Background: an optimization exercise with open tools, aiming at small area, a short achievable clock period and few clock cycles. Do not read the settings as production practice. In this exercise RTL edits were held to simulation tests only and were not proved equivalent to the original. Not every run is shown, and edits may drop behaviour that the tests do not exercise.

Run 1, routing congestion map:
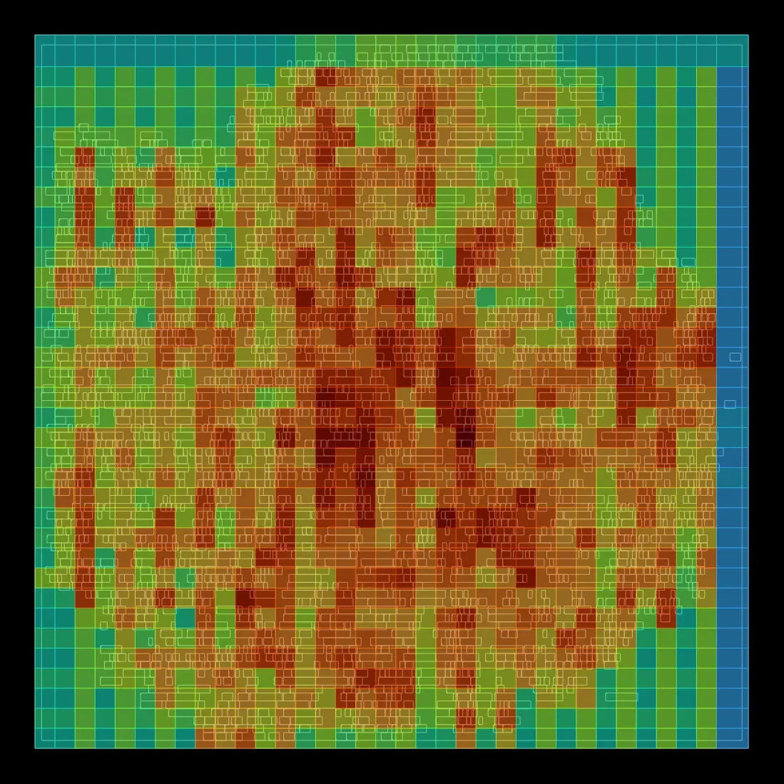
Run 1, zoomed window:
The bar under the picture is 10 µm long. Region (172, 49) to (197, 74) µm. Cells in grey, sequential cells in the stronger grey; small squares are vias.
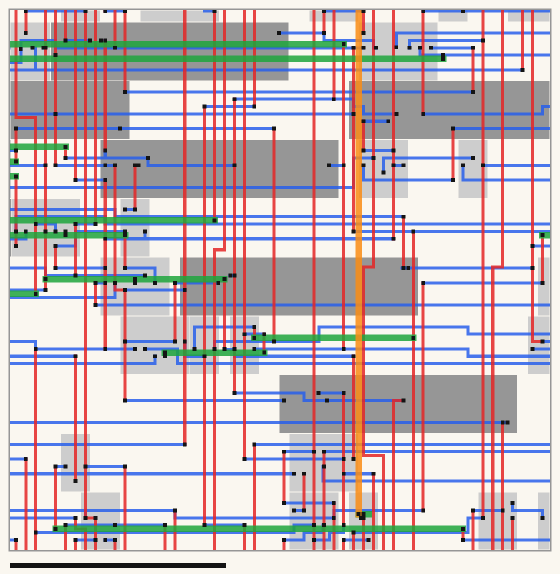
Run 1, wiring heat map:
The bar under the picture is 50 µm long. 25 x 25 tiles, from dark purple (low) to yellow (high), scaled to the fullest tile. Values are wire area over tile area, all layers added.
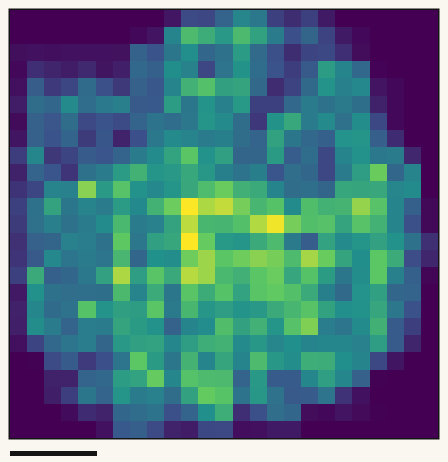
**design/flow/config.mk**
```make
export PLATFORM = sky130hd
export DESIGN_NAME = muldiv
export DESIGN_NICKNAME = muldiv
export VERILOG_FILES = /design/flow/design.v
export SDC_FILE = /design/flow/constraint.sdc
export NUM_CORES = 4
export LEC_CHECK = 0
export CAP_MARGIN = 20
export CORE_MARGIN = 2
export CORE_UTILIZATION = 40
export SLEW_MARGIN = 20
```
**design/flow/constraint.sdc**
```tcl
create_clock -name core_clock -period 9.0 [get_ports {clk}]
set_input_delay 1.8000 -clock core_clock [delete_from_list [all_inputs] [get_ports {clk}]]
set_output_delay 1.8000 -clock core_clock [all_outputs]
set_load 0.01 [all_outputs]
```
**design/flow/design.v**
```verilog
package mult_types;
    typedef struct packed {
        logic reset_n;
        logic start;
        logic [31:0] multiplicand;
		  logic [31:0] multiplier;
    } multi_inputs_t;
    typedef enum bit[1:0] {
        NONE=2'b0,
		  ADD_SHIFT=2'b01,
		  DONE=2'b10
    } op_e;
    typedef struct packed {
        logic ready;
        logic done;
        int iteration;
        op_e op;
        logic[31:0] M;
        logic C;
        logic[31:0] A;
        logic[31:0] Q;
    } mstate_s;
endpackage : mult_types
package div_types;
    parameter int div_width_p = 32;
    typedef bit [div_width_p-1:0] dividend_t;
    typedef bit [div_width_p-1:0] divisor_t;
    typedef bit [div_width_p-1:0] quotient_t;
	 typedef bit [div_width_p*2:0] remainder_t;
endpackage : div_types
module register #(parameter width = 32)
(
    input clk,
    input load,
    input [width-1:0] in,
    output logic [width-1:0] out
);
logic [width-1:0] data;
always_ff @(posedge clk)
begin
    if (load)
    begin
        data <= in;
    end
end
always_comb
begin
    out = data;
end
endmodule
module multiplier
(
    input logic clk_i,
    input logic rst_i,
	 input logic signed1,
	 input logic signed2,
    input logic [31:0] multiplicand_i,
    input logic [31:0] multiplier_i,
    input logic start_i,
    output logic ready_o,
    output logic [63:0] product_o,
    output logic done_o
);
mult_types::mstate_s ms;
mult_types::mstate_s ms_init;
mult_types::mstate_s ms_add_shift;
mult_types::mstate_s inter;
logic update_state;
logic [63:0] unsigned_prod;
assign unsigned_prod = {ms.A, ms.Q};
logic multiplicand_positive;
assign multiplicand_positive = ~multiplicand_i[31];
logic multiplier_positive;
assign multiplier_positive = ~multiplier_i[31];
logic final_sign;
assign final_sign = (signed1 & ~multiplicand_positive) ^ (signed2 & ~multiplier_positive);
assign ready_o = ms.ready;
assign done_o = ms.done;
assign product_o = (final_sign && (signed1 || signed2)) ? (~unsigned_prod + 1'b1) : unsigned_prod;
always_comb begin : init
    ms_init.ready = 1'b0;
    ms_init.done = 1'b0;
    ms_init.iteration = 0;
    ms_init.op = mult_types::ADD_SHIFT;
    ms_init.M = (signed1) ? ((multiplicand_positive) ? multiplicand_i : (~multiplicand_i + 1)) : multiplicand_i; 
    ms_init.C = 1'b0;
    ms_init.A = 0;
    ms_init.Q = (signed2) ? ((multiplier_positive) ? multiplier_i : (~multiplier_i + 1)) : multiplier_i; 
end
always_comb begin : add_shift
		inter = ms;
	   if (ms.Q[0])
	   	  {inter.C, inter.A} = ms.A + ms.M;
	   else
	   	  inter.C = 1'b0;
      ms_add_shift = inter;
      ms_add_shift.op = mult_types::ADD_SHIFT;
      {ms_add_shift.A, ms_add_shift.Q} = {inter.C, inter.A, inter.Q[31:1]};
      ms_add_shift.iteration = inter.iteration + 1;
      if (ms_add_shift.iteration == 32) begin
            ms_add_shift.op = mult_types::DONE;
            ms_add_shift.done = 1'b1;
            ms_add_shift.ready = 1'b1;
      end
end
always_comb begin
    update_state = 1'b0;
    if ((start_i) | (ms.op == mult_types::ADD_SHIFT))
        update_state = 1'b1;
end
always_ff @(posedge clk_i) begin
    if (rst_i) begin
        ms <= '0;
        ms.ready <= 1'b1;
    end
	 else if (update_state) begin
        if (start_i & ready_o) begin
            ms <= ms_init;
        end
        else begin
            case (ms.op)
					 mult_types::ADD_SHIFT: ms <= ms_add_shift;
                default: ms <= ms_init;
            endcase
        end
    end
end
endmodule
module divider_control
(
    input clk,
    input rst,
    input start_i,
	 input div_types::dividend_t dividend,
	 input div_types::divisor_t divisor,
	 input div_types::remainder_t remainder_in,
    input inputs_signed,
	 output logic init,
    output logic load_remainder,
	 output div_types::remainder_t remainder_out,
	 output logic div_zero,
	 output logic sign_overflow,
	 output logic ready,
    output logic done
);
logic [6:0] counter;
logic [6:0] counter_new;
logic reset_counter;
assign div_zero = (divisor == 32'b0);
assign sign_overflow = (inputs_signed && (dividend == 32'h80000000) && (divisor == 32'h1));
function void set_defaults();
	done = 1'b0;
	ready = 1'b0;
	init = 1'b0;
	load_remainder = 1'b0;
	reset_counter = 1'b0;
	remainder_out = remainder_in;
	counter_new = counter;
endfunction
enum int unsigned {
	load,
	start,
	subtract,
	test,
	finish
} state, next_state;
always_ff @(posedge clk) begin
	state <= rst ? load : next_state;
	counter <= reset_counter ? 6'd32 : counter_new;
end
always_comb begin
	unique case(state)
		load: next_state = start_i ? start : load;
		start: next_state = (div_zero || sign_overflow) ? finish : subtract;
		subtract: next_state = test;
		test: if(counter == 6'd1)
					next_state = finish;
				else
					next_state = subtract;
		finish: next_state = load;
		default: next_state = load;
	endcase
end
always_comb begin
	set_defaults();
	unique case(state)
		load: if (start_i) begin
					reset_counter = 1'b1;
					init = 1'b1;
					load_remainder = 1'b1;
				end
				else
					ready = 1'b1;
		start: begin
					 if (~(div_zero || sign_overflow)) begin
						remainder_out = remainder_in << 1;
						load_remainder = 1'b1;
					 end
				 end
		subtract: begin
						 remainder_out = {(remainder_in [64:32] - {1'b0, divisor}), remainder_in[31:0]};
						 load_remainder = 1'b1;
					 end
		test: begin
					counter_new = counter - 1'b1;
					load_remainder = 1'b1;
					if (remainder_in[64]) begin
						remainder_out = {(remainder_in [64:32] + {1'b0, divisor}), remainder_in[31:0]} << 1;
					end
					else begin
						remainder_out = (remainder_in << 1) + 1'b1;
					end
				end
		finish: 	begin
						done = 1'b1;
						ready = 1'b1;
						load_remainder = 1'b1;
						if (~(div_zero || sign_overflow)) begin
							remainder_out = {(remainder_in [64:32] >> 1), remainder_in[31:0]};	
						end
						else begin
							remainder_out = div_zero ? {1'b0, remainder_in[31:0], 32'hFFFFFFFF} : {33'b0, dividend};
						end
					end
	endcase
end
endmodule
module divider
(
    input clk,
    input rst,
	 input start_i,
	 input div_types::dividend_t dividend,
    input div_types::divisor_t divisor,
	 input inputs_signed,
	 output div_types::quotient_t quotient,
    output div_types::quotient_t remainder,
	 output logic ready,
	 output logic done
);
logic load_remainder;
logic dividend_pos;
logic divisor_pos;
div_types::dividend_t dividend_in;
div_types::divisor_t divisor_in;
div_types::dividend_t dividend_out;
div_types::divisor_t divisor_out;
div_types::remainder_t remainder_in;
div_types::remainder_t remainder_mux_out;
div_types::remainder_t remainder_out;
div_types::quotient_t quotient_out;
logic quotient_sign;
logic div_zero;
logic sign_overflow;
logic init;
logic ready_out;
logic done_out;
div_types::dividend_t dividend_og;
assign remainder_mux_out = init ? {33'b0, dividend_og} : remainder_in;
assign dividend_pos = inputs_signed ? ~dividend_out[31] : 1'b1;
assign divisor_pos = inputs_signed ? ~divisor_out[31] : 1'b1;
assign quotient_sign = dividend_pos ^ divisor_pos;
assign quotient_out = remainder_out[31:0];
assign quotient = (quotient_sign && ~(div_zero || sign_overflow)) ? ~quotient_out + 1'b1 : quotient_out;
assign remainder = dividend_pos ? remainder_out[63:32] : ~remainder_out[63:32] + 1'b1;
assign dividend_in = dividend_pos ? dividend_out : (~dividend_out) + 1'b1;
assign divisor_in = divisor_pos ? divisor_out : (~divisor_out) + 1'b1;
assign dividend_og = (inputs_signed && dividend[31]) ? (~dividend) + 1'b1 : dividend;
register #(65) remainder_reg (
    .clk(clk),
    .load(load_remainder),
    .in(remainder_mux_out),
    .out(remainder_out)
);
register #(32) dividend_reg (
    .clk(clk),
    .load(start_i),
    .in(dividend),
    .out(dividend_out)
);
register #(32) divisor_reg (
    .clk(clk),
    .load(start_i),
    .in(divisor),
    .out(divisor_out)
);
divider_control  control (
    .clk (clk),
    .rst (rst),
    .start_i (start_i),
    .dividend (dividend_in),
    .divisor (divisor_in),
	 .remainder_in(remainder_out),
	 .inputs_signed (inputs_signed),
	 .init (init),
    .load_remainder (load_remainder),
	 .remainder_out (remainder_in),
	 .div_zero (div_zero),
	 .sign_overflow (sign_overflow),
	 .ready (ready_out),
    .done (done_out)
);
always_ff @(posedge clk) begin
	if (rst) begin
		done <= 1'b0;
		ready <= 1'b0;
	end
	else begin
		done <= done_out;
		ready <= ready_out;
	end
end
endmodule
module muldiv
(
    input  logic        clk,
    input  logic        rst,
    input  logic        start,
    input  logic [2:0]  funct3,
    input  logic [31:0] rs1,
    input  logic [31:0] rs2,
    output logic        ready,
    output logic        done,
    output logic [31:0] result
);
logic signed1;
logic signed2;
logic half_sel;
logic is_div;
logic mul_rdy;
logic mul_done;
logic [63:0] mul_out;
logic div_rdy;
logic div_done;
logic [31:0] quotient;
logic [31:0] remainder;
assign is_div = funct3[2];
always_comb begin
    unique case (funct3)
        3'b000: {signed1, signed2, half_sel} = 3'b000;  
        3'b001: {signed1, signed2, half_sel} = 3'b111;  
        3'b010: {signed1, signed2, half_sel} = 3'b101;  
        3'b011: {signed1, signed2, half_sel} = 3'b001;  
        3'b100: {signed1, signed2, half_sel} = 3'b110;  
        3'b101: {signed1, signed2, half_sel} = 3'b000;  
        3'b110: {signed1, signed2, half_sel} = 3'b110;  
        3'b111: {signed1, signed2, half_sel} = 3'b000;  
        default: {signed1, signed2, half_sel} = 3'b000;
    endcase
end
assign ready = mul_rdy & div_rdy;
assign done = is_div ? div_done : mul_done;
always_comb begin
    if (is_div)
        result = funct3[1] ? remainder : quotient;
    else
        result = half_sel ? mul_out[63:32] : mul_out[31:0];
end
multiplier MUL(
    .clk_i(clk),
    .rst_i(rst),
    .signed1(signed1),
    .signed2(signed2),
    .multiplicand_i(rs1),
    .multiplier_i(rs2),
    .start_i(start & ready & ~is_div),
    .ready_o(mul_rdy),
    .product_o(mul_out),
    .done_o(mul_done)
);
divider DIV(
    .clk(clk),
    .rst(rst),
    .start_i(start & ready & is_div),
    .dividend(rs1),
    .divisor(rs2),
    .inputs_signed(signed1 || signed2),
    .quotient(quotient),
    .remainder(remainder),
    .ready(div_rdy),
    .done(div_done)
);
endmodule
```
**design/flow/run.sh**
```bash
#!/bin/bash
# synth_recipe.tcl (not shown) runs the flow's synth.tcl, then flattens the netlist and writes it again
# the make line also repeats each setting of config.mk as NAME=value (left out here)
make -C /OpenROAD-flow-scripts/flow DESIGN_CONFIG=/design/flow/config.mk WORK_HOME=/design/flow/orfs CLKGATE_MAP_FILE= SYNTH_SCRIPT=/design/flow/synth_recipe.tcl finish
```
==> impl.org, run 1 <==
** Floorplanning
- The core region is 0.05770 mm².
- Die X-Extent :: 245.5 µm
- The initial utilization of the core area, before any placement, comes to 0.4044.
- Number of placement rows :: 88
- Top-Level Pins :: 104

** Synthesis
- The share of the Yosys chip area taken by registers is 0.2896.
- Most frequent cells after synthesis :: sky130_fd_sc_hd__nor2_1 (297), sky130_fd_sc_hd__nand2_1 (295), sky130_fd_sc_hd__a21oi_1 (217)
- Counting flops and latches in the post-synthesis netlist gives 273.
- Of all flip-flops after synthesis, the portion carrying an async set or reset was 0.
- Of all cell types, the one taking the most synthesized area is sky130_fd_sc_hd__edfxtp_1.
- Leading register cell type out of synthesis :: sky130_fd_sc_hd__dfxtp_1
- During synthesis, Yosys emitted a total of 6 warnings.
- Count of flip-flops with a built-in enable after synthesis :: 129

** Timing
- Transition at the pin with the smallest max-transition slack :: 1162 ps
- Setup-violating endpoint count in the final report :: 0
- The clock arrives with 28.70 ps of skew.

** Outcome
- Outcome :: no timing/DRC/antenna violations

** Flow run
- Max-cap violations :: 0

** Worst setup path
- The critical path goes through clkdlybuf4s50_1 -> inv_1 -> ha_1 -> nor3_1 -> nor2_2 -> buf_4 -> buf_4 -> o41ai_1 -> xor2_1 -> nand4_1 -> a211oi_1 -> a311oi_4 -> buf_12 -> and3b_1 -> o311ai_1 -> nand2_1 -> clkdlybuf4s50_1.
- Along the worst path, the maximum fanout reaches 16.
- Crit path max-delay cell type :: sky130_fd_sc_hd__clkdlybuf4s50_1

** Clock tree
- The later pin in the worst-skew pair is clocked with a latency of 560 ps.
- CTS built an H-tree with a depth of 2.

** Route
- Avg Vias per Cell :: 6.257

** Placement
- Count of buffers from port buffering :: 103
Testbench counts for the RTL of run 1, summed over its fixed seeds: cycles 158,424.
About 'routing congestion map':
average wire per cell in the routed design: 24.15 µm
Final Core Density: 0.4535
aggregate global-route resource usage: 0.2868

About 'zoomed window':
layer	colour
M4	orange
M1	blue
M3	green
M2	red
sequential cells in the window	6
netlist names of flops here include	`DIV.remainder_reg.data` (6)
most frequent	edfxtp_1 (6), nand2_1 (4)
cells with their middle in the window	22

About 'wiring heat map':
nearly empty tiles	14%
fullest tile	0.69
densest ninth of the die	centre
tiles over half the peak	30%
mean over tiles	0.25
drt total wl: 89590 µm
total number of vias: 23208

==> run 1: cells by family (layout without fill, tap and decap cells) <==
logic type / after synthesis / in the layout / synth area share
AO/OA/AOI/OAI: 843 / 843 / 0.2416
multiplexers: 24 / 24 / 0.01056
AND/OR/NAND/NOR: 1035 / 1035 / 0.2163
XOR/XNOR: 343 / 343 / 0.1291
flip-flops: 273 / 273 / 0.2896
adder cells (fa/ha/maj): 121 / 121 / 0.06585
buffers and inverters: 280 / 305 / 0.04708
==> run 1: worst paths after layout <==
kind / from / to / slack (ps)
hold reg to reg: MUL.ms[65] / MUL.ms[65] / 490
hold / removal: MUL.ms[65] / MUL.ms[65] / 490
setup reg to reg: DIV.divisor_reg.data[0] / DIV.remainder_reg.data[63] / 2970
setup / recovery: funct3[1] / result[9] / 260
==> run 1: cell type report <==
type                    count  area, µm²
multi-input cells        2366      15560
clock buffers              51       1090
inverters                 101      379.1
fillers                  5707      31530
well taps                 765      957.2
repair buffers            142       1324
flip-flops and latches    273       6758
clock inverters            11      96.34
==> run 1: through the flow <==
stage	setup WS [ps]	instance area (µm²)	util	hold slack [ps]
after floorplan	164.7	23330	-	436.3
after global placement	329.8	24960	0.4326	475.5
after detailed placement	292.1	24960	0.4326	479.7
after CTS	252.8	26150	0.4532	488.2
after global routing	13.12	26170	0.4535	518.9
final	259.9	26170	0.4535	485.9
==> run 1: worst max-delay path: cells and delay by family <==
kind / cells / cell delay (ps)
simple gates: 5 / 1010
xor+xnor: 1 / 260
fa+ha+maj: 1 / 360
compound gates: 4 / 1470
buf+inv: 6 / 2010
==> run 1: metal layers <==
layer	part of all wire	global-route usage
met3	0.080	0.03962
met5	0	0
met1	0.42	0.3800
met4	0.047	0.1278
met2	0.46	0.4636
==> run 1: state kept, by name (all words and copies together), names as in the netlist <==
register / flops
DIV.control.counter: 7
DIV.control.state: 3
DIV.dividend_reg.data: 32
DIV.divisor_reg.data: 32
DIV.done: 1
DIV.ready: 1
DIV.remainder_reg.data: 65
MUL.ms: 132
Run 1, metal 2:
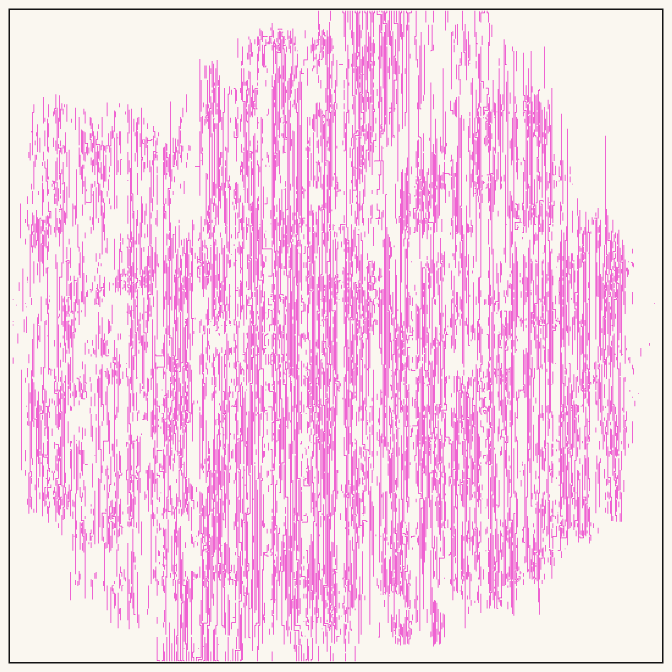

## Run 2: files that changed since run 1, shown whole
==> design/flow/design.v <==
module muldiv
(
    input  logic        clk,
    input  logic        rst,
    input  logic        start,
    input  logic [2:0]  funct3,
    input  logic [31:0] rs1,
    input  logic [31:0] rs2,
    output logic        ready,
    output logic        done,
    output logic [31:0] result
);
logic st_idle, st_mul, st_dneg, st_norm, st_div, st_fix, st_done;
logic [64:0] X;
logic [32:0] Y;        
logic        dneg;     
logic        bprev;
logic [4:0]  cnt;
logic        o_hi;     
logic        o_corr;   
logic        o_rem;    
logic        o_neg;    
logic        f_ah, f_by, f_bh, f_bl, f_inv, f_cin;
wire        p_sgn  = ~funct3[0];                           
wire        p_dneg = funct3[2] & p_sgn & rs2[31];
always_ff @(posedge clk) begin
    if (funct3[2])
        Y <= {1'b0, rs2 ^ {32{p_dneg}}};
    else
        Y <= {((funct3 == 3'b001) | (funct3 == 3'b010)) & rs1[31], rs1};
    dneg <= p_dneg;
end
wire b_one = X[0] ^ bprev;
wire b_two = (X[1] & ~X[0] & ~bprev) | (~X[1] & X[0] & bprev);
wire b_neg = X[1] & ~(X[0] & bprev);
wire sel_ah = st_mul | st_norm | (st_fix & f_ah);
wire sel_ar = st_div;
wire sel_y1 = (st_mul & b_one) | st_div | st_norm | (st_fix & f_by);
wire sel_y2 = st_mul & b_two;
wire sel_bh = st_dneg | (st_fix & f_bh);
wire sel_bl = st_fix & f_bl;
wire inv    = (st_mul & b_neg) | st_div | st_norm | st_dneg | (st_fix & f_inv);
wire cin    = (st_mul & b_neg) | ((st_div | st_norm) & ~dneg) | st_dneg | (st_fix & f_cin);
wire [34:0] ysx = {{2{Y[32]}}, Y};
wire [34:0] aop = ({35{sel_ah}} & {{2{X[64]}}, X[64:32]})
                | ({35{sel_ar}} & {2'b00, X[63:31]});
wire [34:0] bop = ({35{sel_y1}} & ysx)
                | ({35{sel_y2}} & {ysx[33:0], 1'b0})
                | ({35{sel_bh}} & {3'b000, X[63:32]})
                | ({35{sel_bl}} & {3'b000, X[31:0]});
wire [35:0] S36 = {aop, 1'b1} + {bop ^ {35{inv}}, cin};
wire [34:0] S   = S36[35:1];
wire        tneg = S[34];
function automatic logic [2:0] bytelen(input logic [31:0] x);
    if (x[31:24] != 8'd0)      bytelen = 3'd4;
    else if (x[23:16] != 8'd0) bytelen = 3'd3;
    else if (x[15:8] != 8'd0)  bytelen = 3'd2;
    else if (x[7:0] != 8'd0)   bytelen = 3'd1;
    else                       bytelen = 3'd0;
endfunction
wire       dz    = (Y[31:0] == 32'd0) & ~dneg;
wire       early = tneg | dz;                  
wire [2:0] ba    = bytelen(X[63:32]);
wire [2:0] bd    = bytelen(Y[31:0]);
logic [1:0] nbm1;
always_comb begin
    if (early || ba >= bd + 3'd3) nbm1 = 2'd3;
    else if (ba <= bd)            nbm1 = 2'd0;
    else                          nbm1 = 2'(ba - bd);
end
logic [63:0] xn;      
always_comb begin
    case (nbm1)
        2'd0:    xn = {8'd0,  X[63:32], 24'd0};
        2'd1:    xn = {16'd0, X[63:32], 16'd0};
        2'd2:    xn = {24'd0, X[63:32], 8'd0};
        default: xn = {32'd0, X[63:32]};
    endcase
end
always_ff @(posedge clk) begin
    if (st_idle) begin
        X <= {1'b0, rs1 & {32{funct3[2]}}, rs2};
    end else if (st_mul) begin
        X <= {S[34:2], S[1:0], X[31:2]};
    end else if (st_norm) begin
        X <= {1'b0, xn};
    end else if (st_fix) begin
        X[31:0] <= S[31:0];
    end else begin  
        X <= {1'b0, (tneg & ~st_dneg) ? X[62:31] : S[31:0], X[30:0], ~tneg};
    end
    bprev <= st_mul & X[1];
    cnt   <= st_norm ? {nbm1, 3'b111} : (st_idle ? 5'd15 : cnt - 5'd1);
    if (st_idle) begin
        o_hi   <= (funct3 != 3'b000);
        o_corr <= funct3[1] & rs2[31];
        o_rem  <= funct3[1];
        o_neg  <= funct3[1] ? (p_sgn & rs1[31]) : (p_sgn & (rs1[31] ^ rs2[31]));
    end
    if (st_mul) begin
        f_ah <= 1'b1; f_by <= o_corr; f_bh <= 1'b0; f_bl <= 1'b0; f_inv <= 1'b0; f_cin <= 1'b0;
    end else if (st_norm) begin
        f_ah <= 1'b0; f_by <= 1'b0; f_bh <= 1'b0; f_bl <= o_rem;
        f_inv <= o_rem ? o_neg : dz;
        f_cin <= o_rem & o_neg;
    end else begin
        f_ah <= 1'b0; f_by <= 1'b0; f_bh <= o_rem; f_bl <= ~o_rem; f_inv <= o_neg; f_cin <= o_neg;
    end
    if (rst) begin
        {st_idle, st_mul, st_dneg, st_norm, st_div, st_fix, st_done} <= 7'b1000000;
    end else begin
        st_idle <= (st_idle & ~start) | st_done;
        st_mul  <= (st_idle & start & ~funct3[2]) | (st_mul & (cnt != 5'd0));
        st_dneg <= st_idle & start & funct3[2] & p_sgn & rs1[31];
        st_norm <= (st_idle & start & funct3[2] & ~(p_sgn & rs1[31])) | st_dneg;
        st_div  <= (st_norm & ~early) | (st_div & (cnt != 5'd0));
        st_fix  <= (st_mul & (cnt == 5'd0) & o_hi)
                 | (st_norm & early)
                 | (st_div & (cnt == 5'd0) & (o_rem | o_neg));
        st_done <= (st_mul & (cnt == 5'd0) & ~o_hi)
                 | (st_div & (cnt == 5'd0) & ~(o_rem | o_neg))
                 | st_fix;
    end
end
assign ready  = st_idle;
assign done   = st_done;
assign result = X[31:0];
endmodule
==> design/flow/config.mk <==
export PLATFORM = sky130hd
export DESIGN_NAME = muldiv
export DESIGN_NICKNAME = muldiv
export VERILOG_FILES = /design/flow/design.v
export SDC_FILE = /design/flow/constraint.sdc
export NUM_CORES = 4
export LEC_CHECK = 0
export ABC_CLOCK_PERIOD_IN_PS = 4000
export CAP_MARGIN = 20
export CORE_MARGIN = 2
export CORE_UTILIZATION = 40
export SETUP_SLACK_MARGIN = 4.0
export SLEW_MARGIN = 20
Run 2, metal 2:
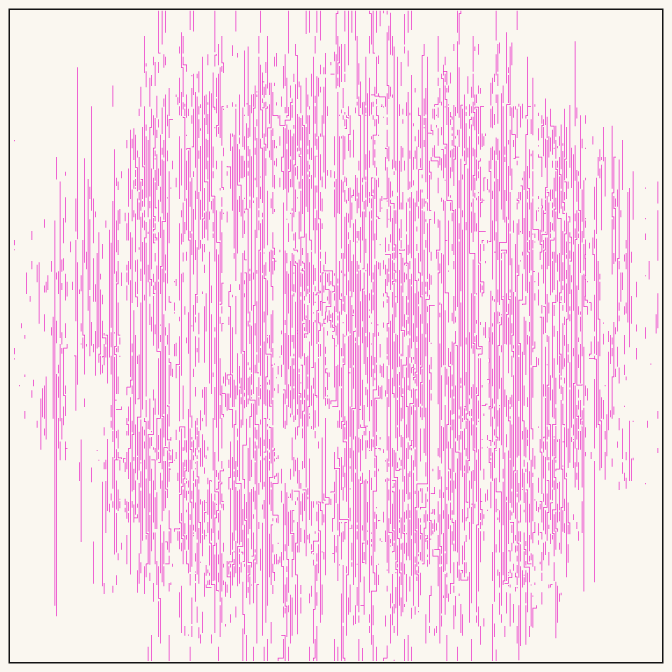
wire length on this layer	21.4 mm
longest straight run	101 µm
met2 global-route usage: 0.5017
drt total wl: 49590 µm
total number of vias: 12586

Run 2, zoomed window:
The bar under the picture is 10 µm long. Region (115, 30) to (140, 55) µm. Cells in grey, sequential cells in the stronger grey; small squares are vias.
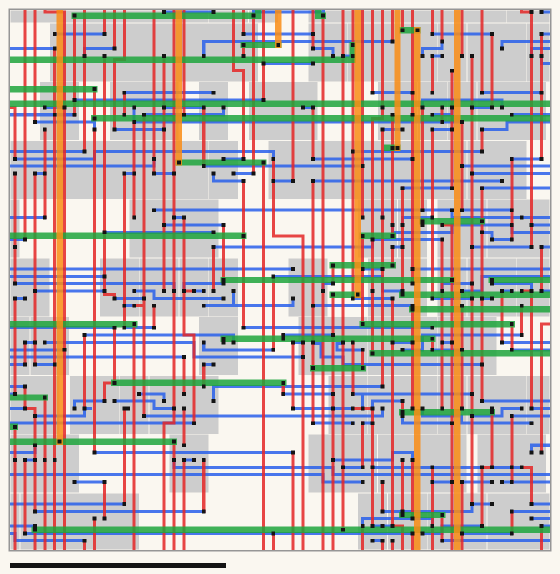
layer	colour
M3	green
M4	orange
M2	red
M1	blue
sequential cells in the window	0
cells with their middle in the window	54
most frequent	nor2_1 (6), buf_4 (6), nand2_1 (5)

==> impl.org, run 2 <==
** Final layout
- Registers with the most flip-flops :: X (65), Y (33), cnt (5)
- The register with the most flip-flops in the layout has 65 of them.
- Counting the fill cells in the layout gives 2653.
- Fraction of standard cell area in multi-input logic :: 0.5748
- Final Core Density :: 0.5011
- For this run, combinational gates with multiple inputs come to 1145.
- FF+latch area :: 0.002816 mm²
- Area taken by multi-input logic gates :: 0.007805 mm²
- Layout clock area frac :: 0.04054
- Counting the inverters off the clock network in the layout gives 32.
- Once layout is done, the placed cells without fillers occupy 0.01358 mm².
- Repair and plain buffers :: 189
- Of all the cell area in the finished design, non-clock buffers hold 0.1342.
- Ranked by flip-flop count, first place goes to X.
- Total number of sequential cells :: 122

** Floorplanning
- Initial core utilization :: 0.4097
- Tapcells inserted :: 372
- 104 I/O pins were placed.
- Number of placement rows :: 60
- The total area inside the core boundary comes to 0.02710 mm².
- In this run the horizontal extent of the chip is 170.6 µm.

** Clock tree
- TritonCTS built the clock tree.
- The H-tree was split into 4 levels.

** Worst setup path
- The startpoint identified for the worst register-to-register timing path is st_fix.
- Along the worst path, the maximum fanout reaches 24.
- In this run the worst setup path begins at st_fix.

** Synthesis
- Among all flip-flop cells after synthesis, the most frequent one is sky130_fd_sc_hd__dfxtp_1.
- Most area-hungry cell type in the Yosys netlist :: sky130_fd_sc_hd__dfxtp_1
- Synthesis Warnings :: 1
- Most frequent cells after synthesis :: sky130_fd_sc_hd__nand2_1 (224), sky130_fd_sc_hd__a21oi_1 (131), sky130_fd_sc_hd__clkbuf_1 (103)
- Asr flop ratio synth :: 0

** Global route
- For this run, the total global-route usage over all layers was measured as 0.3288.

** Timing
- Setup-violating endpoint count in the final report :: 0
- At the pin with the least slew margin, the transition time is 873.8 ps.
- Max-slew violation total from the final report :: 0
- Max Clock Skew :: 11.30 ps
- Hold Worst Slack :: 406.1 ps

** Route
- Detailed-router iteration count before antenna repair :: 8
- After detailed routing, the average wire length per cell comes to 26.21 µm.
- Avg Vias per Cell :: 6.652

** Placement
- Instance area after placement :: 0.01200 mm²
- In this run the tool buffered the top-level ports with 103 buffer cells.

** Outcome
- The run finished with no timing, DRC or antenna violations.

** Flow run
- The tool flagged a number of max-cap violations equal to 0.
Testbench counts for the RTL of run 2, summed over its fixed seeds: cycles 47,758.
[run 2: cell types whose count changed after synthesis, moves of 74 or more]
cell	before	now
sky130_fd_sc_hd__edfxtp_1	129	36
sky130_fd_sc_hd__a21oi_1	217	131
sky130_fd_sc_hd__ha_1	118	44
sky130_fd_sc_hd__nor2_1	297	95
sky130_fd_sc_hd__xnor2_1	179	60
sky130_fd_sc_hd__xor2_1	163	41
sky130_fd_sc_hd__o21ai_0	154	60
[run 2: cell families (layout without fill, tap and decap cells)]
kind of cell	count (synthesis)	count (layout)	share of synthesized area
mux	29	29	0.02716
flops	122	122	0.2524
compound gates	473	473	0.3028
buf+inv	199	253	0.08170
xor+xnor	101	101	0.07967
fa+ha+maj	45	45	0.05139
simple gates	494	497	0.2049
[run 2: worst paths after layout]
kind,slack [ps],end
worst min register to register,410,cnt[0]
worst min-delay path,410,cnt[0]
worst max register to register,4080,X[39]
worst max-delay path,4080,X[39]
[run 2: stage by stage]
step,setup WS (ps),instances
2_1_floorplan,4405,1463
3_3_place_gp,2635,1795
3_5_place_dp,2435,1795
4_1_cts,4010,1845
5_1_grt,3945,1892
6_report,4081,1892
[run 2: critical path, cell delays in order (launching register included)]
cell and delay, ps:
sky130_fd_sc_hd__dfxtp_4 420, sky130_fd_sc_hd__buf_12 190, sky130_fd_sc_hd__a22oi_2 210, sky130_fd_sc_hd__buf_6 180
sky130_fd_sc_hd__nand2_8 120, sky130_fd_sc_hd__clkbuf_16 210, sky130_fd_sc_hd__a222oi_1 340, sky130_fd_sc_hd__nand2_1 140
sky130_fd_sc_hd__xnor2_2 170, sky130_fd_sc_hd__ha_4 290, sky130_fd_sc_hd__and3_4 210, sky130_fd_sc_hd__and4_4 250
sky130_fd_sc_hd__o2111ai_4 120, sky130_fd_sc_hd__a2111oi_4 340, sky130_fd_sc_hd__buf_4 200, sky130_fd_sc_hd__o21ai_4 90
sky130_fd_sc_hd__buf_6 150, sky130_fd_sc_hd__a21oi_4 230, sky130_fd_sc_hd__buf_6 160, sky130_fd_sc_hd__a32oi_2 110
sky130_fd_sc_hd__or3_1 400, sky130_fd_sc_hd__a32oi_1 200
[run 2: per-layer routing]
metal	global-route usage	up-vias	routed length, µm
li1	-	5507	-
met1	0.4426	5933	19620
met2	0.5017	957	21390
met3	0.07194	189	6046
met4	0.1505	0	2532
met5	0	-	0
Run 2, routing congestion map:
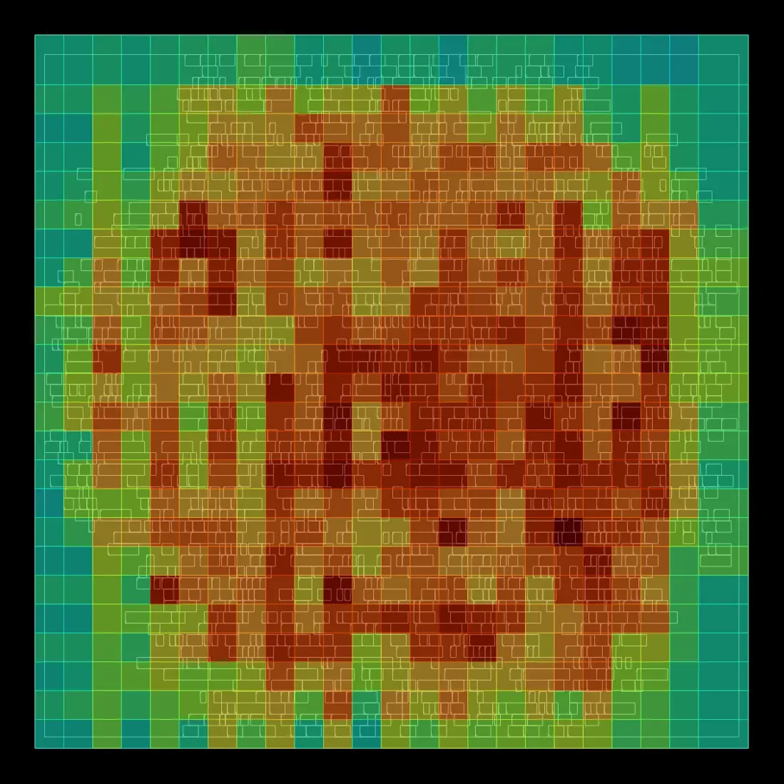

==> inputs of run 3 (changes only) <==
--- a/design/flow/design.v
+++ b/design/flow/design.v
@@ -33,6 +33,9 @@
 wire b_one = X[0] ^ bprev;
 wire b_two = (X[1] & ~X[0] & ~bprev) | (~X[1] & X[0] & bprev);
 wire b_neg = X[1] & ~(X[0] & bprev);
+wire c_one = X[2] ^ X[1];
+wire c_two = (X[3] & ~X[2] & ~X[1]) | (~X[3] & X[2] & X[1]);
+wire c_neg = X[3] & ~(X[2] & X[1]);
 wire sel_ah = st_mul | st_norm | (st_fix & f_ah);
 wire sel_ar = st_div;
 wire sel_y1 = (st_mul & b_one) | st_div | st_norm | (st_fix & f_by);
@@ -41,16 +44,23 @@
 wire sel_bl = st_fix & f_bl;
 wire inv    = (st_mul & b_neg) | st_div | st_norm | st_dneg | (st_fix & f_inv);
 wire cin    = (st_mul & b_neg) | ((st_div | st_norm) & ~dneg) | st_dneg | (st_fix & f_cin);
-wire [34:0] ysx = {{2{Y[32]}}, Y};
-wire [34:0] aop = ({35{sel_ah}} & {{2{X[64]}}, X[64:32]})
-                | ({35{sel_ar}} & {2'b00, X[63:31]});
-wire [34:0] bop = ({35{sel_y1}} & ysx)
-                | ({35{sel_y2}} & {ysx[33:0], 1'b0})
-                | ({35{sel_bh}} & {3'b000, X[63:32]})
-                | ({35{sel_bl}} & {3'b000, X[31:0]});
-wire [35:0] S36 = {aop, 1'b1} + {bop ^ {35{inv}}, cin};
-wire [34:0] S   = S36[35:1];
-wire        tneg = S[34];
+wire [36:0] ysx = {{4{Y[32]}}, Y};
+wire [36:0] aop = ({37{sel_ah}} & {{4{X[64]}}, X[64:32]})
+                | ({37{sel_ar}} & {4'b0000, X[63:31]});
+wire [36:0] bop = ({37{sel_y1}} & ysx)
+                | ({37{sel_y2}} & {ysx[35:0], 1'b0})
+                | ({37{sel_bh}} & {5'b00000, X[63:32]})
+                | ({37{sel_bl}} & {5'b00000, X[31:0]});
+wire        cneg  = st_mul & c_neg;
+wire [34:0] cm    = ({35{st_mul & c_one}} & ysx[34:0])
+                  | ({35{st_mul & c_two}} & {ysx[33:0], 1'b0});
+wire [36:0] cop   = {cm ^ {35{cneg}}, {2{cneg}}};
+wire [36:0] bx    = bop ^ {37{inv}};
+wire [36:0] csum  = aop ^ bx ^ cop;
+wire [36:0] ccar  = {(aop[35:0] & bx[35:0]) | (aop[35:0] & cop[35:0]) | (bx[35:0] & cop[35:0]), cneg};
+wire [37:0] S38   = {csum, 1'b1} + {ccar, cin};
+wire [36:0] S     = S38[37:1];
+wire        tneg  = S[36];
 function automatic logic [2:0] bytelen(input logic [31:0] x);
     if (x[31:24] != 8'd0)      bytelen = 3'd4;
     else if (x[23:16] != 8'd0) bytelen = 3'd3;
@@ -78,19 +88,26 @@
     endcase
 end
 always_ff @(posedge clk) begin
-    if (st_idle) begin
-        X <= {1'b0, rs1 & {32{funct3[2]}}, rs2};
-    end else if (st_mul) begin
-        X <= {S[34:2], S[1:0], X[31:2]};
-    end else if (st_norm) begin
-        X <= {1'b0, xn};
-    end else if (st_fix) begin
+    if (st_idle)
+        X[64:32] <= {1'b0, rs1 & {32{funct3[2]}}};
+    else if (st_mul)
+        X[64:32] <= S[36:4];
+    else if (st_norm)
+        X[64:32] <= {1'b0, xn[63:32]};
+    else  
+        X[64:32] <= {1'b0, (tneg & ~st_dneg) ? X[62:31] : S[31:0]};
+    if (st_idle)
+        X[31:0] <= rs2;
+    else if (st_mul)
+        X[31:0] <= {S[3:0], X[31:4]};
+    else if (st_norm)
+        X[31:0] <= xn[31:0];
+    else if (st_fix | st_dneg)
         X[31:0] <= S[31:0];
-    end else begin  
-        X <= {1'b0, (tneg & ~st_dneg) ? X[62:31] : S[31:0], X[30:0], ~tneg};
-    end
-    bprev <= st_mul & X[1];
-    cnt   <= st_norm ? {nbm1, 3'b111} : (st_idle ? 5'd15 : cnt - 5'd1);
+    else  
+        X[31:0] <= {X[30:0], ~tneg};
+    bprev <= st_mul & X[3];
+    cnt   <= st_norm ? {nbm1, 3'b111} : (st_idle ? 5'd7 : cnt - 5'd1);
     if (st_idle) begin
         o_hi   <= (funct3 != 3'b000);
         o_corr <= funct3[1] & rs2[31];
Run 3, routing congestion map:
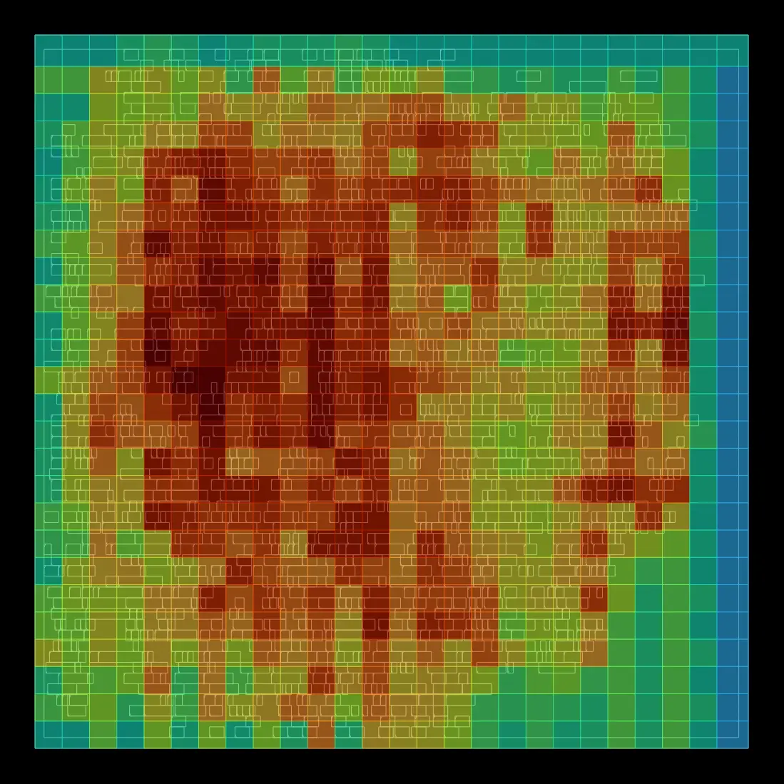
GR Util met3: 0.1079
GRT Max-Usage Layer: met2
met2 global-route usage: 0.4812

Run 3, gate families picked out:
The bar under the picture is 50 µm long.
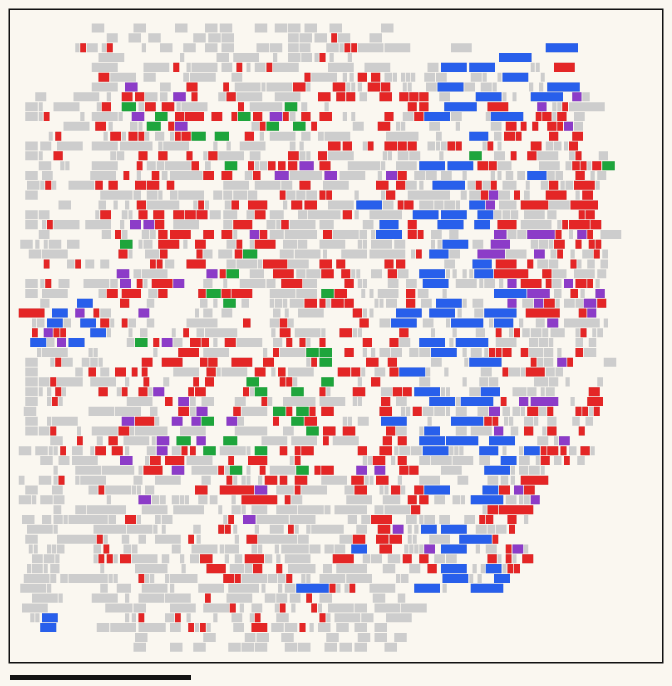
family	colour	cells
aoi and oai cells	red	463
non-inverting ao/oa cells	purple	69
mux cells	green	37
fa/ha/maj cells	blue	84
commonest non-fill, non-tap cell in the layout: sky130_fd_sc_hd__nand2_1
fraction of standard cell area in multi-input logic: 0.6290
post-layout instance count excluding filler cells: 2094

==> impl.org, run 3 <==
** Route
- Met3 wire length :: 7463 µm
- Total number of vias :: 13916
- The routed design uses 23280 µm of met2 wire.
- Dividing the detail-routed via count by the number of cells gives 6.646.

** Timing
- Transition at the pin with the smallest max-transition slack :: 1170 ps

** Worst setup path
- Grouping stages by cell kind, the critical path spends the most delay in compound AO/OA/AOI/OAI gates.
- On the worst path, the slowest cell contributes a delay of 560 ps.
- Crit path max-delay cell type :: sky130_fd_sc_hd__fa_1
- End point of the critical path :: X[21]
- Walking the worst path, the cells encountered are ha_4 -> a22oi_2 -> nand2_2 -> buf_12 -> buf_16 -> a222oi_1 -> nand2_1 -> xor2_2 -> fa_1 -> inv_2 -> ha_4 -> a21oi_4 -> o211ai_1 -> o311a_4 -> nand2b_4 -> o311ai_4 -> a21boi_4 -> a21oi_4 -> a221o_1 -> o32a_1.
- Worst R2R Start :: bprev

** Clock tree
- TritonCTS built the clock tree.
- Clock network latency to the later pin of the worst-skew pair :: 440 ps

** Synthesis
- Leading register cell type out of synthesis :: sky130_fd_sc_hd__dfxtp_1
- Synth Register Bits :: 122
- Asr flop ratio synth :: 0

** Floorplanning
- Die X-Extent :: 180.4 µm
- Initial core utilization :: 0.4071
- Number of placement rows :: 64

** Global route
- Aggregate global-route resource usage :: 0.3338

** Hold path
- The worst hold path begins at cnt[0].

** Flow run
- Max-cap violations :: 0

** Final layout
- Ranked by flip-flop count, first place goes to X.
- The largest registers in the layout are X (65), Y (33), cnt (5).

** Placement
- Count of buffers from port buffering :: 103

** Outcome
- Outcome :: no timing/DRC/antenna violations
Testbench counts for the RTL of run 3, summed over its fixed seeds: cycles 35,054.
## run 3: per-stage QoR
stage	worst slack (ps)	cell area, µm²	utilization	instances
2_1_floorplan	4018	12490	-	1630
3_3_place_gp	3276	13430	0.4389	1987
3_5_place_dp	3171	13430	0.4389	1987
4_1_cts	3958	14990	0.4900	2062
5_1_grt	3654	15960	0.5217	2094
6_report	3759	15960	0.5217	2094
## run 3: cell type report
type | count | area [µm²]
clock buffer | 19 | 442.9
tap | 396 | 495.5
fill | 2944 | 14630
timing repair buffer | 199 | 2043
multi-input combinational | 1262 | 10040
inverter | 83 | 319.1
sequential | 122 | 2500
clock inverter | 13 | 120.1
## run 3: cell families after synthesis
logic type / share of synthesized area
compound gates: 0.3022
fa+ha+maj: 0.1061
buf+inv: 0.08641
simple gates: 0.1762
mux: 0.03055
xor+xnor: 0.09918
flops: 0.1994
## run 3: what timing repair did
item	in CTS	in global routing
pin swaps	33	59
hold buffers	0	0
gates cloned	4	4
resized for setup	132	129
endpoints found under the setup margin	68	66
setup buffers	39	28
## run 3: worst min path at each step
| stage | end | cells past startpoint |
|---|---|---|
| 4_1_cts | cnt[0] | 1 |
| 2_1_floorplan | f_ah | 0 |
| 3_5_place_dp | cnt[0] | 1 |
| 3_3_place_gp | cnt[0] | 1 |
| 6_report | cnt[0] | 1 |
| 5_1_grt | cnt[0] | 1 |
## run 3: routing by layer
layer  track usage  up-vias
li1              -     6037
met1        0.4508     6548
met2        0.4812     1065
met3        0.1079      266
met4        0.1539        0
met5             0        -
Run 3, metal 2:
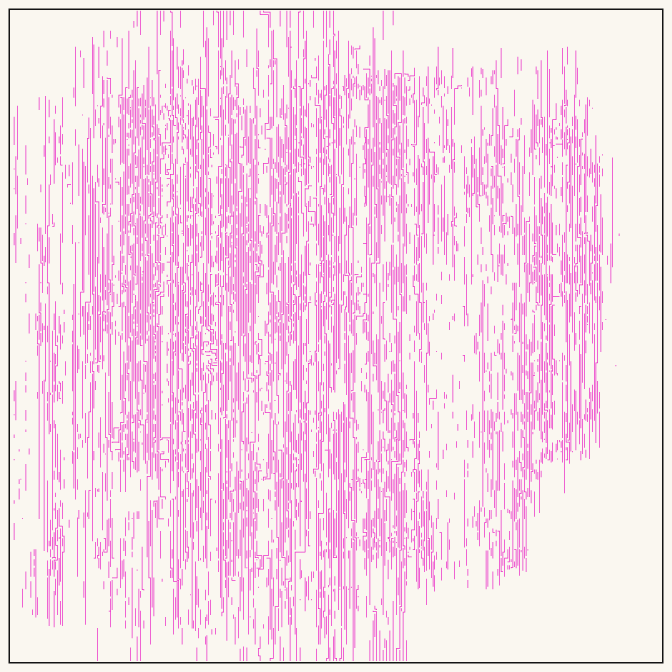

--- run 4 (changed files replaced; the others as in run 3) ---
==> design/flow/design.v <==
module muldiv
(
    input  logic        clk,
    input  logic        rst,
    input  logic        start,
    input  logic [2:0]  funct3,
    input  logic [31:0] rs1,
    input  logic [31:0] rs2,
    output logic        ready,
    output logic        done,
    output logic [31:0] result
);
logic st_idle, st_mul, st_dneg, st_norm, st_div, st_fix, st_done;
logic [64:0] X;
logic [32:0] Y;        
logic        dneg;     
logic [4:0]  cnt;
logic        o_hi;     
logic        o_corr;   
logic        o_rem;    
logic        o_neg;    
logic        f_ah, f_by, f_bh, f_bl, f_inv, f_cin;
wire        p_sgn  = ~funct3[0];                           
wire        p_dneg = funct3[2] & p_sgn & rs2[31];
always_ff @(posedge clk) begin
    if (funct3[2])
        Y <= {1'b0, rs2 ^ {32{p_dneg}}};
    else
        Y <= {((funct3 == 3'b001) | (funct3 == 3'b010)) & rs1[31], rs1};
    dneg <= p_dneg;
end
logic sel_ah, sel_ar, sel_y1, sel_y2, sel_bh, sel_bl, inv, cin;
logic sel_c1, sel_c2, cneg;
wire [36:0] ysx = {{4{Y[32]}}, Y};
wire [36:0] aop = ({37{sel_ah}} & {{4{X[64]}}, X[64:32]})
                | ({37{sel_ar}} & {4'b0000, X[63:31]});
wire [36:0] bop = ({37{sel_y1}} & ysx)
                | ({37{sel_y2}} & {ysx[35:0], 1'b0})
                | ({37{sel_bh}} & {5'b00000, X[63:32]})
                | ({37{sel_bl}} & {5'b00000, X[31:0]});
wire [34:0] cm    = ({35{sel_c1}} & ysx[34:0])
                  | ({35{sel_c2}} & {ysx[33:0], 1'b0});
wire [36:0] cop   = {cm ^ {35{cneg}}, {2{cneg}}};
wire [36:0] bx    = bop ^ {37{inv}};
wire [36:0] csum  = aop ^ bx ^ cop;
wire [36:0] ccar  = {(aop[35:0] & bx[35:0]) | (aop[35:0] & cop[35:0]) | (bx[35:0] & cop[35:0]), cneg};
wire [37:0] S38   = {csum, 1'b1} + {ccar, cin};
wire [36:0] S     = S38[37:1];
wire        tneg  = S[36];
function automatic logic [2:0] bytelen(input logic [31:0] x);
    if (x[31:24] != 8'd0)      bytelen = 3'd4;
    else if (x[23:16] != 8'd0) bytelen = 3'd3;
    else if (x[15:8] != 8'd0)  bytelen = 3'd2;
    else if (x[7:0] != 8'd0)   bytelen = 3'd1;
    else                       bytelen = 3'd0;
endfunction
wire       dz    = (Y[31:0] == 32'd0) & ~dneg;
wire       early = tneg | dz;                  
wire [2:0] ba    = bytelen(X[63:32]);
wire [2:0] bd    = bytelen(Y[31:0]);
logic [1:0] nbm1;
always_comb begin
    if (early || ba >= bd + 3'd3) nbm1 = 2'd3;
    else if (ba <= bd)            nbm1 = 2'd0;
    else                          nbm1 = 2'(ba - bd);
end
logic [63:0] xn;      
always_comb begin
    case (nbm1)
        2'd0:    xn = {8'd0,  X[63:32], 24'd0};
        2'd1:    xn = {16'd0, X[63:32], 16'd0};
        2'd2:    xn = {24'd0, X[63:32], 8'd0};
        default: xn = {32'd0, X[63:32]};
    endcase
end
wire n_idle = (st_idle & ~start) | st_done;
wire n_mul  = (st_idle & start & ~funct3[2]) | (st_mul & (cnt != 5'd0));
wire n_dneg = st_idle & start & funct3[2] & p_sgn & rs1[31];
wire n_norm = (st_idle & start & funct3[2] & ~(p_sgn & rs1[31])) | st_dneg;
wire n_div  = (st_norm & ~early) | (st_div & (cnt != 5'd0));
wire n_fix  = (st_mul & (cnt == 5'd0) & o_hi)
            | (st_norm & early)
            | (st_div & (cnt == 5'd0) & (o_rem | o_neg));
wire n_done = (st_mul & (cnt == 5'd0) & ~o_hi)
            | (st_div & (cnt == 5'd0) & ~(o_rem | o_neg))
            | st_fix;
wire n_dnegv = st_idle ? p_dneg : dneg;
logic nf_ah, nf_by, nf_bh, nf_bl, nf_inv, nf_cin;
always_comb begin
    if (st_mul) begin
        nf_ah = 1'b1; nf_by = o_corr; nf_bh = 1'b0; nf_bl = 1'b0; nf_inv = 1'b0; nf_cin = 1'b0;
    end else if (st_norm) begin
        nf_ah = 1'b0; nf_by = 1'b0; nf_bh = 1'b0; nf_bl = o_rem;
        nf_inv = o_rem ? o_neg : dz;
        nf_cin = o_rem & o_neg;
    end else begin
        nf_ah = 1'b0; nf_by = 1'b0; nf_bh = o_rem; nf_bl = ~o_rem; nf_inv = o_neg; nf_cin = o_neg;
    end
end
wire [3:0] nx  = st_idle ? rs2[3:0] : X[7:4];
wire       npv = st_idle ? 1'b0 : X[3];
wire nb_one = nx[0] ^ npv;
wire nb_two = (nx[1] & ~nx[0] & ~npv) | (~nx[1] & nx[0] & npv);
wire nb_neg = nx[1] & ~(nx[0] & npv);
wire nc_one = nx[2] ^ nx[1];
wire nc_two = (nx[3] & ~nx[2] & ~nx[1]) | (~nx[3] & nx[2] & nx[1]);
wire nc_neg = nx[3] & ~(nx[2] & nx[1]);
always_ff @(posedge clk) begin
    if (st_idle)
        X[64:32] <= {1'b0, rs1 & {32{funct3[2]}}};
    else if (st_mul)
        X[64:32] <= S[36:4];
    else if (st_norm)
        X[64:32] <= {1'b0, xn[63:32]};
    else  
        X[64:32] <= {1'b0, (tneg & ~st_dneg) ? X[62:31] : S[31:0]};
    if (st_idle)
        X[31:0] <= rs2;
    else if (st_mul)
        X[31:0] <= {S[3:0], X[31:4]};
    else if (st_norm)
        X[31:0] <= xn[31:0];
    else if (st_fix | st_dneg)
        X[31:0] <= S[31:0];
    else  
        X[31:0] <= {X[30:0], ~tneg};
    cnt   <= st_norm ? {nbm1, 3'b111} : (st_idle ? 5'd7 : cnt - 5'd1);
    if (st_idle) begin
        o_hi   <= (funct3 != 3'b000);
        o_corr <= funct3[1] & rs2[31];
        o_rem  <= funct3[1];
        o_neg  <= funct3[1] ? (p_sgn & rs1[31]) : (p_sgn & (rs1[31] ^ rs2[31]));
    end
    {f_ah, f_by, f_bh, f_bl, f_inv, f_cin} <= {nf_ah, nf_by, nf_bh, nf_bl, nf_inv, nf_cin};
    sel_ah <= n_mul | n_norm | (n_fix & nf_ah);
    sel_ar <= n_div;
    sel_y1 <= (n_mul & nb_one) | n_div | n_norm | (n_fix & nf_by);
    sel_y2 <= n_mul & nb_two;
    sel_bh <= n_dneg | (n_fix & nf_bh);
    sel_bl <= n_fix & nf_bl;
    inv    <= (n_mul & nb_neg) | n_div | n_norm | n_dneg | (n_fix & nf_inv);
    cin    <= (n_mul & nb_neg) | ((n_div | n_norm) & ~n_dnegv) | n_dneg | (n_fix & nf_cin);
    sel_c1 <= n_mul & nc_one;
    sel_c2 <= n_mul & nc_two;
    cneg   <= n_mul & nc_neg;
    if (rst) begin
        {st_idle, st_mul, st_dneg, st_norm, st_div, st_fix, st_done} <= 7'b1000000;
    end else begin
        {st_idle, st_mul, st_dneg, st_norm, st_div, st_fix, st_done}
            <= {n_idle, n_mul, n_dneg, n_norm, n_div, n_fix, n_done};
    end
end
assign ready  = st_idle;
assign done   = st_done;
assign result = X[31:0];
endmodule
Run 4, metal 2:
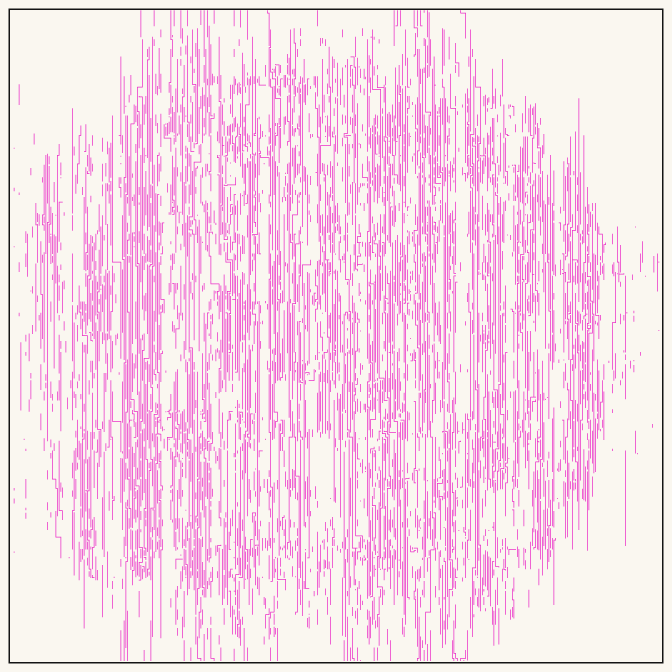
share of all routed wire	44%
nets with wire on the layer	1430
drt total wl: 50880 µm
met2 global-route usage: 0.4654
total number of vias: 12952

Run 4, zoomed window:
The bar under the picture is 10 µm long. Region (123, 33) to (148, 58) µm. Cells in grey, sequential cells in the stronger grey; small squares are vias.
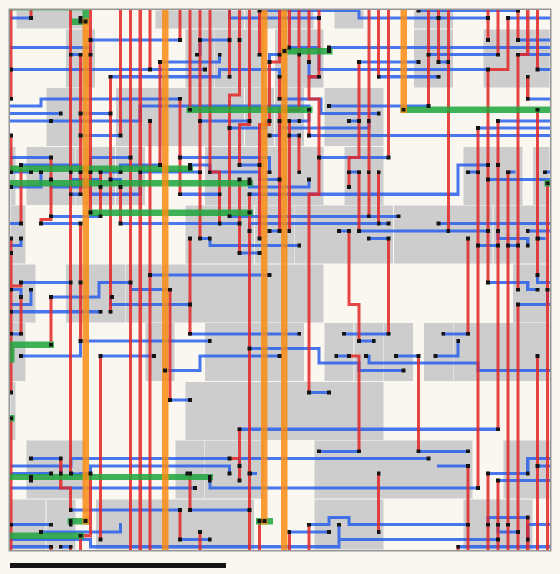
layer	colour
M4	orange
M3	green
M1	blue
M2	red
sequential cells in the window	0
cells with their middle in the window	47
most frequent	inv_1 (8), nand2_1 (5)

==> impl.org, run 4 <==
** Synthesis
- Mux share of post-synthesis cell area :: 0.02706
- Of the total synthesized cell area, the portion taken by full adders, half adders and majority gates is 0.1076.
- Leading register cell type out of synthesis :: sky130_fd_sc_hd__dfxtp_1
- For this run, the number of Yosys warnings is 1.
- Most frequent cells after synthesis :: sky130_fd_sc_hd__nand2_1 (194), sky130_fd_sc_hd__a21oi_1 (133), sky130_fd_sc_hd__dfxtp_1 (122), sky130_fd_sc_hd__nor2_1 (122), sky130_fd_sc_hd__clkbuf_1 (115)
- The synthesized design contains 4 enable-type register cells.
- Most area-hungry cell type in the Yosys netlist :: sky130_fd_sc_hd__dfxtp_1
- Of the total synthesized cell area, the portion taken by AND, OR, NAND and NOR gates is 0.1648.
- Combinational family with the most area after synthesis :: compound AO/OA/AOI/OAI gates

** Final layout
- Commonest non-fill, non-tap cell in the layout :: sky130_fd_sc_hd__nand2_1
- Counting flops per register, the top entry is X.
- Registers with the most flip-flops :: X (65), Y (33), cnt (5)
- Leaving out filler cells and counting taps, the final layout contains 2016.
- Flip-flop count of the largest register, all copies and words added :: 65

** Clock tree
- TritonCTS built the clock tree.
- Clock latency on the worst-skew pair, taken at its later pin, is 450 ps.

** Floorplanning
- Measured along the x axis, the die boundary spans 180.0 µm.
- Top-Level Pins :: 104
- Placeable core region :: 0.03059 mm²
- After floorplanning, the core was divided into 64 placement rows.

** Timing
- For the final database, setup skew stands at 13.63 ps.
- At the pin with the least slew margin, the transition time is 1000 ps.

** Outcome
- The flow ran to the end and the layout has no timing, DRC or antenna violations.

** Placement
- Placed cell count :: 1977
- At the placement stage, the worst setup path has a slack of 3503 ps.

** Worst setup path
- Critical Path, Cell by Cell :: buf_6 -> a22o_1 -> a221oi_1 -> xor2_1 -> fa_1 -> inv_1 -> ha_2 -> and4_2 -> nor4b_2 -> a22oi_2 -> o211ai_1 -> nor2_2 -> o21ba_2 -> mux2i_2 -> buf_12 -> or2_4 -> a211oi_1 -> a21oi_1

** Flow run
- Max-cap violations in this run came to 0.

** Global route
- In the global route stage, overall resource usage came out at 0.3034.

** Route
- Before antenna repair, the detailed router went through 6 iterations.
- Average wire per cell in the routed design :: 25.24 µm
Testbench counts for the RTL of run 4, summed over its fixed seeds: cycles 35,054.
[run 4: what timing repair did]
item                       in CTS  in global routing
buffers inserted                3                  3
setup endpoints to repair      65                 70
hold buffers                    0                  0
resized for setup              14                 44
pin swaps                       1                  8
cloned                          0                  1
[run 4: final timing paths]
kind	from	end	slack, ps	cells past startpoint
min reg2reg	cnt[0]	cnt[0]	400	1
max	sel_bh	X[19]	4090	18
min	cnt[0]	cnt[0]	400	1
max reg2reg	sel_bh	X[19]	4090	18
[run 4: cell type report]
cell class                 count  area, µm²
fill                        3118      16400
clock inverter                15      192.7
sequential                   126       2575
inverter                      88      330.3
clock buffer                  17      425.4
timing repair buffer         134       1303
tap                          396      495.5
multi-input combinational   1240       8865
[run 4: cells by family (layout without fill, tap and decap cells)]
logic type                 Yosys count  after routing
AOI/OAI and AO/OA                  529            529
xor gates and xnor gates           138            138
adders and majority gates           85             85
buffers and inverters              266            254
DFF                                126            126
muxes                               32             32
and+or+nand+nor                    455            456
[run 4: stage by stage]
step / utilization / cell area (µm²) / hold WS [ps]
3_5_place_dp: 0.4344 / 13290 / 386.9
3_3_place_gp: 0.4344 / 13290 / 384.9
5_1_grt: 0.4638 / 14190 / 419.4
4_1_cts: 0.4571 / 13980 / 404.7
2_1_floorplan: - / 12390 / 371.7
6_report: 0.4638 / 14190 / 404.0
[run 4: layer usage]
metal  track usage  share of wire  vias to the layer above  wire [µm]
li1              -              -                     5837          -
met3       0.07336           0.10                      125       5119
met5             0              0                        -          0
met2        0.4654           0.44                      771      22410
met1        0.4126           0.42                     6219      21340
met4        0.1142          0.040                        0       2015
[run 4: critical path: cells and delay by family, from the launching register on]
family                   cells  cell delay [ps]
AO/OA/AOI/OAI                7             1810
AND/OR/NAND/NOR              4              910
buffers and inverters        3              430
XOR/XNOR                     1              140
flip-flops                   1              310
multiplexers                 1              180
adder cells (fa/ha/maj)      2              940
Run 4, wiring heat map:
The bar under the picture is 50 µm long. 36 x 36 tiles, from dark purple (low) to yellow (high), scaled to the fullest tile. Values are wire area over tile area, all layers added.
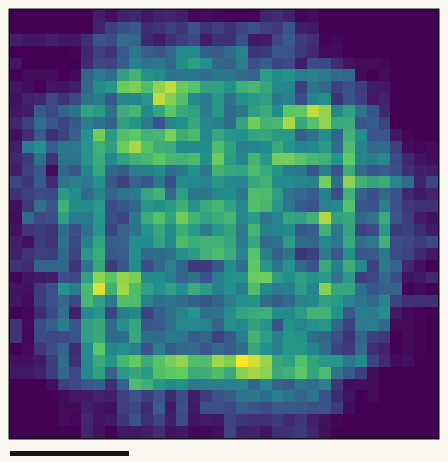

--- run 5 (changed files replaced; the others as in run 4) ---
==> design/flow/design.v <==
module muldiv
(
    input  logic        clk,
    input  logic        rst,
    input  logic        start,
    input  logic [2:0]  funct3,
    input  logic [31:0] rs1,
    input  logic [31:0] rs2,
    output logic        ready,
    output logic        done,
    output logic [31:0] result
);
logic st_idle, st_mul, st_dneg, st_norm, st_div, st_corr, st_fix, st_done;
logic [64:0] X;
logic [32:0] Y;        
logic        dneg;     
logic [4:0]  cnt;
logic        o_hi;     
logic        o_corr;   
logic        o_rem;    
logic        o_neg;    
wire        p_sgn  = ~funct3[0];                           
wire        p_dneg = funct3[2] & p_sgn & rs2[31];
always_ff @(posedge clk) begin
    if (funct3[2])
        Y <= {1'b0, rs2 ^ {32{p_dneg}}};
    else
        Y <= {((funct3 == 3'b001) | (funct3 == 3'b010)) & rs1[31], rs1};
    dneg <= p_dneg;
end
logic sel_ah, sel_ar, sel_y1, sel_y2, sel_bh, sel_bl, sel_bm, inv, cin;
logic sel_c1, sel_c2, cneg;
wire [36:0] ysx = {{4{Y[32]}}, Y};
wire [36:0] aop = ({37{sel_ah}} & {{4{X[64]}}, X[64:32]})
                | ({37{sel_ar}} & {{3{X[64]}}, X[64:31]});
wire [36:0] bop = ({37{sel_y1}} & ysx)
                | ({37{sel_y2}} & {ysx[35:0], 1'b0})
                | ({37{sel_bh}} & {5'b00000, X[63:32]})
                | ({37{sel_bl}} & {5'b00000, X[31:0]})
                | ({37{sel_bm}} & {5'b00000, X[59:28]});
wire [34:0] cm    = ({35{sel_c1}} & ysx[34:0])
                  | ({35{sel_c2}} & {ysx[33:0], 1'b0});
wire [36:0] cop   = {cm ^ {35{cneg}}, {2{cneg}}};
wire [36:0] bx    = bop ^ {37{inv}};
wire [36:0] csum  = aop ^ bx ^ cop;
wire [36:0] ccar  = {(aop[35:0] & bx[35:0]) | (aop[35:0] & cop[35:0]) | (bx[35:0] & cop[35:0]), cneg};
wire [37:0] S38   = {csum, 1'b1} + {ccar, cin};
wire [36:0] S     = S38[37:1];
wire        sneg  = S[36];
function automatic logic [3:0] niblen(input logic [31:0] x);
    niblen = 4'd0;
    for (int i = 0; i < 8; i++)
        if (x[4*i +: 4] != 4'd0) niblen = 4'(i + 1);
endfunction
wire       dz    = (Y[31:0] == 32'd0) & ~dneg;
wire       early = sneg | dz;                  
wire [3:0] na    = niblen(X[63:32]);
wire [3:0] nd    = niblen(Y[31:0]);
logic [2:0] nnm1;
always_comb begin
    if (dz || na <= nd)      nnm1 = 3'd0;
    else if (na >= nd + 4'd7) nnm1 = 3'd7;
    else                     nnm1 = 3'(na - nd);
end
wire [63:0] xn = {32'd0, X[63:32]} << {~nnm1, 2'b00};    
wire last   = (cnt == 5'd0);
wire n_idle = (st_idle & ~start) | st_done;
wire n_mul  = (st_idle & start & ~funct3[2]) | (st_mul & ~last);
wire n_dneg = st_idle & start & funct3[2] & p_sgn & rs1[31];
wire n_norm = (st_idle & start & funct3[2] & ~(p_sgn & rs1[31])) | st_dneg;
wire n_div  = (st_norm & ~early) | (st_div & ~last);
wire n_corr = st_div & last & o_rem & sneg;
wire n_fix  = (st_mul & last & o_hi)
            | (st_norm & early)
            | (st_div & last & (o_rem ? ~sneg : o_neg))
            | st_corr;
wire n_done = (st_mul & last & ~o_hi)
            | (st_div & last & ~o_rem & ~o_neg)
            | st_fix;
wire n_sub  = st_norm | ~sneg;
logic nf_ah, nf_by, nf_bh, nf_bl, nf_bm, nf_inv, nf_cin;
always_comb begin
    if (st_mul) begin
        nf_ah = 1'b1; nf_by = o_corr; nf_bh = 1'b0; nf_bl = 1'b0; nf_bm = 1'b0; nf_inv = 1'b0; nf_cin = 1'b0;
    end else if (st_norm) begin
        nf_ah = 1'b0; nf_by = 1'b0; nf_bh = 1'b0; nf_bl = 1'b0; nf_bm = o_rem;
        nf_inv = o_rem ? o_neg : dz;
        nf_cin = o_rem & o_neg;
    end else begin
        nf_ah = 1'b0; nf_by = 1'b0; nf_bh = o_rem; nf_bl = ~o_rem; nf_bm = 1'b0; nf_inv = o_neg; nf_cin = o_neg;
    end
end
wire [3:0] nx  = st_idle ? rs2[3:0] : X[7:4];
wire       npv = st_idle ? 1'b0 : X[3];
wire nb_one = nx[0] ^ npv;
wire nb_two = (nx[1] & ~nx[0] & ~npv) | (~nx[1] & nx[0] & npv);
wire nb_neg = nx[1] & ~(nx[0] & npv);
wire nc_one = nx[2] ^ nx[1];
wire nc_two = (nx[3] & ~nx[2] & ~nx[1]) | (~nx[3] & nx[2] & nx[1]);
wire nc_neg = nx[3] & ~(nx[2] & nx[1]);
always_ff @(posedge clk) begin
    if (st_idle)
        X[64:32] <= {1'b0, rs1 & {32{funct3[2]}}};
    else if (st_mul)
        X[64:32] <= S[36:4];
    else if (st_norm)
        X[64:32] <= {1'b0, xn[63:32]};
    else  
        X[64:32] <= {S[32] & ~st_dneg, S[31:0]};
    if (st_idle)
        X[31:0] <= rs2;
    else if (st_mul)
        X[31:0] <= {S[3:0], X[31:4]};
    else if (st_norm)
        X[31:0] <= xn[31:0];
    else if (st_fix | st_dneg)
        X[31:0] <= S[31:0];
    else  
        X[31:0] <= {X[30:0], ~sneg};
    cnt <= st_norm ? {nnm1, 2'b11} : (st_idle ? 5'd7 : cnt - 5'd1);
    if (st_idle) begin
        o_hi   <= (funct3 != 3'b000);
        o_corr <= funct3[1] & rs2[31];
        o_rem  <= funct3[1];
        o_neg  <= funct3[1] ? (p_sgn & rs1[31]) : (p_sgn & (rs1[31] ^ rs2[31]));
    end
    sel_ah <= n_mul | n_norm | n_corr | (n_fix & nf_ah);
    sel_ar <= n_div;
    sel_y1 <= (n_mul & nb_one) | n_div | n_norm | n_corr | (n_fix & nf_by);
    sel_y2 <= n_mul & nb_two;
    sel_bh <= n_dneg | (n_fix & nf_bh);
    sel_bl <= n_fix & nf_bl;
    sel_bm <= n_fix & nf_bm;
    inv    <= (n_mul & nb_neg) | (n_div & n_sub) | n_norm | n_dneg | (n_fix & nf_inv);
    cin    <= (n_mul & nb_neg) | (n_div & (n_sub ^ p_dneg)) | (n_norm & ~p_dneg)
            | (n_corr & p_dneg) | n_dneg | (n_fix & nf_cin);
    sel_c1 <= n_mul & nc_one;
    sel_c2 <= n_mul & nc_two;
    cneg   <= n_mul & nc_neg;
    if (rst) begin
        {st_idle, st_mul, st_dneg, st_norm, st_div, st_corr, st_fix, st_done} <= 8'b10000000;
    end else begin
        {st_idle, st_mul, st_dneg, st_norm, st_div, st_corr, st_fix, st_done}
            <= {n_idle, n_mul, n_dneg, n_norm, n_div, n_corr, n_fix, n_done};
    end
end
assign ready  = st_idle;
assign done   = st_done;
assign result = X[31:0];
endmodule
Run 5, wiring heat map:
The bar under the picture is 50 µm long. 37 x 37 tiles, from dark purple (low) to yellow (high), scaled to the fullest tile. Values are wire area over tile area, all layers added.
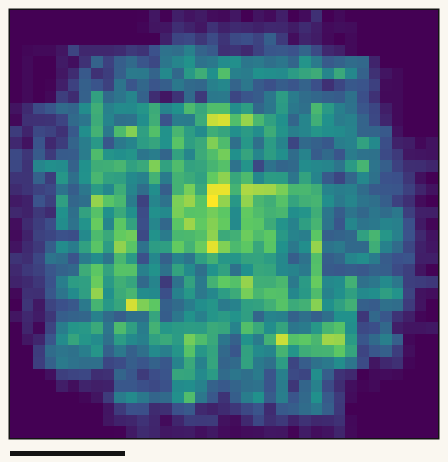
densest ninth of the die	centre
mean over tiles	0.31
fullest tile	0.95
total number of vias: 14740
average wire per cell in the routed design: 28.27 µm

==> impl.org, run 5 <==
** Final layout
- Count of fill cells added during filler insertion :: 3285
- Commonest non-fill, non-tap cell in the layout :: sky130_fd_sc_hd__nand2_1
- More flip-flops sit in one register than any other, and that register is X.
- Fin area :: 0.01515 mm²
- For this run, the share of the core covered by cells in the final layout is 0.4645.
- The register with the most flip-flops in the layout has 65 of them.
- The largest registers in the layout are X (65), Y (33), cnt (5).

** Timing
- At the pin with the least slew margin, the transition time is 1132 ps.
- Max Clock Skew :: 13.82 ps
- Final hold analysis gives a worst-case slack of 403.5 ps.

** Global route
- In the global route stage, overall resource usage came out at 0.3521.

** Synthesis
- Synthesis Warnings :: 1
- Sequential area share after synthesis :: 0.1962
- Asr flop ratio synth :: 0
- Counting instances in the post-synthesis netlist gives the leading cell types as sky130_fd_sc_hd__nand2_1 (161), sky130_fd_sc_hd__a21oi_1 (137), sky130_fd_sc_hd__dfxtp_1 (124).
- Count of flip-flops with a built-in enable after synthesis :: 4
- Leading register cell type out of synthesis :: sky130_fd_sc_hd__dfxtp_1
- Counting flops and latches in the post-synthesis netlist gives 128.
- The biggest area contributor in the post-synthesis netlist is sky130_fd_sc_hd__dfxtp_1.

** Route
- Summed over all nets, wire length on met3 after detailed routing comes to 7170 µm.
- M1 wire length :: 24240 µm
- After detailed routing, the number of vias per cell comes to 6.821.
- Drt total wl :: 61100 µm
- The first detailed-routing pass took 10 iterations.
- In the detailed route, the total length drawn on met2 is 26560 µm.

** Floorplanning
- Number of placement rows :: 66
- During I/O placement, the number of pins put on the boundary was 104.

** Worst setup path
- Worst setup path start :: sel_bm
- Register-to-Register Path Depth :: 14
- The setup check on the worst reg-to-reg path leaves a slack of 4040 ps.

** Hold path
- The worst hold path begins at cnt[0].
- Worst hold endpoint :: cnt[0]

** Clock tree
- The number of setup buffers added after CTS is 1.
- Clock network latency to the later pin of the worst-skew pair :: 460 ps

** Outcome
- The flow ran to the end and the layout has no timing, DRC or antenna violations.

** Placement
- Dpl ws :: 3642 ps
Testbench counts for the RTL of run 5, summed over its fixed seeds: cycles 33,109.
Run 5, gate families picked out:
The bar under the picture is 50 µm long.
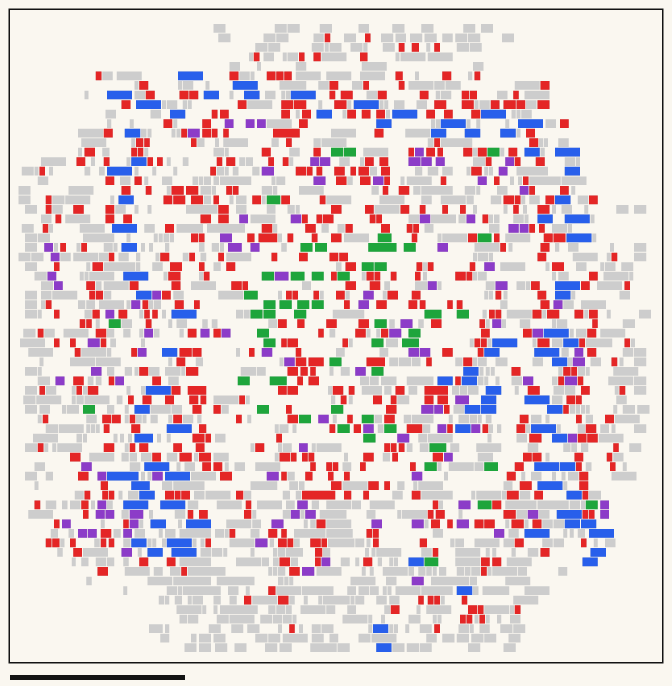
family	colour	cells
fa/ha/maj cells	blue	87
non-inverting ao/oa cells	purple	104
aoi and oai cells	red	519
mux cells	green	51
fraction of standard cell area in multi-input logic: 0.6398
post-layout instance count excluding filler cells: 2161

run 5: final cells by class:
| class | count | area (µm²) | share of cell area |
|---|---|---|---|
| Clock buffer | 19 | 464.2 | 0.03064 |
| Clock inverter | 13 | 172.7 | 0.01140 |
| Tap cell | 442 | 553.0 | 0.03650 |
| Sequential cell | 128 | 2611 | 0.1724 |
| Timing Repair Buffer | 143 | 1326 | 0.08754 |
| Inverter | 88 | 330.3 | 0.02180 |
| Multi-Input combinational cell | 1328 | 9693 | 0.6398 |
run 5: worst max-delay path, cell delays in order (launching register included):
cell	delay, ps
sky130_fd_sc_hd__dfxtp_1	300
sky130_fd_sc_hd__buf_4	260
sky130_fd_sc_hd__a22o_1	290
sky130_fd_sc_hd__a221oi_1	360
sky130_fd_sc_hd__xnor2_1	190
sky130_fd_sc_hd__fa_1	440
sky130_fd_sc_hd__ha_1	370
sky130_fd_sc_hd__a21o_1	220
sky130_fd_sc_hd__a21oi_1	370
sky130_fd_sc_hd__a21o_1	460
sky130_fd_sc_hd__a311oi_1	210
sky130_fd_sc_hd__or3_1	380
sky130_fd_sc_hd__and2_2	310
sky130_fd_sc_hd__a221o_1	350
sky130_fd_sc_hd__a311o_1	350
run 5: worst max path at each step:
stage               depth (start not counted)  slack (ps)      to
detailed placement                         14        3640  sel_ah
global placement                           15        3750  sel_ah
CTS                                        15        4010  sel_y1
global route                               15        3900  sel_y1
floorplan                                  16        4570  sel_y1
finish                                     14        4040  sel_y1
run 5: logic make-up (layout without fill, tap and decap cells):
family,count (synthesis),after routing,share of synthesized area
and+or+nand+nor,433,434,0.1573
xor gates and xnor gates,133,133,0.08782
DFF,128,128,0.1962
adders and majority gates,87,87,0.1030
muxes,51,51,0.04018
AOI/OAI and AO/OA,623,623,0.3270
buffers and inverters,268,263,0.08858
run 5: layer usage:
| metal | up-vias | global-route usage |
|---|---|---|
| li1 | 6326 | - |
| met1 | 7093 | 0.4724 |
| met2 | 1090 | 0.5407 |
| met3 | 231 | 0.07376 |
| met4 | 0 | 0.1641 |
| met5 | - | 0 |
Run 5, routing congestion map:
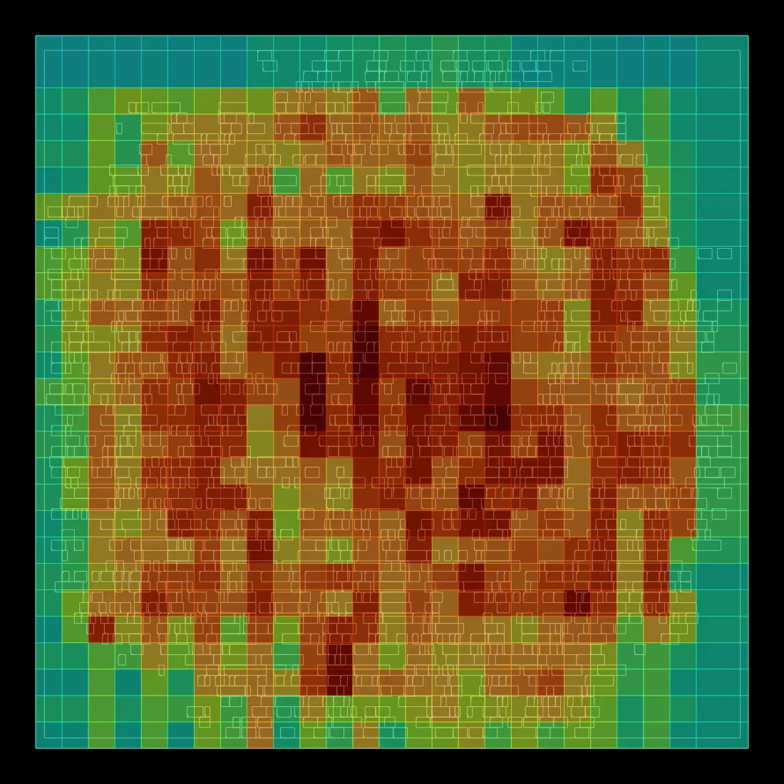

==> run 6: a larger rewrite; changed files in full <==
==> design/flow/design.v <==
module muldiv
(
    input  logic        clk,
    input  logic        rst,
    input  logic        start,
    input  logic [2:0]  funct3,
    input  logic [31:0] rs1,
    input  logic [31:0] rs2,
    output logic        ready,
    output logic        done,
    output logic [31:0] result
);
logic st_idle, st_mul, st_dneg, st_norm, st_div, st_corr, st_fix, st_done;
logic [64:0] X;
logic [32:0] Y;        
logic        dneg;     
logic [4:0]  cnt;
logic        o_hi;     
logic        o_corr;   
logic        o_rem;    
logic        o_neg;    
wire        p_sgn  = ~funct3[0];                           
wire        p_dneg = funct3[2] & p_sgn & rs2[31];
always_ff @(posedge clk) begin
    if (funct3[2])
        Y <= {1'b0, rs2 ^ {32{p_dneg}}};
    else
        Y <= {((funct3 == 3'b001) | (funct3 == 3'b010)) & rs1[31], rs1};
    dneg <= p_dneg;
end
logic sel_ah, sel_ar, sel_y1, sel_y2, sel_bh, sel_bl, sel_bm, inv, cin;
logic sel_c1, sel_c2, cneg;
wire [36:0] ysx = {{4{Y[32]}}, Y};
wire [36:0] aop = ({37{sel_ah}} & {{4{X[64]}}, X[64:32]})
                | ({37{sel_ar}} & {{3{X[64]}}, X[64:31]});
wire [36:0] bop = ({37{sel_y1}} & ysx)
                | ({37{sel_y2}} & {ysx[35:0], 1'b0})
                | ({37{sel_bh}} & {5'b00000, X[63:32]})
                | ({37{sel_bl}} & {5'b00000, X[31:0]})
                | ({37{sel_bm}} & {5'b00000, X[59:28]});
wire [34:0] cm    = ({35{sel_c1}} & ysx[34:0])
                  | ({35{sel_c2}} & {ysx[33:0], 1'b0});
wire [36:0] cop   = {cm ^ {35{cneg}}, {2{cneg}}};
wire [36:0] bx    = bop ^ {37{inv}};
wire [36:0] csum  = aop ^ bx ^ cop;
wire [36:0] ccar  = {(aop[35:0] & bx[35:0]) | (aop[35:0] & cop[35:0]) | (bx[35:0] & cop[35:0]), cneg};
wire [37:0] S38   = {csum, 1'b1} + {ccar, cin};
wire [36:0] S     = S38[37:1];
wire        sneg  = S[36];
function automatic logic [3:0] niblen(input logic [31:0] x);
    niblen = 4'd0;
    for (int i = 0; i < 8; i++)
        if (x[4*i +: 4] != 4'd0) niblen = 4'(i + 1);
endfunction
wire       dz    = (Y[31:0] == 32'd0) & ~dneg;
wire [3:0] na    = niblen(X[63:32]);
wire [3:0] nd    = niblen(Y[31:0]);
logic [2:0] nnm1;
always_comb begin
    if (dz || na <= nd)      nnm1 = 3'd0;
    else if (na >= nd + 4'd7) nnm1 = 3'd7;
    else                     nnm1 = 3'(na - nd);
end
wire [63:0] xn = {32'd0, X[63:32]} << {~nnm1, 2'b00};    
wire last = (cnt == 5'd0);
wire [19:0] nxt0, nxt1;
muldiv_next nx0 (.sg(1'b0), .nxt(nxt0), .*);
muldiv_next nx1 (.sg(1'b1), .nxt(nxt1), .*);
wire [19:0] nxt = sneg ? nxt1 : nxt0;
wire [3:0] nx  = st_idle ? rs2[3:0] : X[7:4];
wire       npv = st_idle ? 1'b0 : X[3];
wire nb_one = nx[0] ^ npv;
wire nb_two = (nx[1] & ~nx[0] & ~npv) | (~nx[1] & nx[0] & npv);
wire nb_neg = nx[1] & ~(nx[0] & npv);
wire nc_one = nx[2] ^ nx[1];
wire nc_two = (nx[3] & ~nx[2] & ~nx[1]) | (~nx[3] & nx[2] & nx[1]);
wire nc_neg = nx[3] & ~(nx[2] & nx[1]);
always_ff @(posedge clk) begin
    if (st_idle)
        X[64:32] <= {1'b0, rs1 & {32{funct3[2]}}};
    else if (st_mul)
        X[64:32] <= S[36:4];
    else if (st_norm)
        X[64:32] <= {1'b0, xn[63:32]};
    else  
        X[64:32] <= {S[32] & ~st_dneg, S[31:0]};
    if (st_idle)
        X[31:0] <= rs2;
    else if (st_mul)
        X[31:0] <= {S[3:0], X[31:4]};
    else if (st_norm)
        X[31:0] <= xn[31:0];
    else if (st_fix | st_dneg)
        X[31:0] <= S[31:0];
    else  
        X[31:0] <= {X[30:0], ~sneg};
    cnt <= st_norm ? {nnm1, 2'b11} : (st_idle ? 5'd7 : cnt - 5'd1);
    if (st_idle) begin
        o_hi   <= (funct3 != 3'b000);
        o_corr <= funct3[1] & rs2[31];
        o_rem  <= funct3[1];
        o_neg  <= funct3[1] ? (p_sgn & rs1[31]) : (p_sgn & (rs1[31] ^ rs2[31]));
    end
    {sel_ah, sel_ar, sel_y1, sel_y2, sel_bh, sel_bl, sel_bm, inv, cin, sel_c1, sel_c2, cneg} <= nxt[19:8];
    if (rst) begin
        {st_idle, st_mul, st_dneg, st_norm, st_div, st_corr, st_fix, st_done} <= 8'b10000000;
    end else begin
        {st_idle, st_mul, st_dneg, st_norm, st_div, st_corr, st_fix, st_done}
            <= nxt[7:0];
    end
end
assign ready  = st_idle;
assign done   = st_done;
assign result = X[31:0];
endmodule
module muldiv_next
(
    input  logic        sg,
    input  logic        st_idle, st_mul, st_dneg, st_norm, st_div, st_corr, st_fix, st_done,
    input  logic        start,
    input  logic [2:0]  funct3,
    input  logic [31:0] rs1,
    input  logic        p_sgn, p_dneg,
    input  logic        last, dz,
    input  logic        o_hi, o_corr, o_rem, o_neg,
    input  logic        nb_one, nb_two, nb_neg, nc_one, nc_two, nc_neg,
    output logic [19:0] nxt
);
wire early  = sg | dz;                  
wire n_idle = (st_idle & ~start) | st_done;
wire n_mul  = (st_idle & start & ~funct3[2]) | (st_mul & ~last);
wire n_dneg = st_idle & start & funct3[2] & p_sgn & rs1[31];
wire n_norm = (st_idle & start & funct3[2] & ~(p_sgn & rs1[31])) | st_dneg;
wire n_div  = (st_norm & ~early) | (st_div & ~last);
wire n_corr = st_div & last & o_rem & sg;
wire n_fix  = (st_mul & last & o_hi)
            | (st_norm & early)
            | (st_div & last & (o_rem ? ~sg : o_neg))
            | st_corr;
wire n_done = (st_mul & last & ~o_hi)
            | (st_div & last & ~o_rem & ~o_neg);
wire n_sub  = st_norm | ~sg;
logic nf_ah, nf_by, nf_bh, nf_bl, nf_bm, nf_inv, nf_cin;
always_comb begin
    if (st_mul) begin
        nf_ah = 1'b1; nf_by = o_corr; nf_bh = 1'b0; nf_bl = 1'b0; nf_bm = 1'b0; nf_inv = 1'b0; nf_cin = 1'b0;
    end else if (st_norm) begin
        nf_ah = 1'b0; nf_by = 1'b0; nf_bh = 1'b0; nf_bl = 1'b0; nf_bm = o_rem;
        nf_inv = o_rem ? o_neg : dz;
        nf_cin = o_rem & o_neg;
    end else begin
        nf_ah = 1'b0; nf_by = 1'b0; nf_bh = o_rem; nf_bl = ~o_rem; nf_bm = 1'b0; nf_inv = o_neg; nf_cin = o_neg;
    end
end
assign nxt[19] = n_mul | n_norm | n_corr | (n_fix & nf_ah);                           
assign nxt[18] = n_div;                                                               
assign nxt[17] = (n_mul & nb_one) | n_div | n_norm | n_corr | (n_fix & nf_by);        
assign nxt[16] = n_mul & nb_two;                                                      
assign nxt[15] = n_dneg | (n_fix & nf_bh);                                            
assign nxt[14] = n_fix & nf_bl;                                                       
assign nxt[13] = n_fix & nf_bm;                                                       
assign nxt[12] = (n_mul & nb_neg) | (n_div & n_sub) | n_norm | n_dneg | (n_fix & nf_inv);  
assign nxt[11] = (n_mul & nb_neg) | (n_div & (n_sub ^ p_dneg)) | (n_norm & ~p_dneg)
               | (n_corr & p_dneg) | n_dneg | (n_fix & nf_cin);                       
assign nxt[10]  = n_mul & nc_one;                                                      
assign nxt[9]  = n_mul & nc_two;                                                      
assign nxt[8]  = n_mul & nc_neg;                                                      
assign nxt[7:0] = {n_idle, n_mul, n_dneg, n_norm, n_div, n_corr, n_fix, n_done | st_fix};
endmodule
Run 6, routing congestion map:
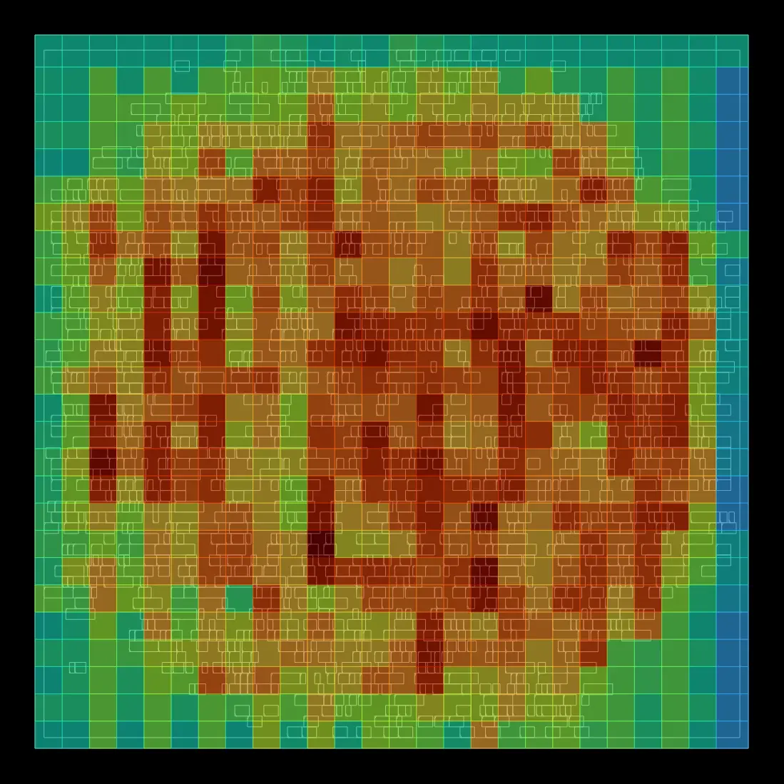
Final Core Density: 0.4672
GR Util met3: 0.05376

Run 6, zoomed window:
The bar under the picture is 10 µm long. Region (123, 33) to (148, 58) µm. Cells in grey, sequential cells in the stronger grey; small squares are vias.
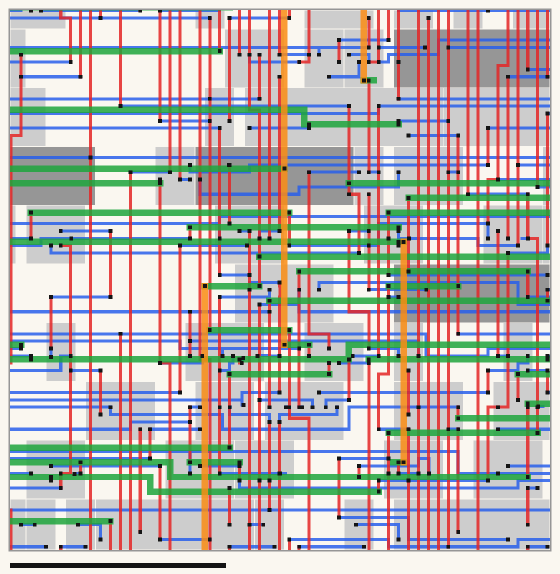
layer	colour
M1	blue
M3	green
M4	orange
M2	red
netlist names of flops here include	`X` (4)
sequential cells in the window	4
most frequent	a22oi_1 (9)
cells with their middle in the window	39

==> impl.org, run 6 <==
** Synthesis
- Sorting the synthesized cells by how often they occur yields sky130_fd_sc_hd__nand2_1 (166), sky130_fd_sc_hd__a21oi_1 (128), sky130_fd_sc_hd__dfxtp_1 (124).
- Summed over all instances, the cell type with the most area after synthesis is sky130_fd_sc_hd__dfxtp_1.
- After synthesis, the share of flip-flops with an asynchronous set or reset is 0.
- Synth Register Bits :: 128
- Leading register cell type out of synthesis :: sky130_fd_sc_hd__dfxtp_1

** Global route
- Across every metal layer, demand over resource in global routing totals 0.3180.
- After global routing, the most crowded layer is met2.
- For this run, global-route usage on met2 was measured as 0.4855.

** Route
- After detailed routing, the total wire length is 53550 µm.
- Summing over every cut layer, the via total after detailed routing is 13134.
- After detailed routing, the number of vias per cell comes to 6.541.
- M1 wire length :: 22790 µm
- Met3 wire length :: 5270 µm
- Average wire per cell in the routed design :: 26.67 µm

** Clock tree
- Htree depth :: 4
- TritonCTS built the clock tree.

** Placement
- After detailed placement, the design holds a cell count of 1973.

** Final layout
- For this run, the number of standard cells in the final layout without fillers is 2008.
- Commonest non-fill, non-tap cell in the layout :: sky130_fd_sc_hd__nand2_1
- The multi-input combinational cells in the finished layout cover a total of 0.009012 mm².
- Ranked by flip-flop count, first place goes to X.
- Across the whole layout, storage elements account for 0.002615 mm².
- The register with the most flip-flops in the layout has 65 of them.

** Outcome
- The run finished with no timing, DRC or antenna violations.

** Timing
- Max Clock Skew :: 14.43 ps
- The number of max-slew violations in the final report was 0.

** Floorplanning
- The floorplan has 64 rows.
- Top-Level Pins :: 104
- Die X-Extent :: 180.6 µm
Testbench counts for the RTL of run 6, summed over its fixed seeds: cycles 33,109.
run 6: cell types whose count changed in the layout (fill, tap and decap cells not counted), moves of 12 or more:
cell,before,now
sky130_fd_sc_hd__nand3_1,32,20
sky130_fd_sc_hd__a21oi_1,136,123
sky130_fd_sc_hd__buf_4,40,25
sky130_fd_sc_hd__o21ai_0,81,95
sky130_fd_sc_hd__xor2_1,56,23
sky130_fd_sc_hd__xnor2_1,76,115
run 6: cell families (layout without fill, tap and decap cells):
group,after synthesis,in the layout,share of synthesized area
compound gates,566,566,0.3127
xor+xnor,141,141,0.1011
flops,128,128,0.2085
fa+ha+maj,87,87,0.1095
buf+inv,256,256,0.09043
mux,49,49,0.04000
simple gates,385,385,0.1378
run 6: cell type report:
type,count,area share
Clock buffer,19,0.03021
Inverter,92,0.02410
Multi-Input combinational cell,1228,0.6290
Tap cell,396,0.03458
Sequential cell,128,0.1825
Timing Repair Buffer,132,0.08828
Clock inverter,13,0.01135
run 6: through the flow:
step | hold WS (ps) | instance area (µm²)
floorplan | 371.1 | 12480
global placement | 383.6 | 13430
detailed placement | 391.8 | 13430
CTS | 405.5 | 14160
global route | 437.9 | 14330
finish | 405.2 | 14330
run 6: worst paths after layout:
path,startpoint,end,slack (ps),cells past startpoint
setup / recovery,Y[15],X[47],4140,16
hold / removal,cnt[0],cnt[0],410,1
setup reg to reg,Y[15],X[47],4140,16
hold reg to reg,cnt[0],cnt[0],410,1
run 6: critical path: stages, from the launching register on:
cell and delay (ps):
sky130_fd_sc_hd__dfxtp_1 360, sky130_fd_sc_hd__nor4_2 680, sky130_fd_sc_hd__nand2_1 110, sky130_fd_sc_hd__a21boi_0 180
sky130_fd_sc_hd__nand2b_1 140, sky130_fd_sc_hd__nand2_1 110, sky130_fd_sc_hd__ha_1 350, sky130_fd_sc_hd__ha_1 300
sky130_fd_sc_hd__a21oi_1 180, sky130_fd_sc_hd__o21ai_0 220, sky130_fd_sc_hd__o211ai_4 210, sky130_fd_sc_hd__clkbuf_8 400
sky130_fd_sc_hd__mux2i_1 600, sky130_fd_sc_hd__o21ai_0 310, sky130_fd_sc_hd__a21oi_1 210, sky130_fd_sc_hd__nor2_1 50
sky130_fd_sc_hd__a221o_1 280
Run 6, gate families picked out:
The bar under the picture is 50 µm long.
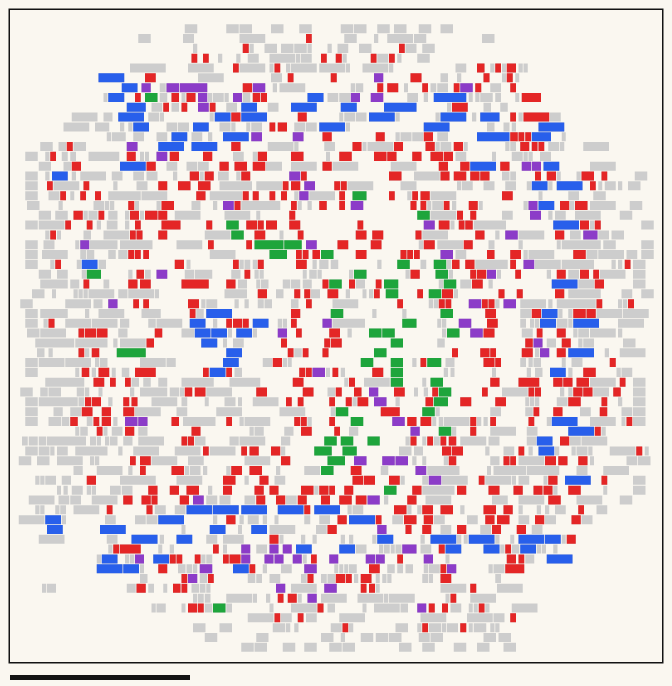

==> inputs of run 7 (changes only) <==
--- a/design/flow/config.mk
+++ b/design/flow/config.mk
@@ -9,5 +9,5 @@
 export CAP_MARGIN = 20
 export CORE_MARGIN = 2
 export CORE_UTILIZATION = 40
-export SETUP_SLACK_MARGIN = 4.0
+export SETUP_SLACK_MARGIN = 4.5
 export SLEW_MARGIN = 20
Run 7, gate families picked out:
The bar under the picture is 50 µm long.
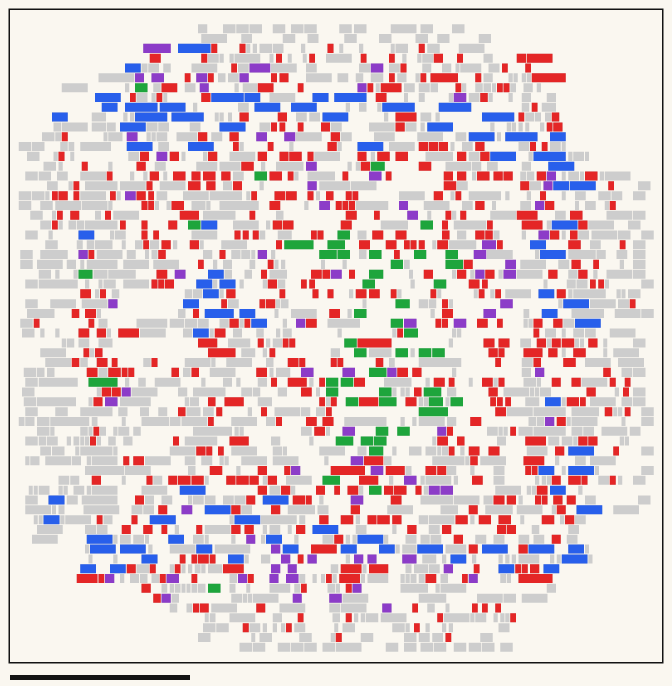
family	colour	cells
fa/ha/maj cells	blue	87
mux cells	green	49
non-inverting ao/oa cells	purple	78
aoi and oai cells	red	488
post-layout instance count excluding filler cells: 2056
fraction of standard cell area in multi-input logic: 0.6245

==> impl.org, run 7 <==
** Outcome
- Outcome :: no timing/DRC/antenna violations

** Worst setup path
- Among the stages of the critical path, the cell type that occurs most often is sky130_fd_sc_hd__buf_6.
- Crit path max-delay cell type :: sky130_fd_sc_hd__fa_1

** Final layout
- The multi-input combinational cells in the finished layout cover a total of 0.009691 mm².
- FF+latch area :: 0.002631 mm²

** Timing
- Max Clock Skew :: 16.83 ps

** Clock tree
- The H-tree was split into 4 levels.
- The later pin in the worst-skew pair is clocked with a latency of 450 ps.
- In this run, post-CTS hold repair placed 0 buffers.

** Synthesis
- Count of flip-flops with a built-in enable after synthesis :: 4
- Most area-hungry cell type in the Yosys netlist :: sky130_fd_sc_hd__dfxtp_1
- Yosys printed 2 warnings.
- Counting flops and latches in the post-synthesis netlist gives 128.
- Asr flop ratio synth :: 0

** Placement
- The placed instances occupy a cell area of 0.01346 mm².

** Route
- In the final routed layout, each cell accounts on average for 27.46 µm.
- The final layout contains routed wiring with a total length of 56460 µm.

** Floorplanning
- Die X-Extent :: 180.6 µm
- The core region is 0.03067 mm².
- Top-Level Pins :: 104
- Initial core utilization :: 0.4069
- Row generation in the floorplan step produced 64 rows.

** Global route
- For this run, the total global-route usage over all layers was measured as 0.3315.
Run 7, zoomed window:
The bar under the picture is 10 µm long. Region (123, 33) to (148, 58) µm. Cells in grey, sequential cells in the stronger grey; small squares are vias.
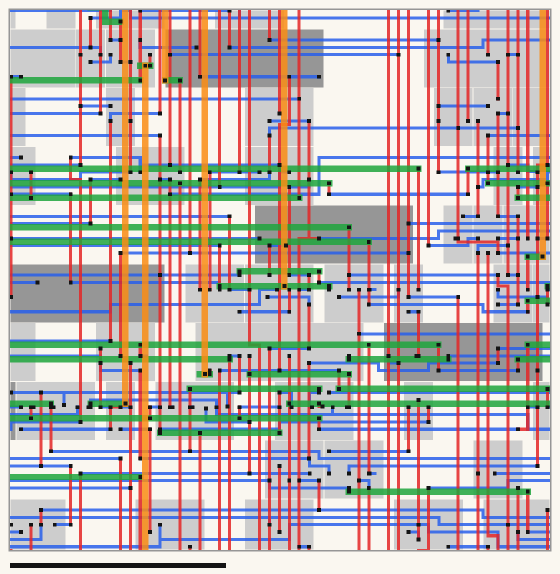
layer	colour
M1	blue
M3	green
M2	red
M4	orange
most frequent	a22oi_1 (5), nand2_1 (5), xnor2_1 (5)
netlist names of flops here include	`X` (4)
sequential cells in the window	4
cells with their middle in the window	39

## run 7: cell count changes in the layout (fill, tap and decap cells not counted), sizes merged
cell,delta
nand3,+1
bufbuf,+2
buf,+45
clkinv,-1
clkbuf,+1
## run 7: layout make-up
cell class | instances | area share
clock buffers | 20 | 0.02943
clock inverters | 12 | 0.01016
inverters | 92 | 0.02226
multi-input cells | 1229 | 0.6245
flip-flops and latches | 128 | 0.1696
well taps | 396 | 0.03193
repair buffers | 179 | 0.1121
## run 7: per-stage QoR
stage / utilization / hold slack [ps] / cells
final: 0.5059 / 401.8 / 2056
after global routing: 0.5059 / 443.9 / 2056
after CTS: 0.4795 / 407.0 / 2027
after detailed placement: 0.4389 / 394.0 / 1974
after global placement: 0.4389 / 385.3 / 1974
after floorplan: - / 371.1 / 1612
## run 7: cell families (layout without fill, tap and decap cells)
| logic type | count (synthesis) | after routing | share of synthesized area |
|---|---|---|---|
| simple gates | 385 | 386 | 0.1378 |
| flops | 128 | 128 | 0.2085 |
| buf+inv | 256 | 303 | 0.09043 |
| xor+xnor | 141 | 141 | 0.1011 |
| fa+ha+maj | 87 | 87 | 0.1095 |
| compound gates | 566 | 566 | 0.3127 |
| mux | 49 | 49 | 0.04000 |
## run 7: routing by layer
metal	part of all wire	track usage	vias up	wire length (µm)
li1	-	-	5949	-
met1	0.41	0.4557	6666	23190
met2	0.44	0.5130	951	24830
met3	0.11	0.06973	173	5954
met4	0.044	0.1165	0	2489
met5	0	0	-	0
## run 7: timing repair
| item | CTS | global route |
|---|---|---|
| setup endpoints to repair | 77 | 73 |
| cloned | 2 | 3 |
| setup buffers | 19 | 26 |
| resized for setup | 90 | 113 |
| endpoints found under the hold margin | 0 | 0 |
| pin swaps | 20 | 42 |
## run 7: worst paths after layout
check | start | to | slack (ps) | cells after the start
max | sel_y1 | X[30] | 4400 | 21
min | cnt[0] | cnt[0] | 400 | 1
max reg2reg | sel_y1 | X[30] | 4400 | 21
min reg2reg | cnt[0] | cnt[0] | 400 | 1
Run 7, wiring heat map:
The bar under the picture is 50 µm long. 36 x 36 tiles, from dark purple (low) to yellow (high), scaled to the fullest tile. Values are wire area over tile area, all layers added.
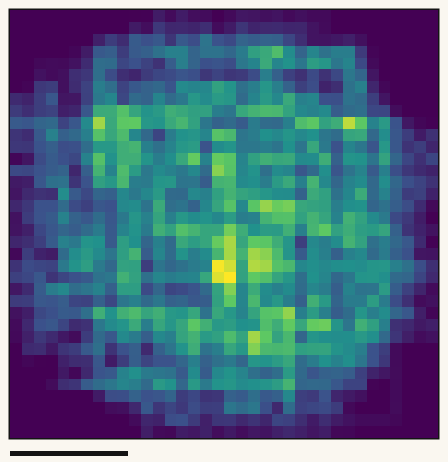

==> inputs of run 8 (changes only) <==
--- a/design/flow/config.mk
+++ b/design/flow/config.mk
@@ -8,6 +8,6 @@
 export ABC_CLOCK_PERIOD_IN_PS = 4000
 export CAP_MARGIN = 20
 export CORE_MARGIN = 2
-export CORE_UTILIZATION = 40
-export SETUP_SLACK_MARGIN = 4.5
+export CORE_UTILIZATION = 60
+export SETUP_SLACK_MARGIN = 4.0
 export SLEW_MARGIN = 20
Run 8, wiring heat map:
The bar under the picture is 50 µm long. 30 x 30 tiles, from dark purple (low) to yellow (high), scaled to the fullest tile. Values are wire area over tile area, all layers added.
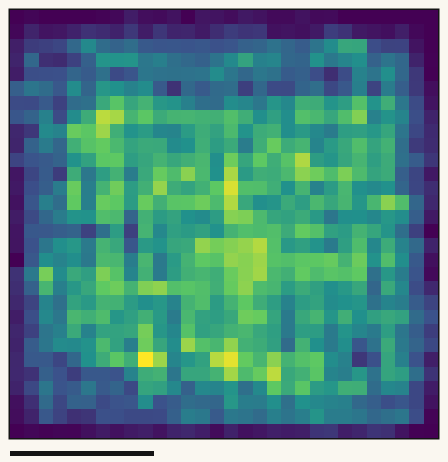
nearly empty tiles	3.3%
densest ninth of the die	centre
fullest tile	0.98
drt total wl: 51400 µm
total number of vias: 13699
average wire per cell in the routed design: 27.32 µm
aggregate global-route resource usage: 0.4589

==> impl.org, run 8 <==
** Floorplanning
- Number of placement rows :: 52
- In this run the count of I/O pins placed on the die edge is 104.
- The die is 148.2 µm wide.
- Die Area :: 0.02197 mm²
- The floorplan step defined a core boundary enclosing 0.02030 mm².
- Initial core utilization :: 0.6148

** Final layout
- Commonest non-fill, non-tap cell in the layout :: sky130_fd_sc_hd__nand2_1
- Count of fill cells added during filler insertion :: 1715
- Registers with the most flip-flops :: X (65), Y (33), cnt (5)
- Fin area :: 0.01413 mm²
- Flip-flop count of the largest register, all copies and words added :: 65
- Register name with the most flops :: X
- For this run, the share of the core covered by cells in the final layout is 0.6961.

** Timing
- Post-route worst setup slack :: 4114 ps
- Timing would allow up to 204.7 MHz.
- On the final layout, the worst clock skew is 11.89 ps.
- The worst pin sits at a relative slew slack of 0.3067.
- Transition at the pin with the smallest max-transition slack :: 1036 ps
- Setup repair after global routing could not meet its margin everywhere.
- Setup violations remaining at the end of the flow were counted as 0.
- The number of max-slew violations in the final report came to 0.

** Route
- Detailed routing placed a total of 7581 µm of wire on met3.
- The detailed router put a total of 18750 µm of wire on met1.
- Routed length on met2 :: 21690 µm
- In this run the top signal layer used is met4.
- Detailed-router iteration count before antenna repair :: 8

** Clock tree
- Clock network latency to the later pin of the worst-skew pair :: 440 ps
- Hold buffer count at CTS :: 0
- Htree depth :: 4

** Worst setup path
- In this run the worst path has a maximum fanout of 34.
- Critical Path, Cell by Cell :: buf_4 -> a22oi_1 -> xnor2_1 -> fa_1 -> inv_1 -> ha_2 -> nand2_1 -> nor3_2 -> o211ai_2 -> a211oi_4 -> a21oi_4 -> o41a_1 -> o21ai_4 -> xor2_4 -> mux2i_4 -> o2111ai_1
- At the worst endpoint, the required time is 9280 ps.
- Delay of the slowest cell on the worst path :: 560 ps
- Crit path max-delay cell type :: sky130_fd_sc_hd__fa_1
- For the worst setup path, the data arrival time is 5170 ps.

** Global route
- GRT Max-Usage Layer :: met2
- GR Util met3 :: 0.1316
- Global routing usage on met1 :: 0.6018

** Outcome
- The run finished with no timing, DRC or antenna violations.

** Synthesis
- Synthesis inferred 128 register bits.
- Leading register cell type out of synthesis :: sky130_fd_sc_hd__dfxtp_1
- The Yosys step of the flow raised 2 warnings.
- By count the netlist is led by sky130_fd_sc_hd__nand2_1 (166), sky130_fd_sc_hd__a21oi_1 (128), sky130_fd_sc_hd__dfxtp_1 (124).
- Summed over all instances, the cell type with the most area after synthesis is sky130_fd_sc_hd__dfxtp_1.
- Of the synthesized area, sequential elements account for 0.2085.
- Count of flip-flops with a built-in enable after synthesis :: 4
- Counting flops with an async set or reset pin after synthesis yields a share of 0.

** Placement
- In this run the tool buffered the top-level ports with 103 buffer cells.
- Instance area after placement :: 0.01326 mm²
- Dpl ws :: 3499 ps

** Flow run
- Max-cap violations :: 0
Run 8, zoomed window:
The bar under the picture is 10 µm long. Region (99, 25) to (124, 50) µm. Cells in grey, sequential cells in the stronger grey; small squares are vias.
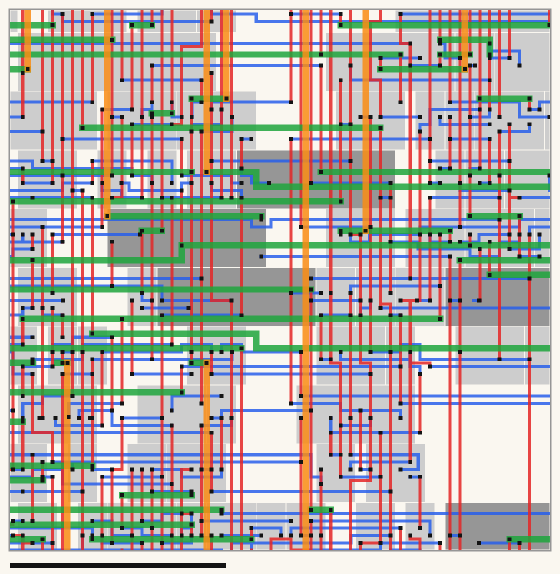
layer	colour
M1	blue
M2	red
M3	green
M4	orange
sequential cells in the window	5
most frequent	nand2_1 (9), nor2_1 (6)
cells with their middle in the window	55
netlist names of flops here include	`X` (5)

run 8: changes by cell type in the layout (fill, tap and decap cells not counted), sizes merged:
cell	previous run	this run
buf	74	29
bufbuf	2	0
bufinv	3	2
clkbuf	21	17
clkinvlp	3	0
inv	93	100
nand3	22	21
run 8: final cells by class:
cell class / count / area, µm² / area share
Tap cell: 270 / 337.8 / 0.02391
Timing Repair Buffer: 131 / 1260 / 0.08916
Inverter: 92 / 346.6 / 0.02453
Clock buffer: 17 / 425.4 / 0.03010
Multi-Input combinational cell: 1228 / 8962 / 0.6342
Clock inverter: 15 / 186.4 / 0.01319
Sequential cell: 128 / 2613 / 0.1849
run 8: timing repair:
action                                  in CTS  in global routing
pin swaps                                    1                  9
resized for setup                           13                 39
setup buffers                                0                  4
endpoints found under the setup margin      31                 54
run 8: logic make-up (layout without fill, tap and decap cells):
logic type	after synthesis	in the layout	share of synthesized area
XOR/XNOR	141	141	0.1011
AO/OA/AOI/OAI	566	566	0.3127
AND/OR/NAND/NOR	385	385	0.1378
multiplexers	49	49	0.04000
adder cells (fa/ha/maj)	87	87	0.1095
flip-flops	128	128	0.2085
buffers and inverters	256	255	0.09043
run 8: critical path, delay by kind of cell (launching register included):
| family | cells | cell delay [ps] |
|---|---|---|
| AND/OR/NAND/NOR | 2 | 290 |
| flip-flops | 1 | 310 |
| XOR/XNOR | 2 | 470 |
| multiplexers | 1 | 340 |
| AO/OA/AOI/OAI | 7 | 1820 |
| adder cells (fa/ha/maj) | 2 | 1000 |
| buffers and inverters | 2 | 470 |
run 8: stage by stage:
step / std cells / hold slack [ps]
3_3_place_gp: 1845 / 380.7
5_1_grt: 1881 / 438.1
2_1_floorplan: 1612 / 371.1
6_report: 1881 / 404.6
3_5_place_dp: 1845 / 392.5
4_1_cts: 1877 / 408.1
run 8: final timing paths:
path                             start  endpoint  slack (ps)  depth (start not counted)
worst max-delay path            sel_c1    sel_ah        4110                         16
worst min-delay path            cnt[0]    cnt[0]         400                          1
worst max register to register  sel_c1    sel_ah        4110                         16
worst min register to register  cnt[0]    cnt[0]         400                          1
Run 8, gate families picked out:
The bar under the picture is 50 µm long.
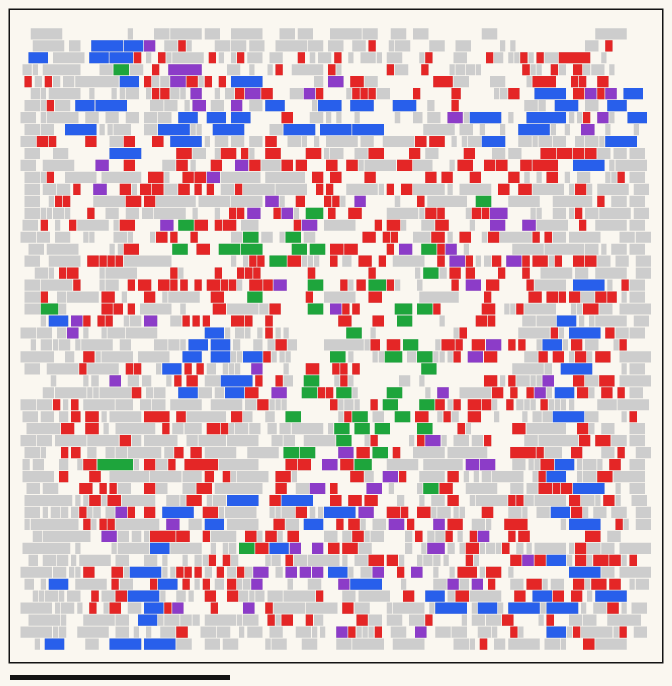

==> inputs of run 9 (changes only) <==
==> design/flow/flow/run.sh (new file) <==
#!/bin/bash
# The standard layout (standard.sh), with each port buffered by a
# sky130_fd_sc_hd__buf_1 instead of the larger cell buffer_ports picks.
# standard.sh's output goes to standard.log in this folder.
export BUFFER_PORTS_ARGS="-buffer_cell sky130_fd_sc_hd__buf_1"
bash standard.sh > standard.log 2>&1
==> design/flow/standard.sh (new file) <==
#!/bin/bash
# synth_recipe.tcl (not shown) runs the flow's synth.tcl, then flattens the netlist and writes it again
# the make line also repeats each setting of config.mk as NAME=value (left out here)
make -C /OpenROAD-flow-scripts/flow DESIGN_CONFIG=/design/flow/config.mk WORK_HOME=/design/flow/orfs CLKGATE_MAP_FILE= SYNTH_SCRIPT=/design/flow/synth_recipe.tcl "${@:-finish}"
removed: design/flow/run.sh
Run 9, gate families picked out:
The bar under the picture is 50 µm long.
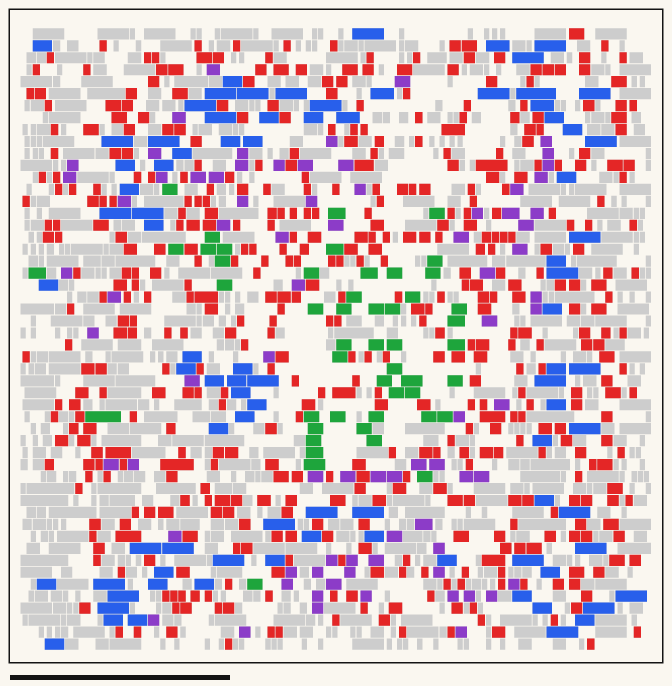
family	colour	cells
fa/ha/maj cells	blue	87
aoi and oai cells	red	488
non-inverting ao/oa cells	purple	78
mux cells	green	49
post-layout instance count excluding filler cells: 1884
fraction of standard cell area in multi-input logic: 0.6650

==> impl.org, run 9 <==
** Outcome
- Outcome :: no timing/DRC/antenna violations

** Worst setup path
- Largest fanout on the critical path :: 34
- Crit path max-delay cell type :: sky130_fd_sc_hd__fa_1
- STA classifies the critical path startpoint as a flip-flop.
- For the worst setup path, the data required time is 9270 ps.
- The setup check on the worst reg-to-reg path leaves a slack of 4100 ps.
- On the worst path, the slowest cell contributes a delay of 540 ps.
- STA puts the critical path data arrival time at 5170 ps.
- Broken down by cell family, the worst path's largest delay share belongs to compound AO/OA/AOI/OAI gates.
- Critical Path, Cell by Cell :: buf_4 -> a22oi_1 -> xnor2_1 -> fa_1 -> inv_1 -> ha_1 -> nand2_1 -> nor3_2 -> o211ai_2 -> a211oi_4 -> a21oi_4 -> o41a_1 -> o21ai_4 -> xor2_4 -> mux2i_4 -> o2111ai_1
- The worst register-to-register path ends at sel_ah.
- For the worst flop-to-flop path, the logic depth is 16.
- The worst register-to-register path begins at sel_c1.
- Together, buffers and inverters on the worst path number 2.

** Synthesis
- Most frequent cells after synthesis :: sky130_fd_sc_hd__nand2_1 (166), sky130_fd_sc_hd__a21oi_1 (128), sky130_fd_sc_hd__dfxtp_1 (124)
- Synth Register Bits :: 128
- Synthesis Warnings :: 2
- Leading register cell type out of synthesis :: sky130_fd_sc_hd__dfxtp_1
- After synthesis, the netlist uses 77 different library cells.
- Most area-hungry cell type in the Yosys netlist :: sky130_fd_sc_hd__dfxtp_1
- The synthesized design contains 4 enable-type register cells.
- Of all flip-flops after synthesis, the portion carrying an async set or reset was 0.

** Placement
- Count of buffers from port buffering :: 103
- Placed cell count :: 1847
- Prior to clock tree synthesis, the placed netlist has a worst setup slack of 2874 ps.

** Final layout
- Registers with the most flip-flops :: X (65), Y (33), cnt (5)
- Register name with the most flops :: X

** Timing
- Post-route worst setup slack :: 4103 ps
- Unrepaired setup endpoints after global routing :: no
- Worst slew margin :: 0.2421
- Setup violations remaining at the end of the flow were counted as 0.
- For this run, the top clock speed supported by timing is 204.2 MHz.
- The number of max-slew violations in the final report was 0.
- Transition at the pin with the smallest max-transition slack :: 1133 ps
- Hold Worst Slack :: 403.4 ps
- Max Clock Skew :: 20.54 ps

** Route
- Dividing the detail-routed via count by the number of cells gives 7.181.
- Drt total wl :: 51530 µm
- Average wire per cell in the routed design :: 27.35 µm
- Detailed-router iteration count before antenna repair :: 10
- The routed layout has 13529 vias.

** Hold path
- Cell depth of the worst hold path :: 1
- The startpoint identified for the worst hold timing path is cnt[0].

** Floorplanning
- In this run the horizontal extent of the chip is 148.2 µm.
- The floorplan step defined a die boundary enclosing 0.02197 mm².
- Placeable core region :: 0.02030 mm²
- The initial utilization of the core area, before any placement, comes to 0.6148.
- Number of placement rows :: 52

** Global route
- Aggregate global-route resource usage :: 0.4589
- Entering global routing, the biggest net connects 81 pins.

** Clock tree
- TritonCTS clock tree :: yes
- Clock network latency to the later pin of the worst-skew pair :: 450 ps
- In this run the number of H-tree levels came out at 4.
Run 9, zoomed window:
The bar under the picture is 10 µm long. Region (99, 25) to (124, 50) µm. Cells in grey, sequential cells in the stronger grey; small squares are vias.
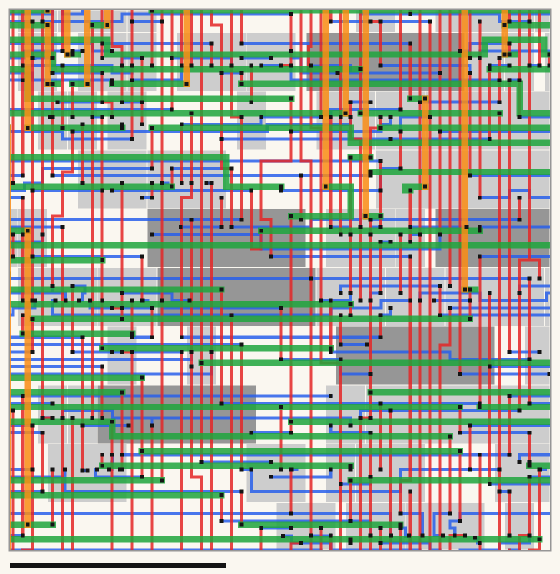
layer	colour
M4	orange
M3	green
M1	blue
M2	red
sequential cells in the window	6
cells with their middle in the window	47
netlist names of flops here include	`X` (6)
most frequent	nand2_1 (8), dfxtp_1 (6), a22oi_1 (5)

[run 9: cell counts after synthesis]
No cell type changed its count.
[run 9: final cells by class]
type	count	area, µm²
clock inverter	13	138.9
timing repair buffer	132	633.1
inverter	92	351.6
sequential	128	2613
multi-input combinational	1229	8970
clock buffer	19	442.9
antenna	1	2.502
tap	270	337.8
fill	1780	6810
[run 9: worst max path at each step]
stage | from | end | slack [ps] | cells after the start
detailed placement | cneg | sel_ah | 2870 | 16
finish | sel_c1 | sel_ah | 4100 | 16
CTS | Y[3] | X[30] | 4010 | 18
global route | sel_y1 | sel_ah | 3990 | 17
floorplan | cneg | sel_ah | 4390 | 18
global placement | cneg | sel_ah | 3120 | 16
[run 9: what timing repair did]
action                                  4_1_cts  5_1_grt
cloned                                        0        1
endpoints found under the hold margin         0        0
hold buffers                                  0        0
buffers inserted                              0        3
resized for setup                            21       32
endpoints found under the setup margin       66       47
pin swaps                                     1        8
[run 9: kinds of logic (layout without fill, tap and decap cells)]
logic type	Yosys count	after routing	synth area share
flops	128	128	0.2085
compound gates	566	566	0.3127
buf+inv	256	256	0.09043
xor+xnor	141	141	0.1011
mux	49	49	0.04000
other cells	0	1	0
simple gates	385	386	0.1378
fa+ha+maj	87	87	0.1095
[run 9: stage by stage]
stage	instance area, µm²	utilization
3_3_place_gp	12630	0.6224
6_report	13490	0.6645
4_1_cts	13320	0.6563
2_1_floorplan	12480	-
5_1_grt	13490	0.6644
3_5_place_dp	12640	0.6227
[run 9: metal layers]
metal | track usage | vias up | part of all wire
met4 | 0.2086 | 0 | 0.059
met5 | 0.009091 | - | 0
met2 | 0.6926 | 1143 | 0.42
met3 | 0.1374 | 264 | 0.14
met1 | 0.6051 | 6273 | 0.38
li1 | - | 5849 | -
Run 9, metal 2:
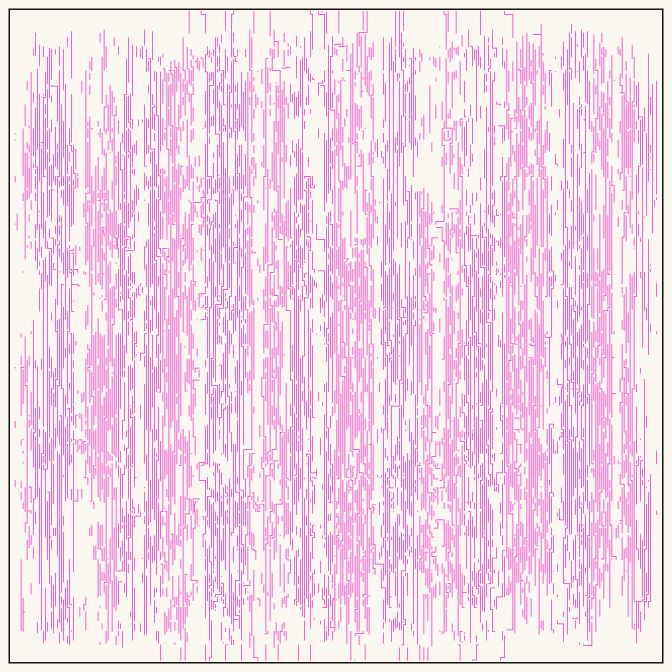

==> inputs of run 10 (changes only) <==
--- a/design/flow/config.mk
+++ b/design/flow/config.mk
@@ -8,6 +8,6 @@
 export ABC_CLOCK_PERIOD_IN_PS = 4000
 export CAP_MARGIN = 20
 export CORE_MARGIN = 2
-export CORE_UTILIZATION = 60
-export SETUP_SLACK_MARGIN = 4.0
+export CORE_UTILIZATION = 40
+export SETUP_SLACK_MARGIN = 4.5
 export SLEW_MARGIN = 20
Run 10, metal 2:
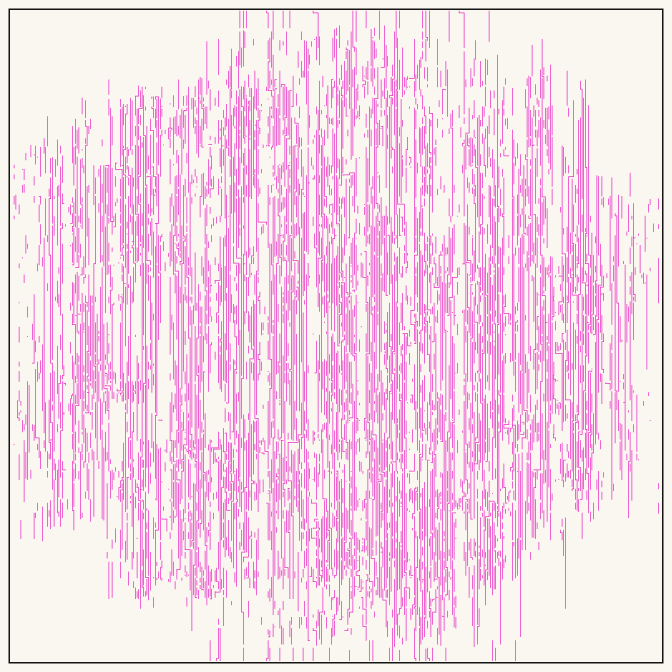
wire length on this layer	25.0 mm
main direction	vertical
nets with wire on the layer	1480
longest straight run	61.4 µm
share of all routed wire	44%
met2 global-route usage: 0.5100
drt total wl: 56200 µm

Run 10, gate families picked out:
The bar under the picture is 50 µm long.
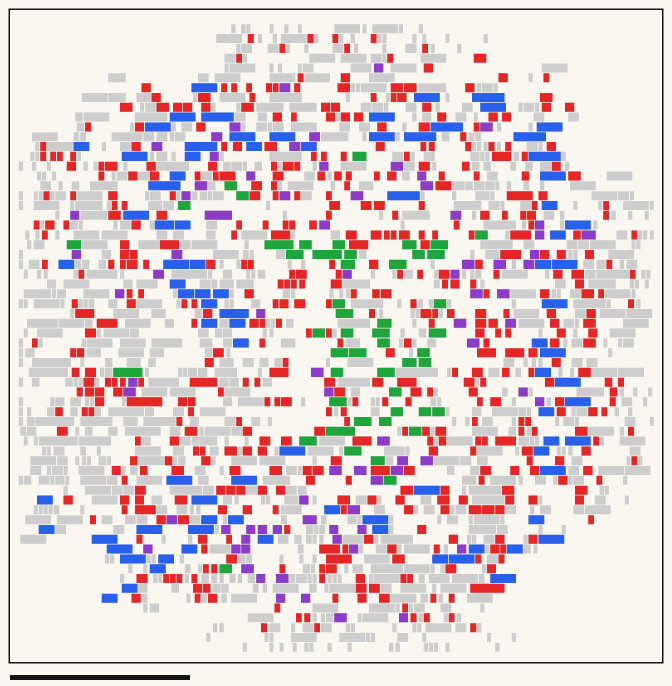
family	colour	cells
fa/ha/maj cells	blue	87
aoi and oai cells	red	488
mux cells	green	49
non-inverting ao/oa cells	purple	78
post-layout instance count excluding filler cells: 2031
fraction of standard cell area in multi-input logic: 0.6548

==> impl.org, run 10 <==
** Outcome
- The run finished with no timing, DRC or antenna violations.

** Timing
- Unrepaired setup endpoints after global routing :: yes
- Post-route worst setup slack :: 4422 ps
- Based on the critical path, the design can be clocked at up to 218.4 MHz.

** Floorplanning
- Die X-Extent :: 180.6 µm
- Number of placement rows :: 64
- After floorplanning, the core was sized to cover 0.03067 mm².
- For this configuration, the core starts out at a cell density of 0.4069.

** Synthesis
- Sequential area share after synthesis :: 0.2085
- Leading register cell type out of synthesis :: sky130_fd_sc_hd__dfxtp_1
- Synth Register Bits :: 128
- Yosys mapped a number of flops with a built-in enable equal to 4.
- Most area-hungry cell type in the Yosys netlist :: sky130_fd_sc_hd__dfxtp_1
- After synthesis, the most frequently instantiated cells are sky130_fd_sc_hd__nand2_1 (166), sky130_fd_sc_hd__a21oi_1 (128), sky130_fd_sc_hd__dfxtp_1 (124).
- Asr flop ratio synth :: 0

** Route
- Average wire per cell in the routed design :: 27.67 µm
- Total number of vias :: 13560
- Before antenna repair, the detailed router went through 10 iterations.

** Worst setup path
- Worst R2R Setup Slack :: 4420 ps
- In this run the critical register-to-register path is launched from sel_y1.
- Req. time, crit path :: 9300 ps
- Arrival time worst endpoint :: 4870 ps
- Register-to-Register Path Depth :: 17

** Placement
- Dpl ws :: 2820 ps

** Clock tree
- Setup bufs post-CTS :: 6

** Final layout
- Flip-flop count of the largest register, all copies and words added :: 65
- Final Core Density :: 0.4699
- Commonest non-fill, non-tap cell in the layout :: sky130_fd_sc_hd__nand2_1
- The register with the most flip-flops in the final layout is X.

** Global route
- Across every metal layer, demand over resource in global routing totals 0.3299.
- Entering global routing, the biggest net connects 77 pins.
## run 10: stage by stage
| step | hold WS [ps] | instances | cell area (µm²) |
|---|---|---|---|
| floorplan | 371.1 | 1612 | 12510 |
| global placement | 381.3 | 1972 | 12820 |
| detailed placement | 399.4 | 1972 | 12820 |
| CTS | 414.5 | 2011 | 13860 |
| global route | 443.6 | 2030 | 14410 |
| finish | 409.6 | 2031 | 14410 |
## run 10: area by class of cell
type / count / area [µm²]
Antenna cell: 1 / 2.502
Sequential cell: 128 / 2633
Multi-Input combinational cell: 1228 / 9437
Inverter: 92 / 357.8
Timing Repair Buffer: 154 / 923.4
Tap cell: 396 / 495.5
Clock buffer: 17 / 425.4
Fill cell: 3079 / 16260
Clock inverter: 15 / 137.6
## run 10: critical path, delay by kind of cell (launching register included)
family | cells | cell delay [ps]
compound gates | 7 | 1850
xor+xnor | 2 | 400
flops | 1 | 350
buf+inv | 2 | 210
simple gates | 3 | 440
mux | 1 | 330
fa+ha+maj | 2 | 800
## run 10: worst min-delay path by stage
stage	startpoint	end	slack (ps)	depth (start not counted)
after floorplan	cnt[0]	cnt[0]	370	1
after global placement	cnt[0]	cnt[0]	380	1
after detailed placement	cnt[0]	cnt[0]	400	1
after CTS	cnt[0]	cnt[0]	410	1
after global routing	cnt[0]	cnt[0]	440	1
final	cnt[0]	cnt[0]	410	1
## run 10: per-layer routing
layer / GRT usage / vias up / routed length, µm
met1: 0.4509 / 6586 / 22890
li1: - / 5888 / -
met4: 0.1277 / 0 / 2285
met2: 0.5100 / 908 / 24970
met5: 0 / - / 0
met3: 0.06669 / 178 / 6052
## run 10: cell families after synthesis
kind of cell	share of synthesized area
AOI/OAI and AO/OA	0.3127
xor gates and xnor gates	0.1011
adders and majority gates	0.1095
buffers and inverters	0.09043
DFF	0.2085
muxes	0.04000
and+or+nand+nor	0.1378

## port drivers added, routing unchanged
In the flow no input, the clock included, has a driving cell. The finished layouts below were timed again as built, in two steps.
Step 1 assumes that a clkbuf_16 drives the clock port and a buf_2 every other input.
Step 2, shift: input delay + t, output delay - t, t = (earliest + latest rising clock arrival at the registers) / 2. This alone moves slack from input paths to output paths.
a / b / c = no drivers / after step 1 / after step 2; a / b = the first two.
run	t, ns	setup slack, ns	hold slack, ns
run 1	0.608	0.260 / 0.237 / 0.237	0.486 / 0.486 / 0.486
run 2	0.485	4.081 / 4.081 / 4.081	0.406 / 0.406 / 0.406
run 3	0.479	3.759 / 3.759 / 3.759	0.401 / 0.401 / 0.401
run 4	0.495	4.089 / 4.089 / 4.089	0.404 / 0.404 / 0.404
run 5	0.504	4.038 / 4.038 / 4.038	0.404 / 0.404 / 0.404
run 6	0.496	4.141 / 4.141 / 4.141	0.405 / 0.405 / 0.405
run 7	0.493	4.402 / 4.402 / 4.248	0.402 / 0.402 / 0.402
run 8	0.485	4.114 / 4.114 / 4.114	0.405 / 0.405 / 0.405
run 9	0.485	4.103 / 4.103 / 4.103	0.403 / 0.403 / 0.403
run 10	0.505	4.422 / 4.422 / 4.197	0.410 / 0.410 / 0.410
After both steps every run listed still meets setup and hold. The setup slack of run 10, which loses most, moves by 0.000 ns with the drivers and by -0.225 ns with both steps.
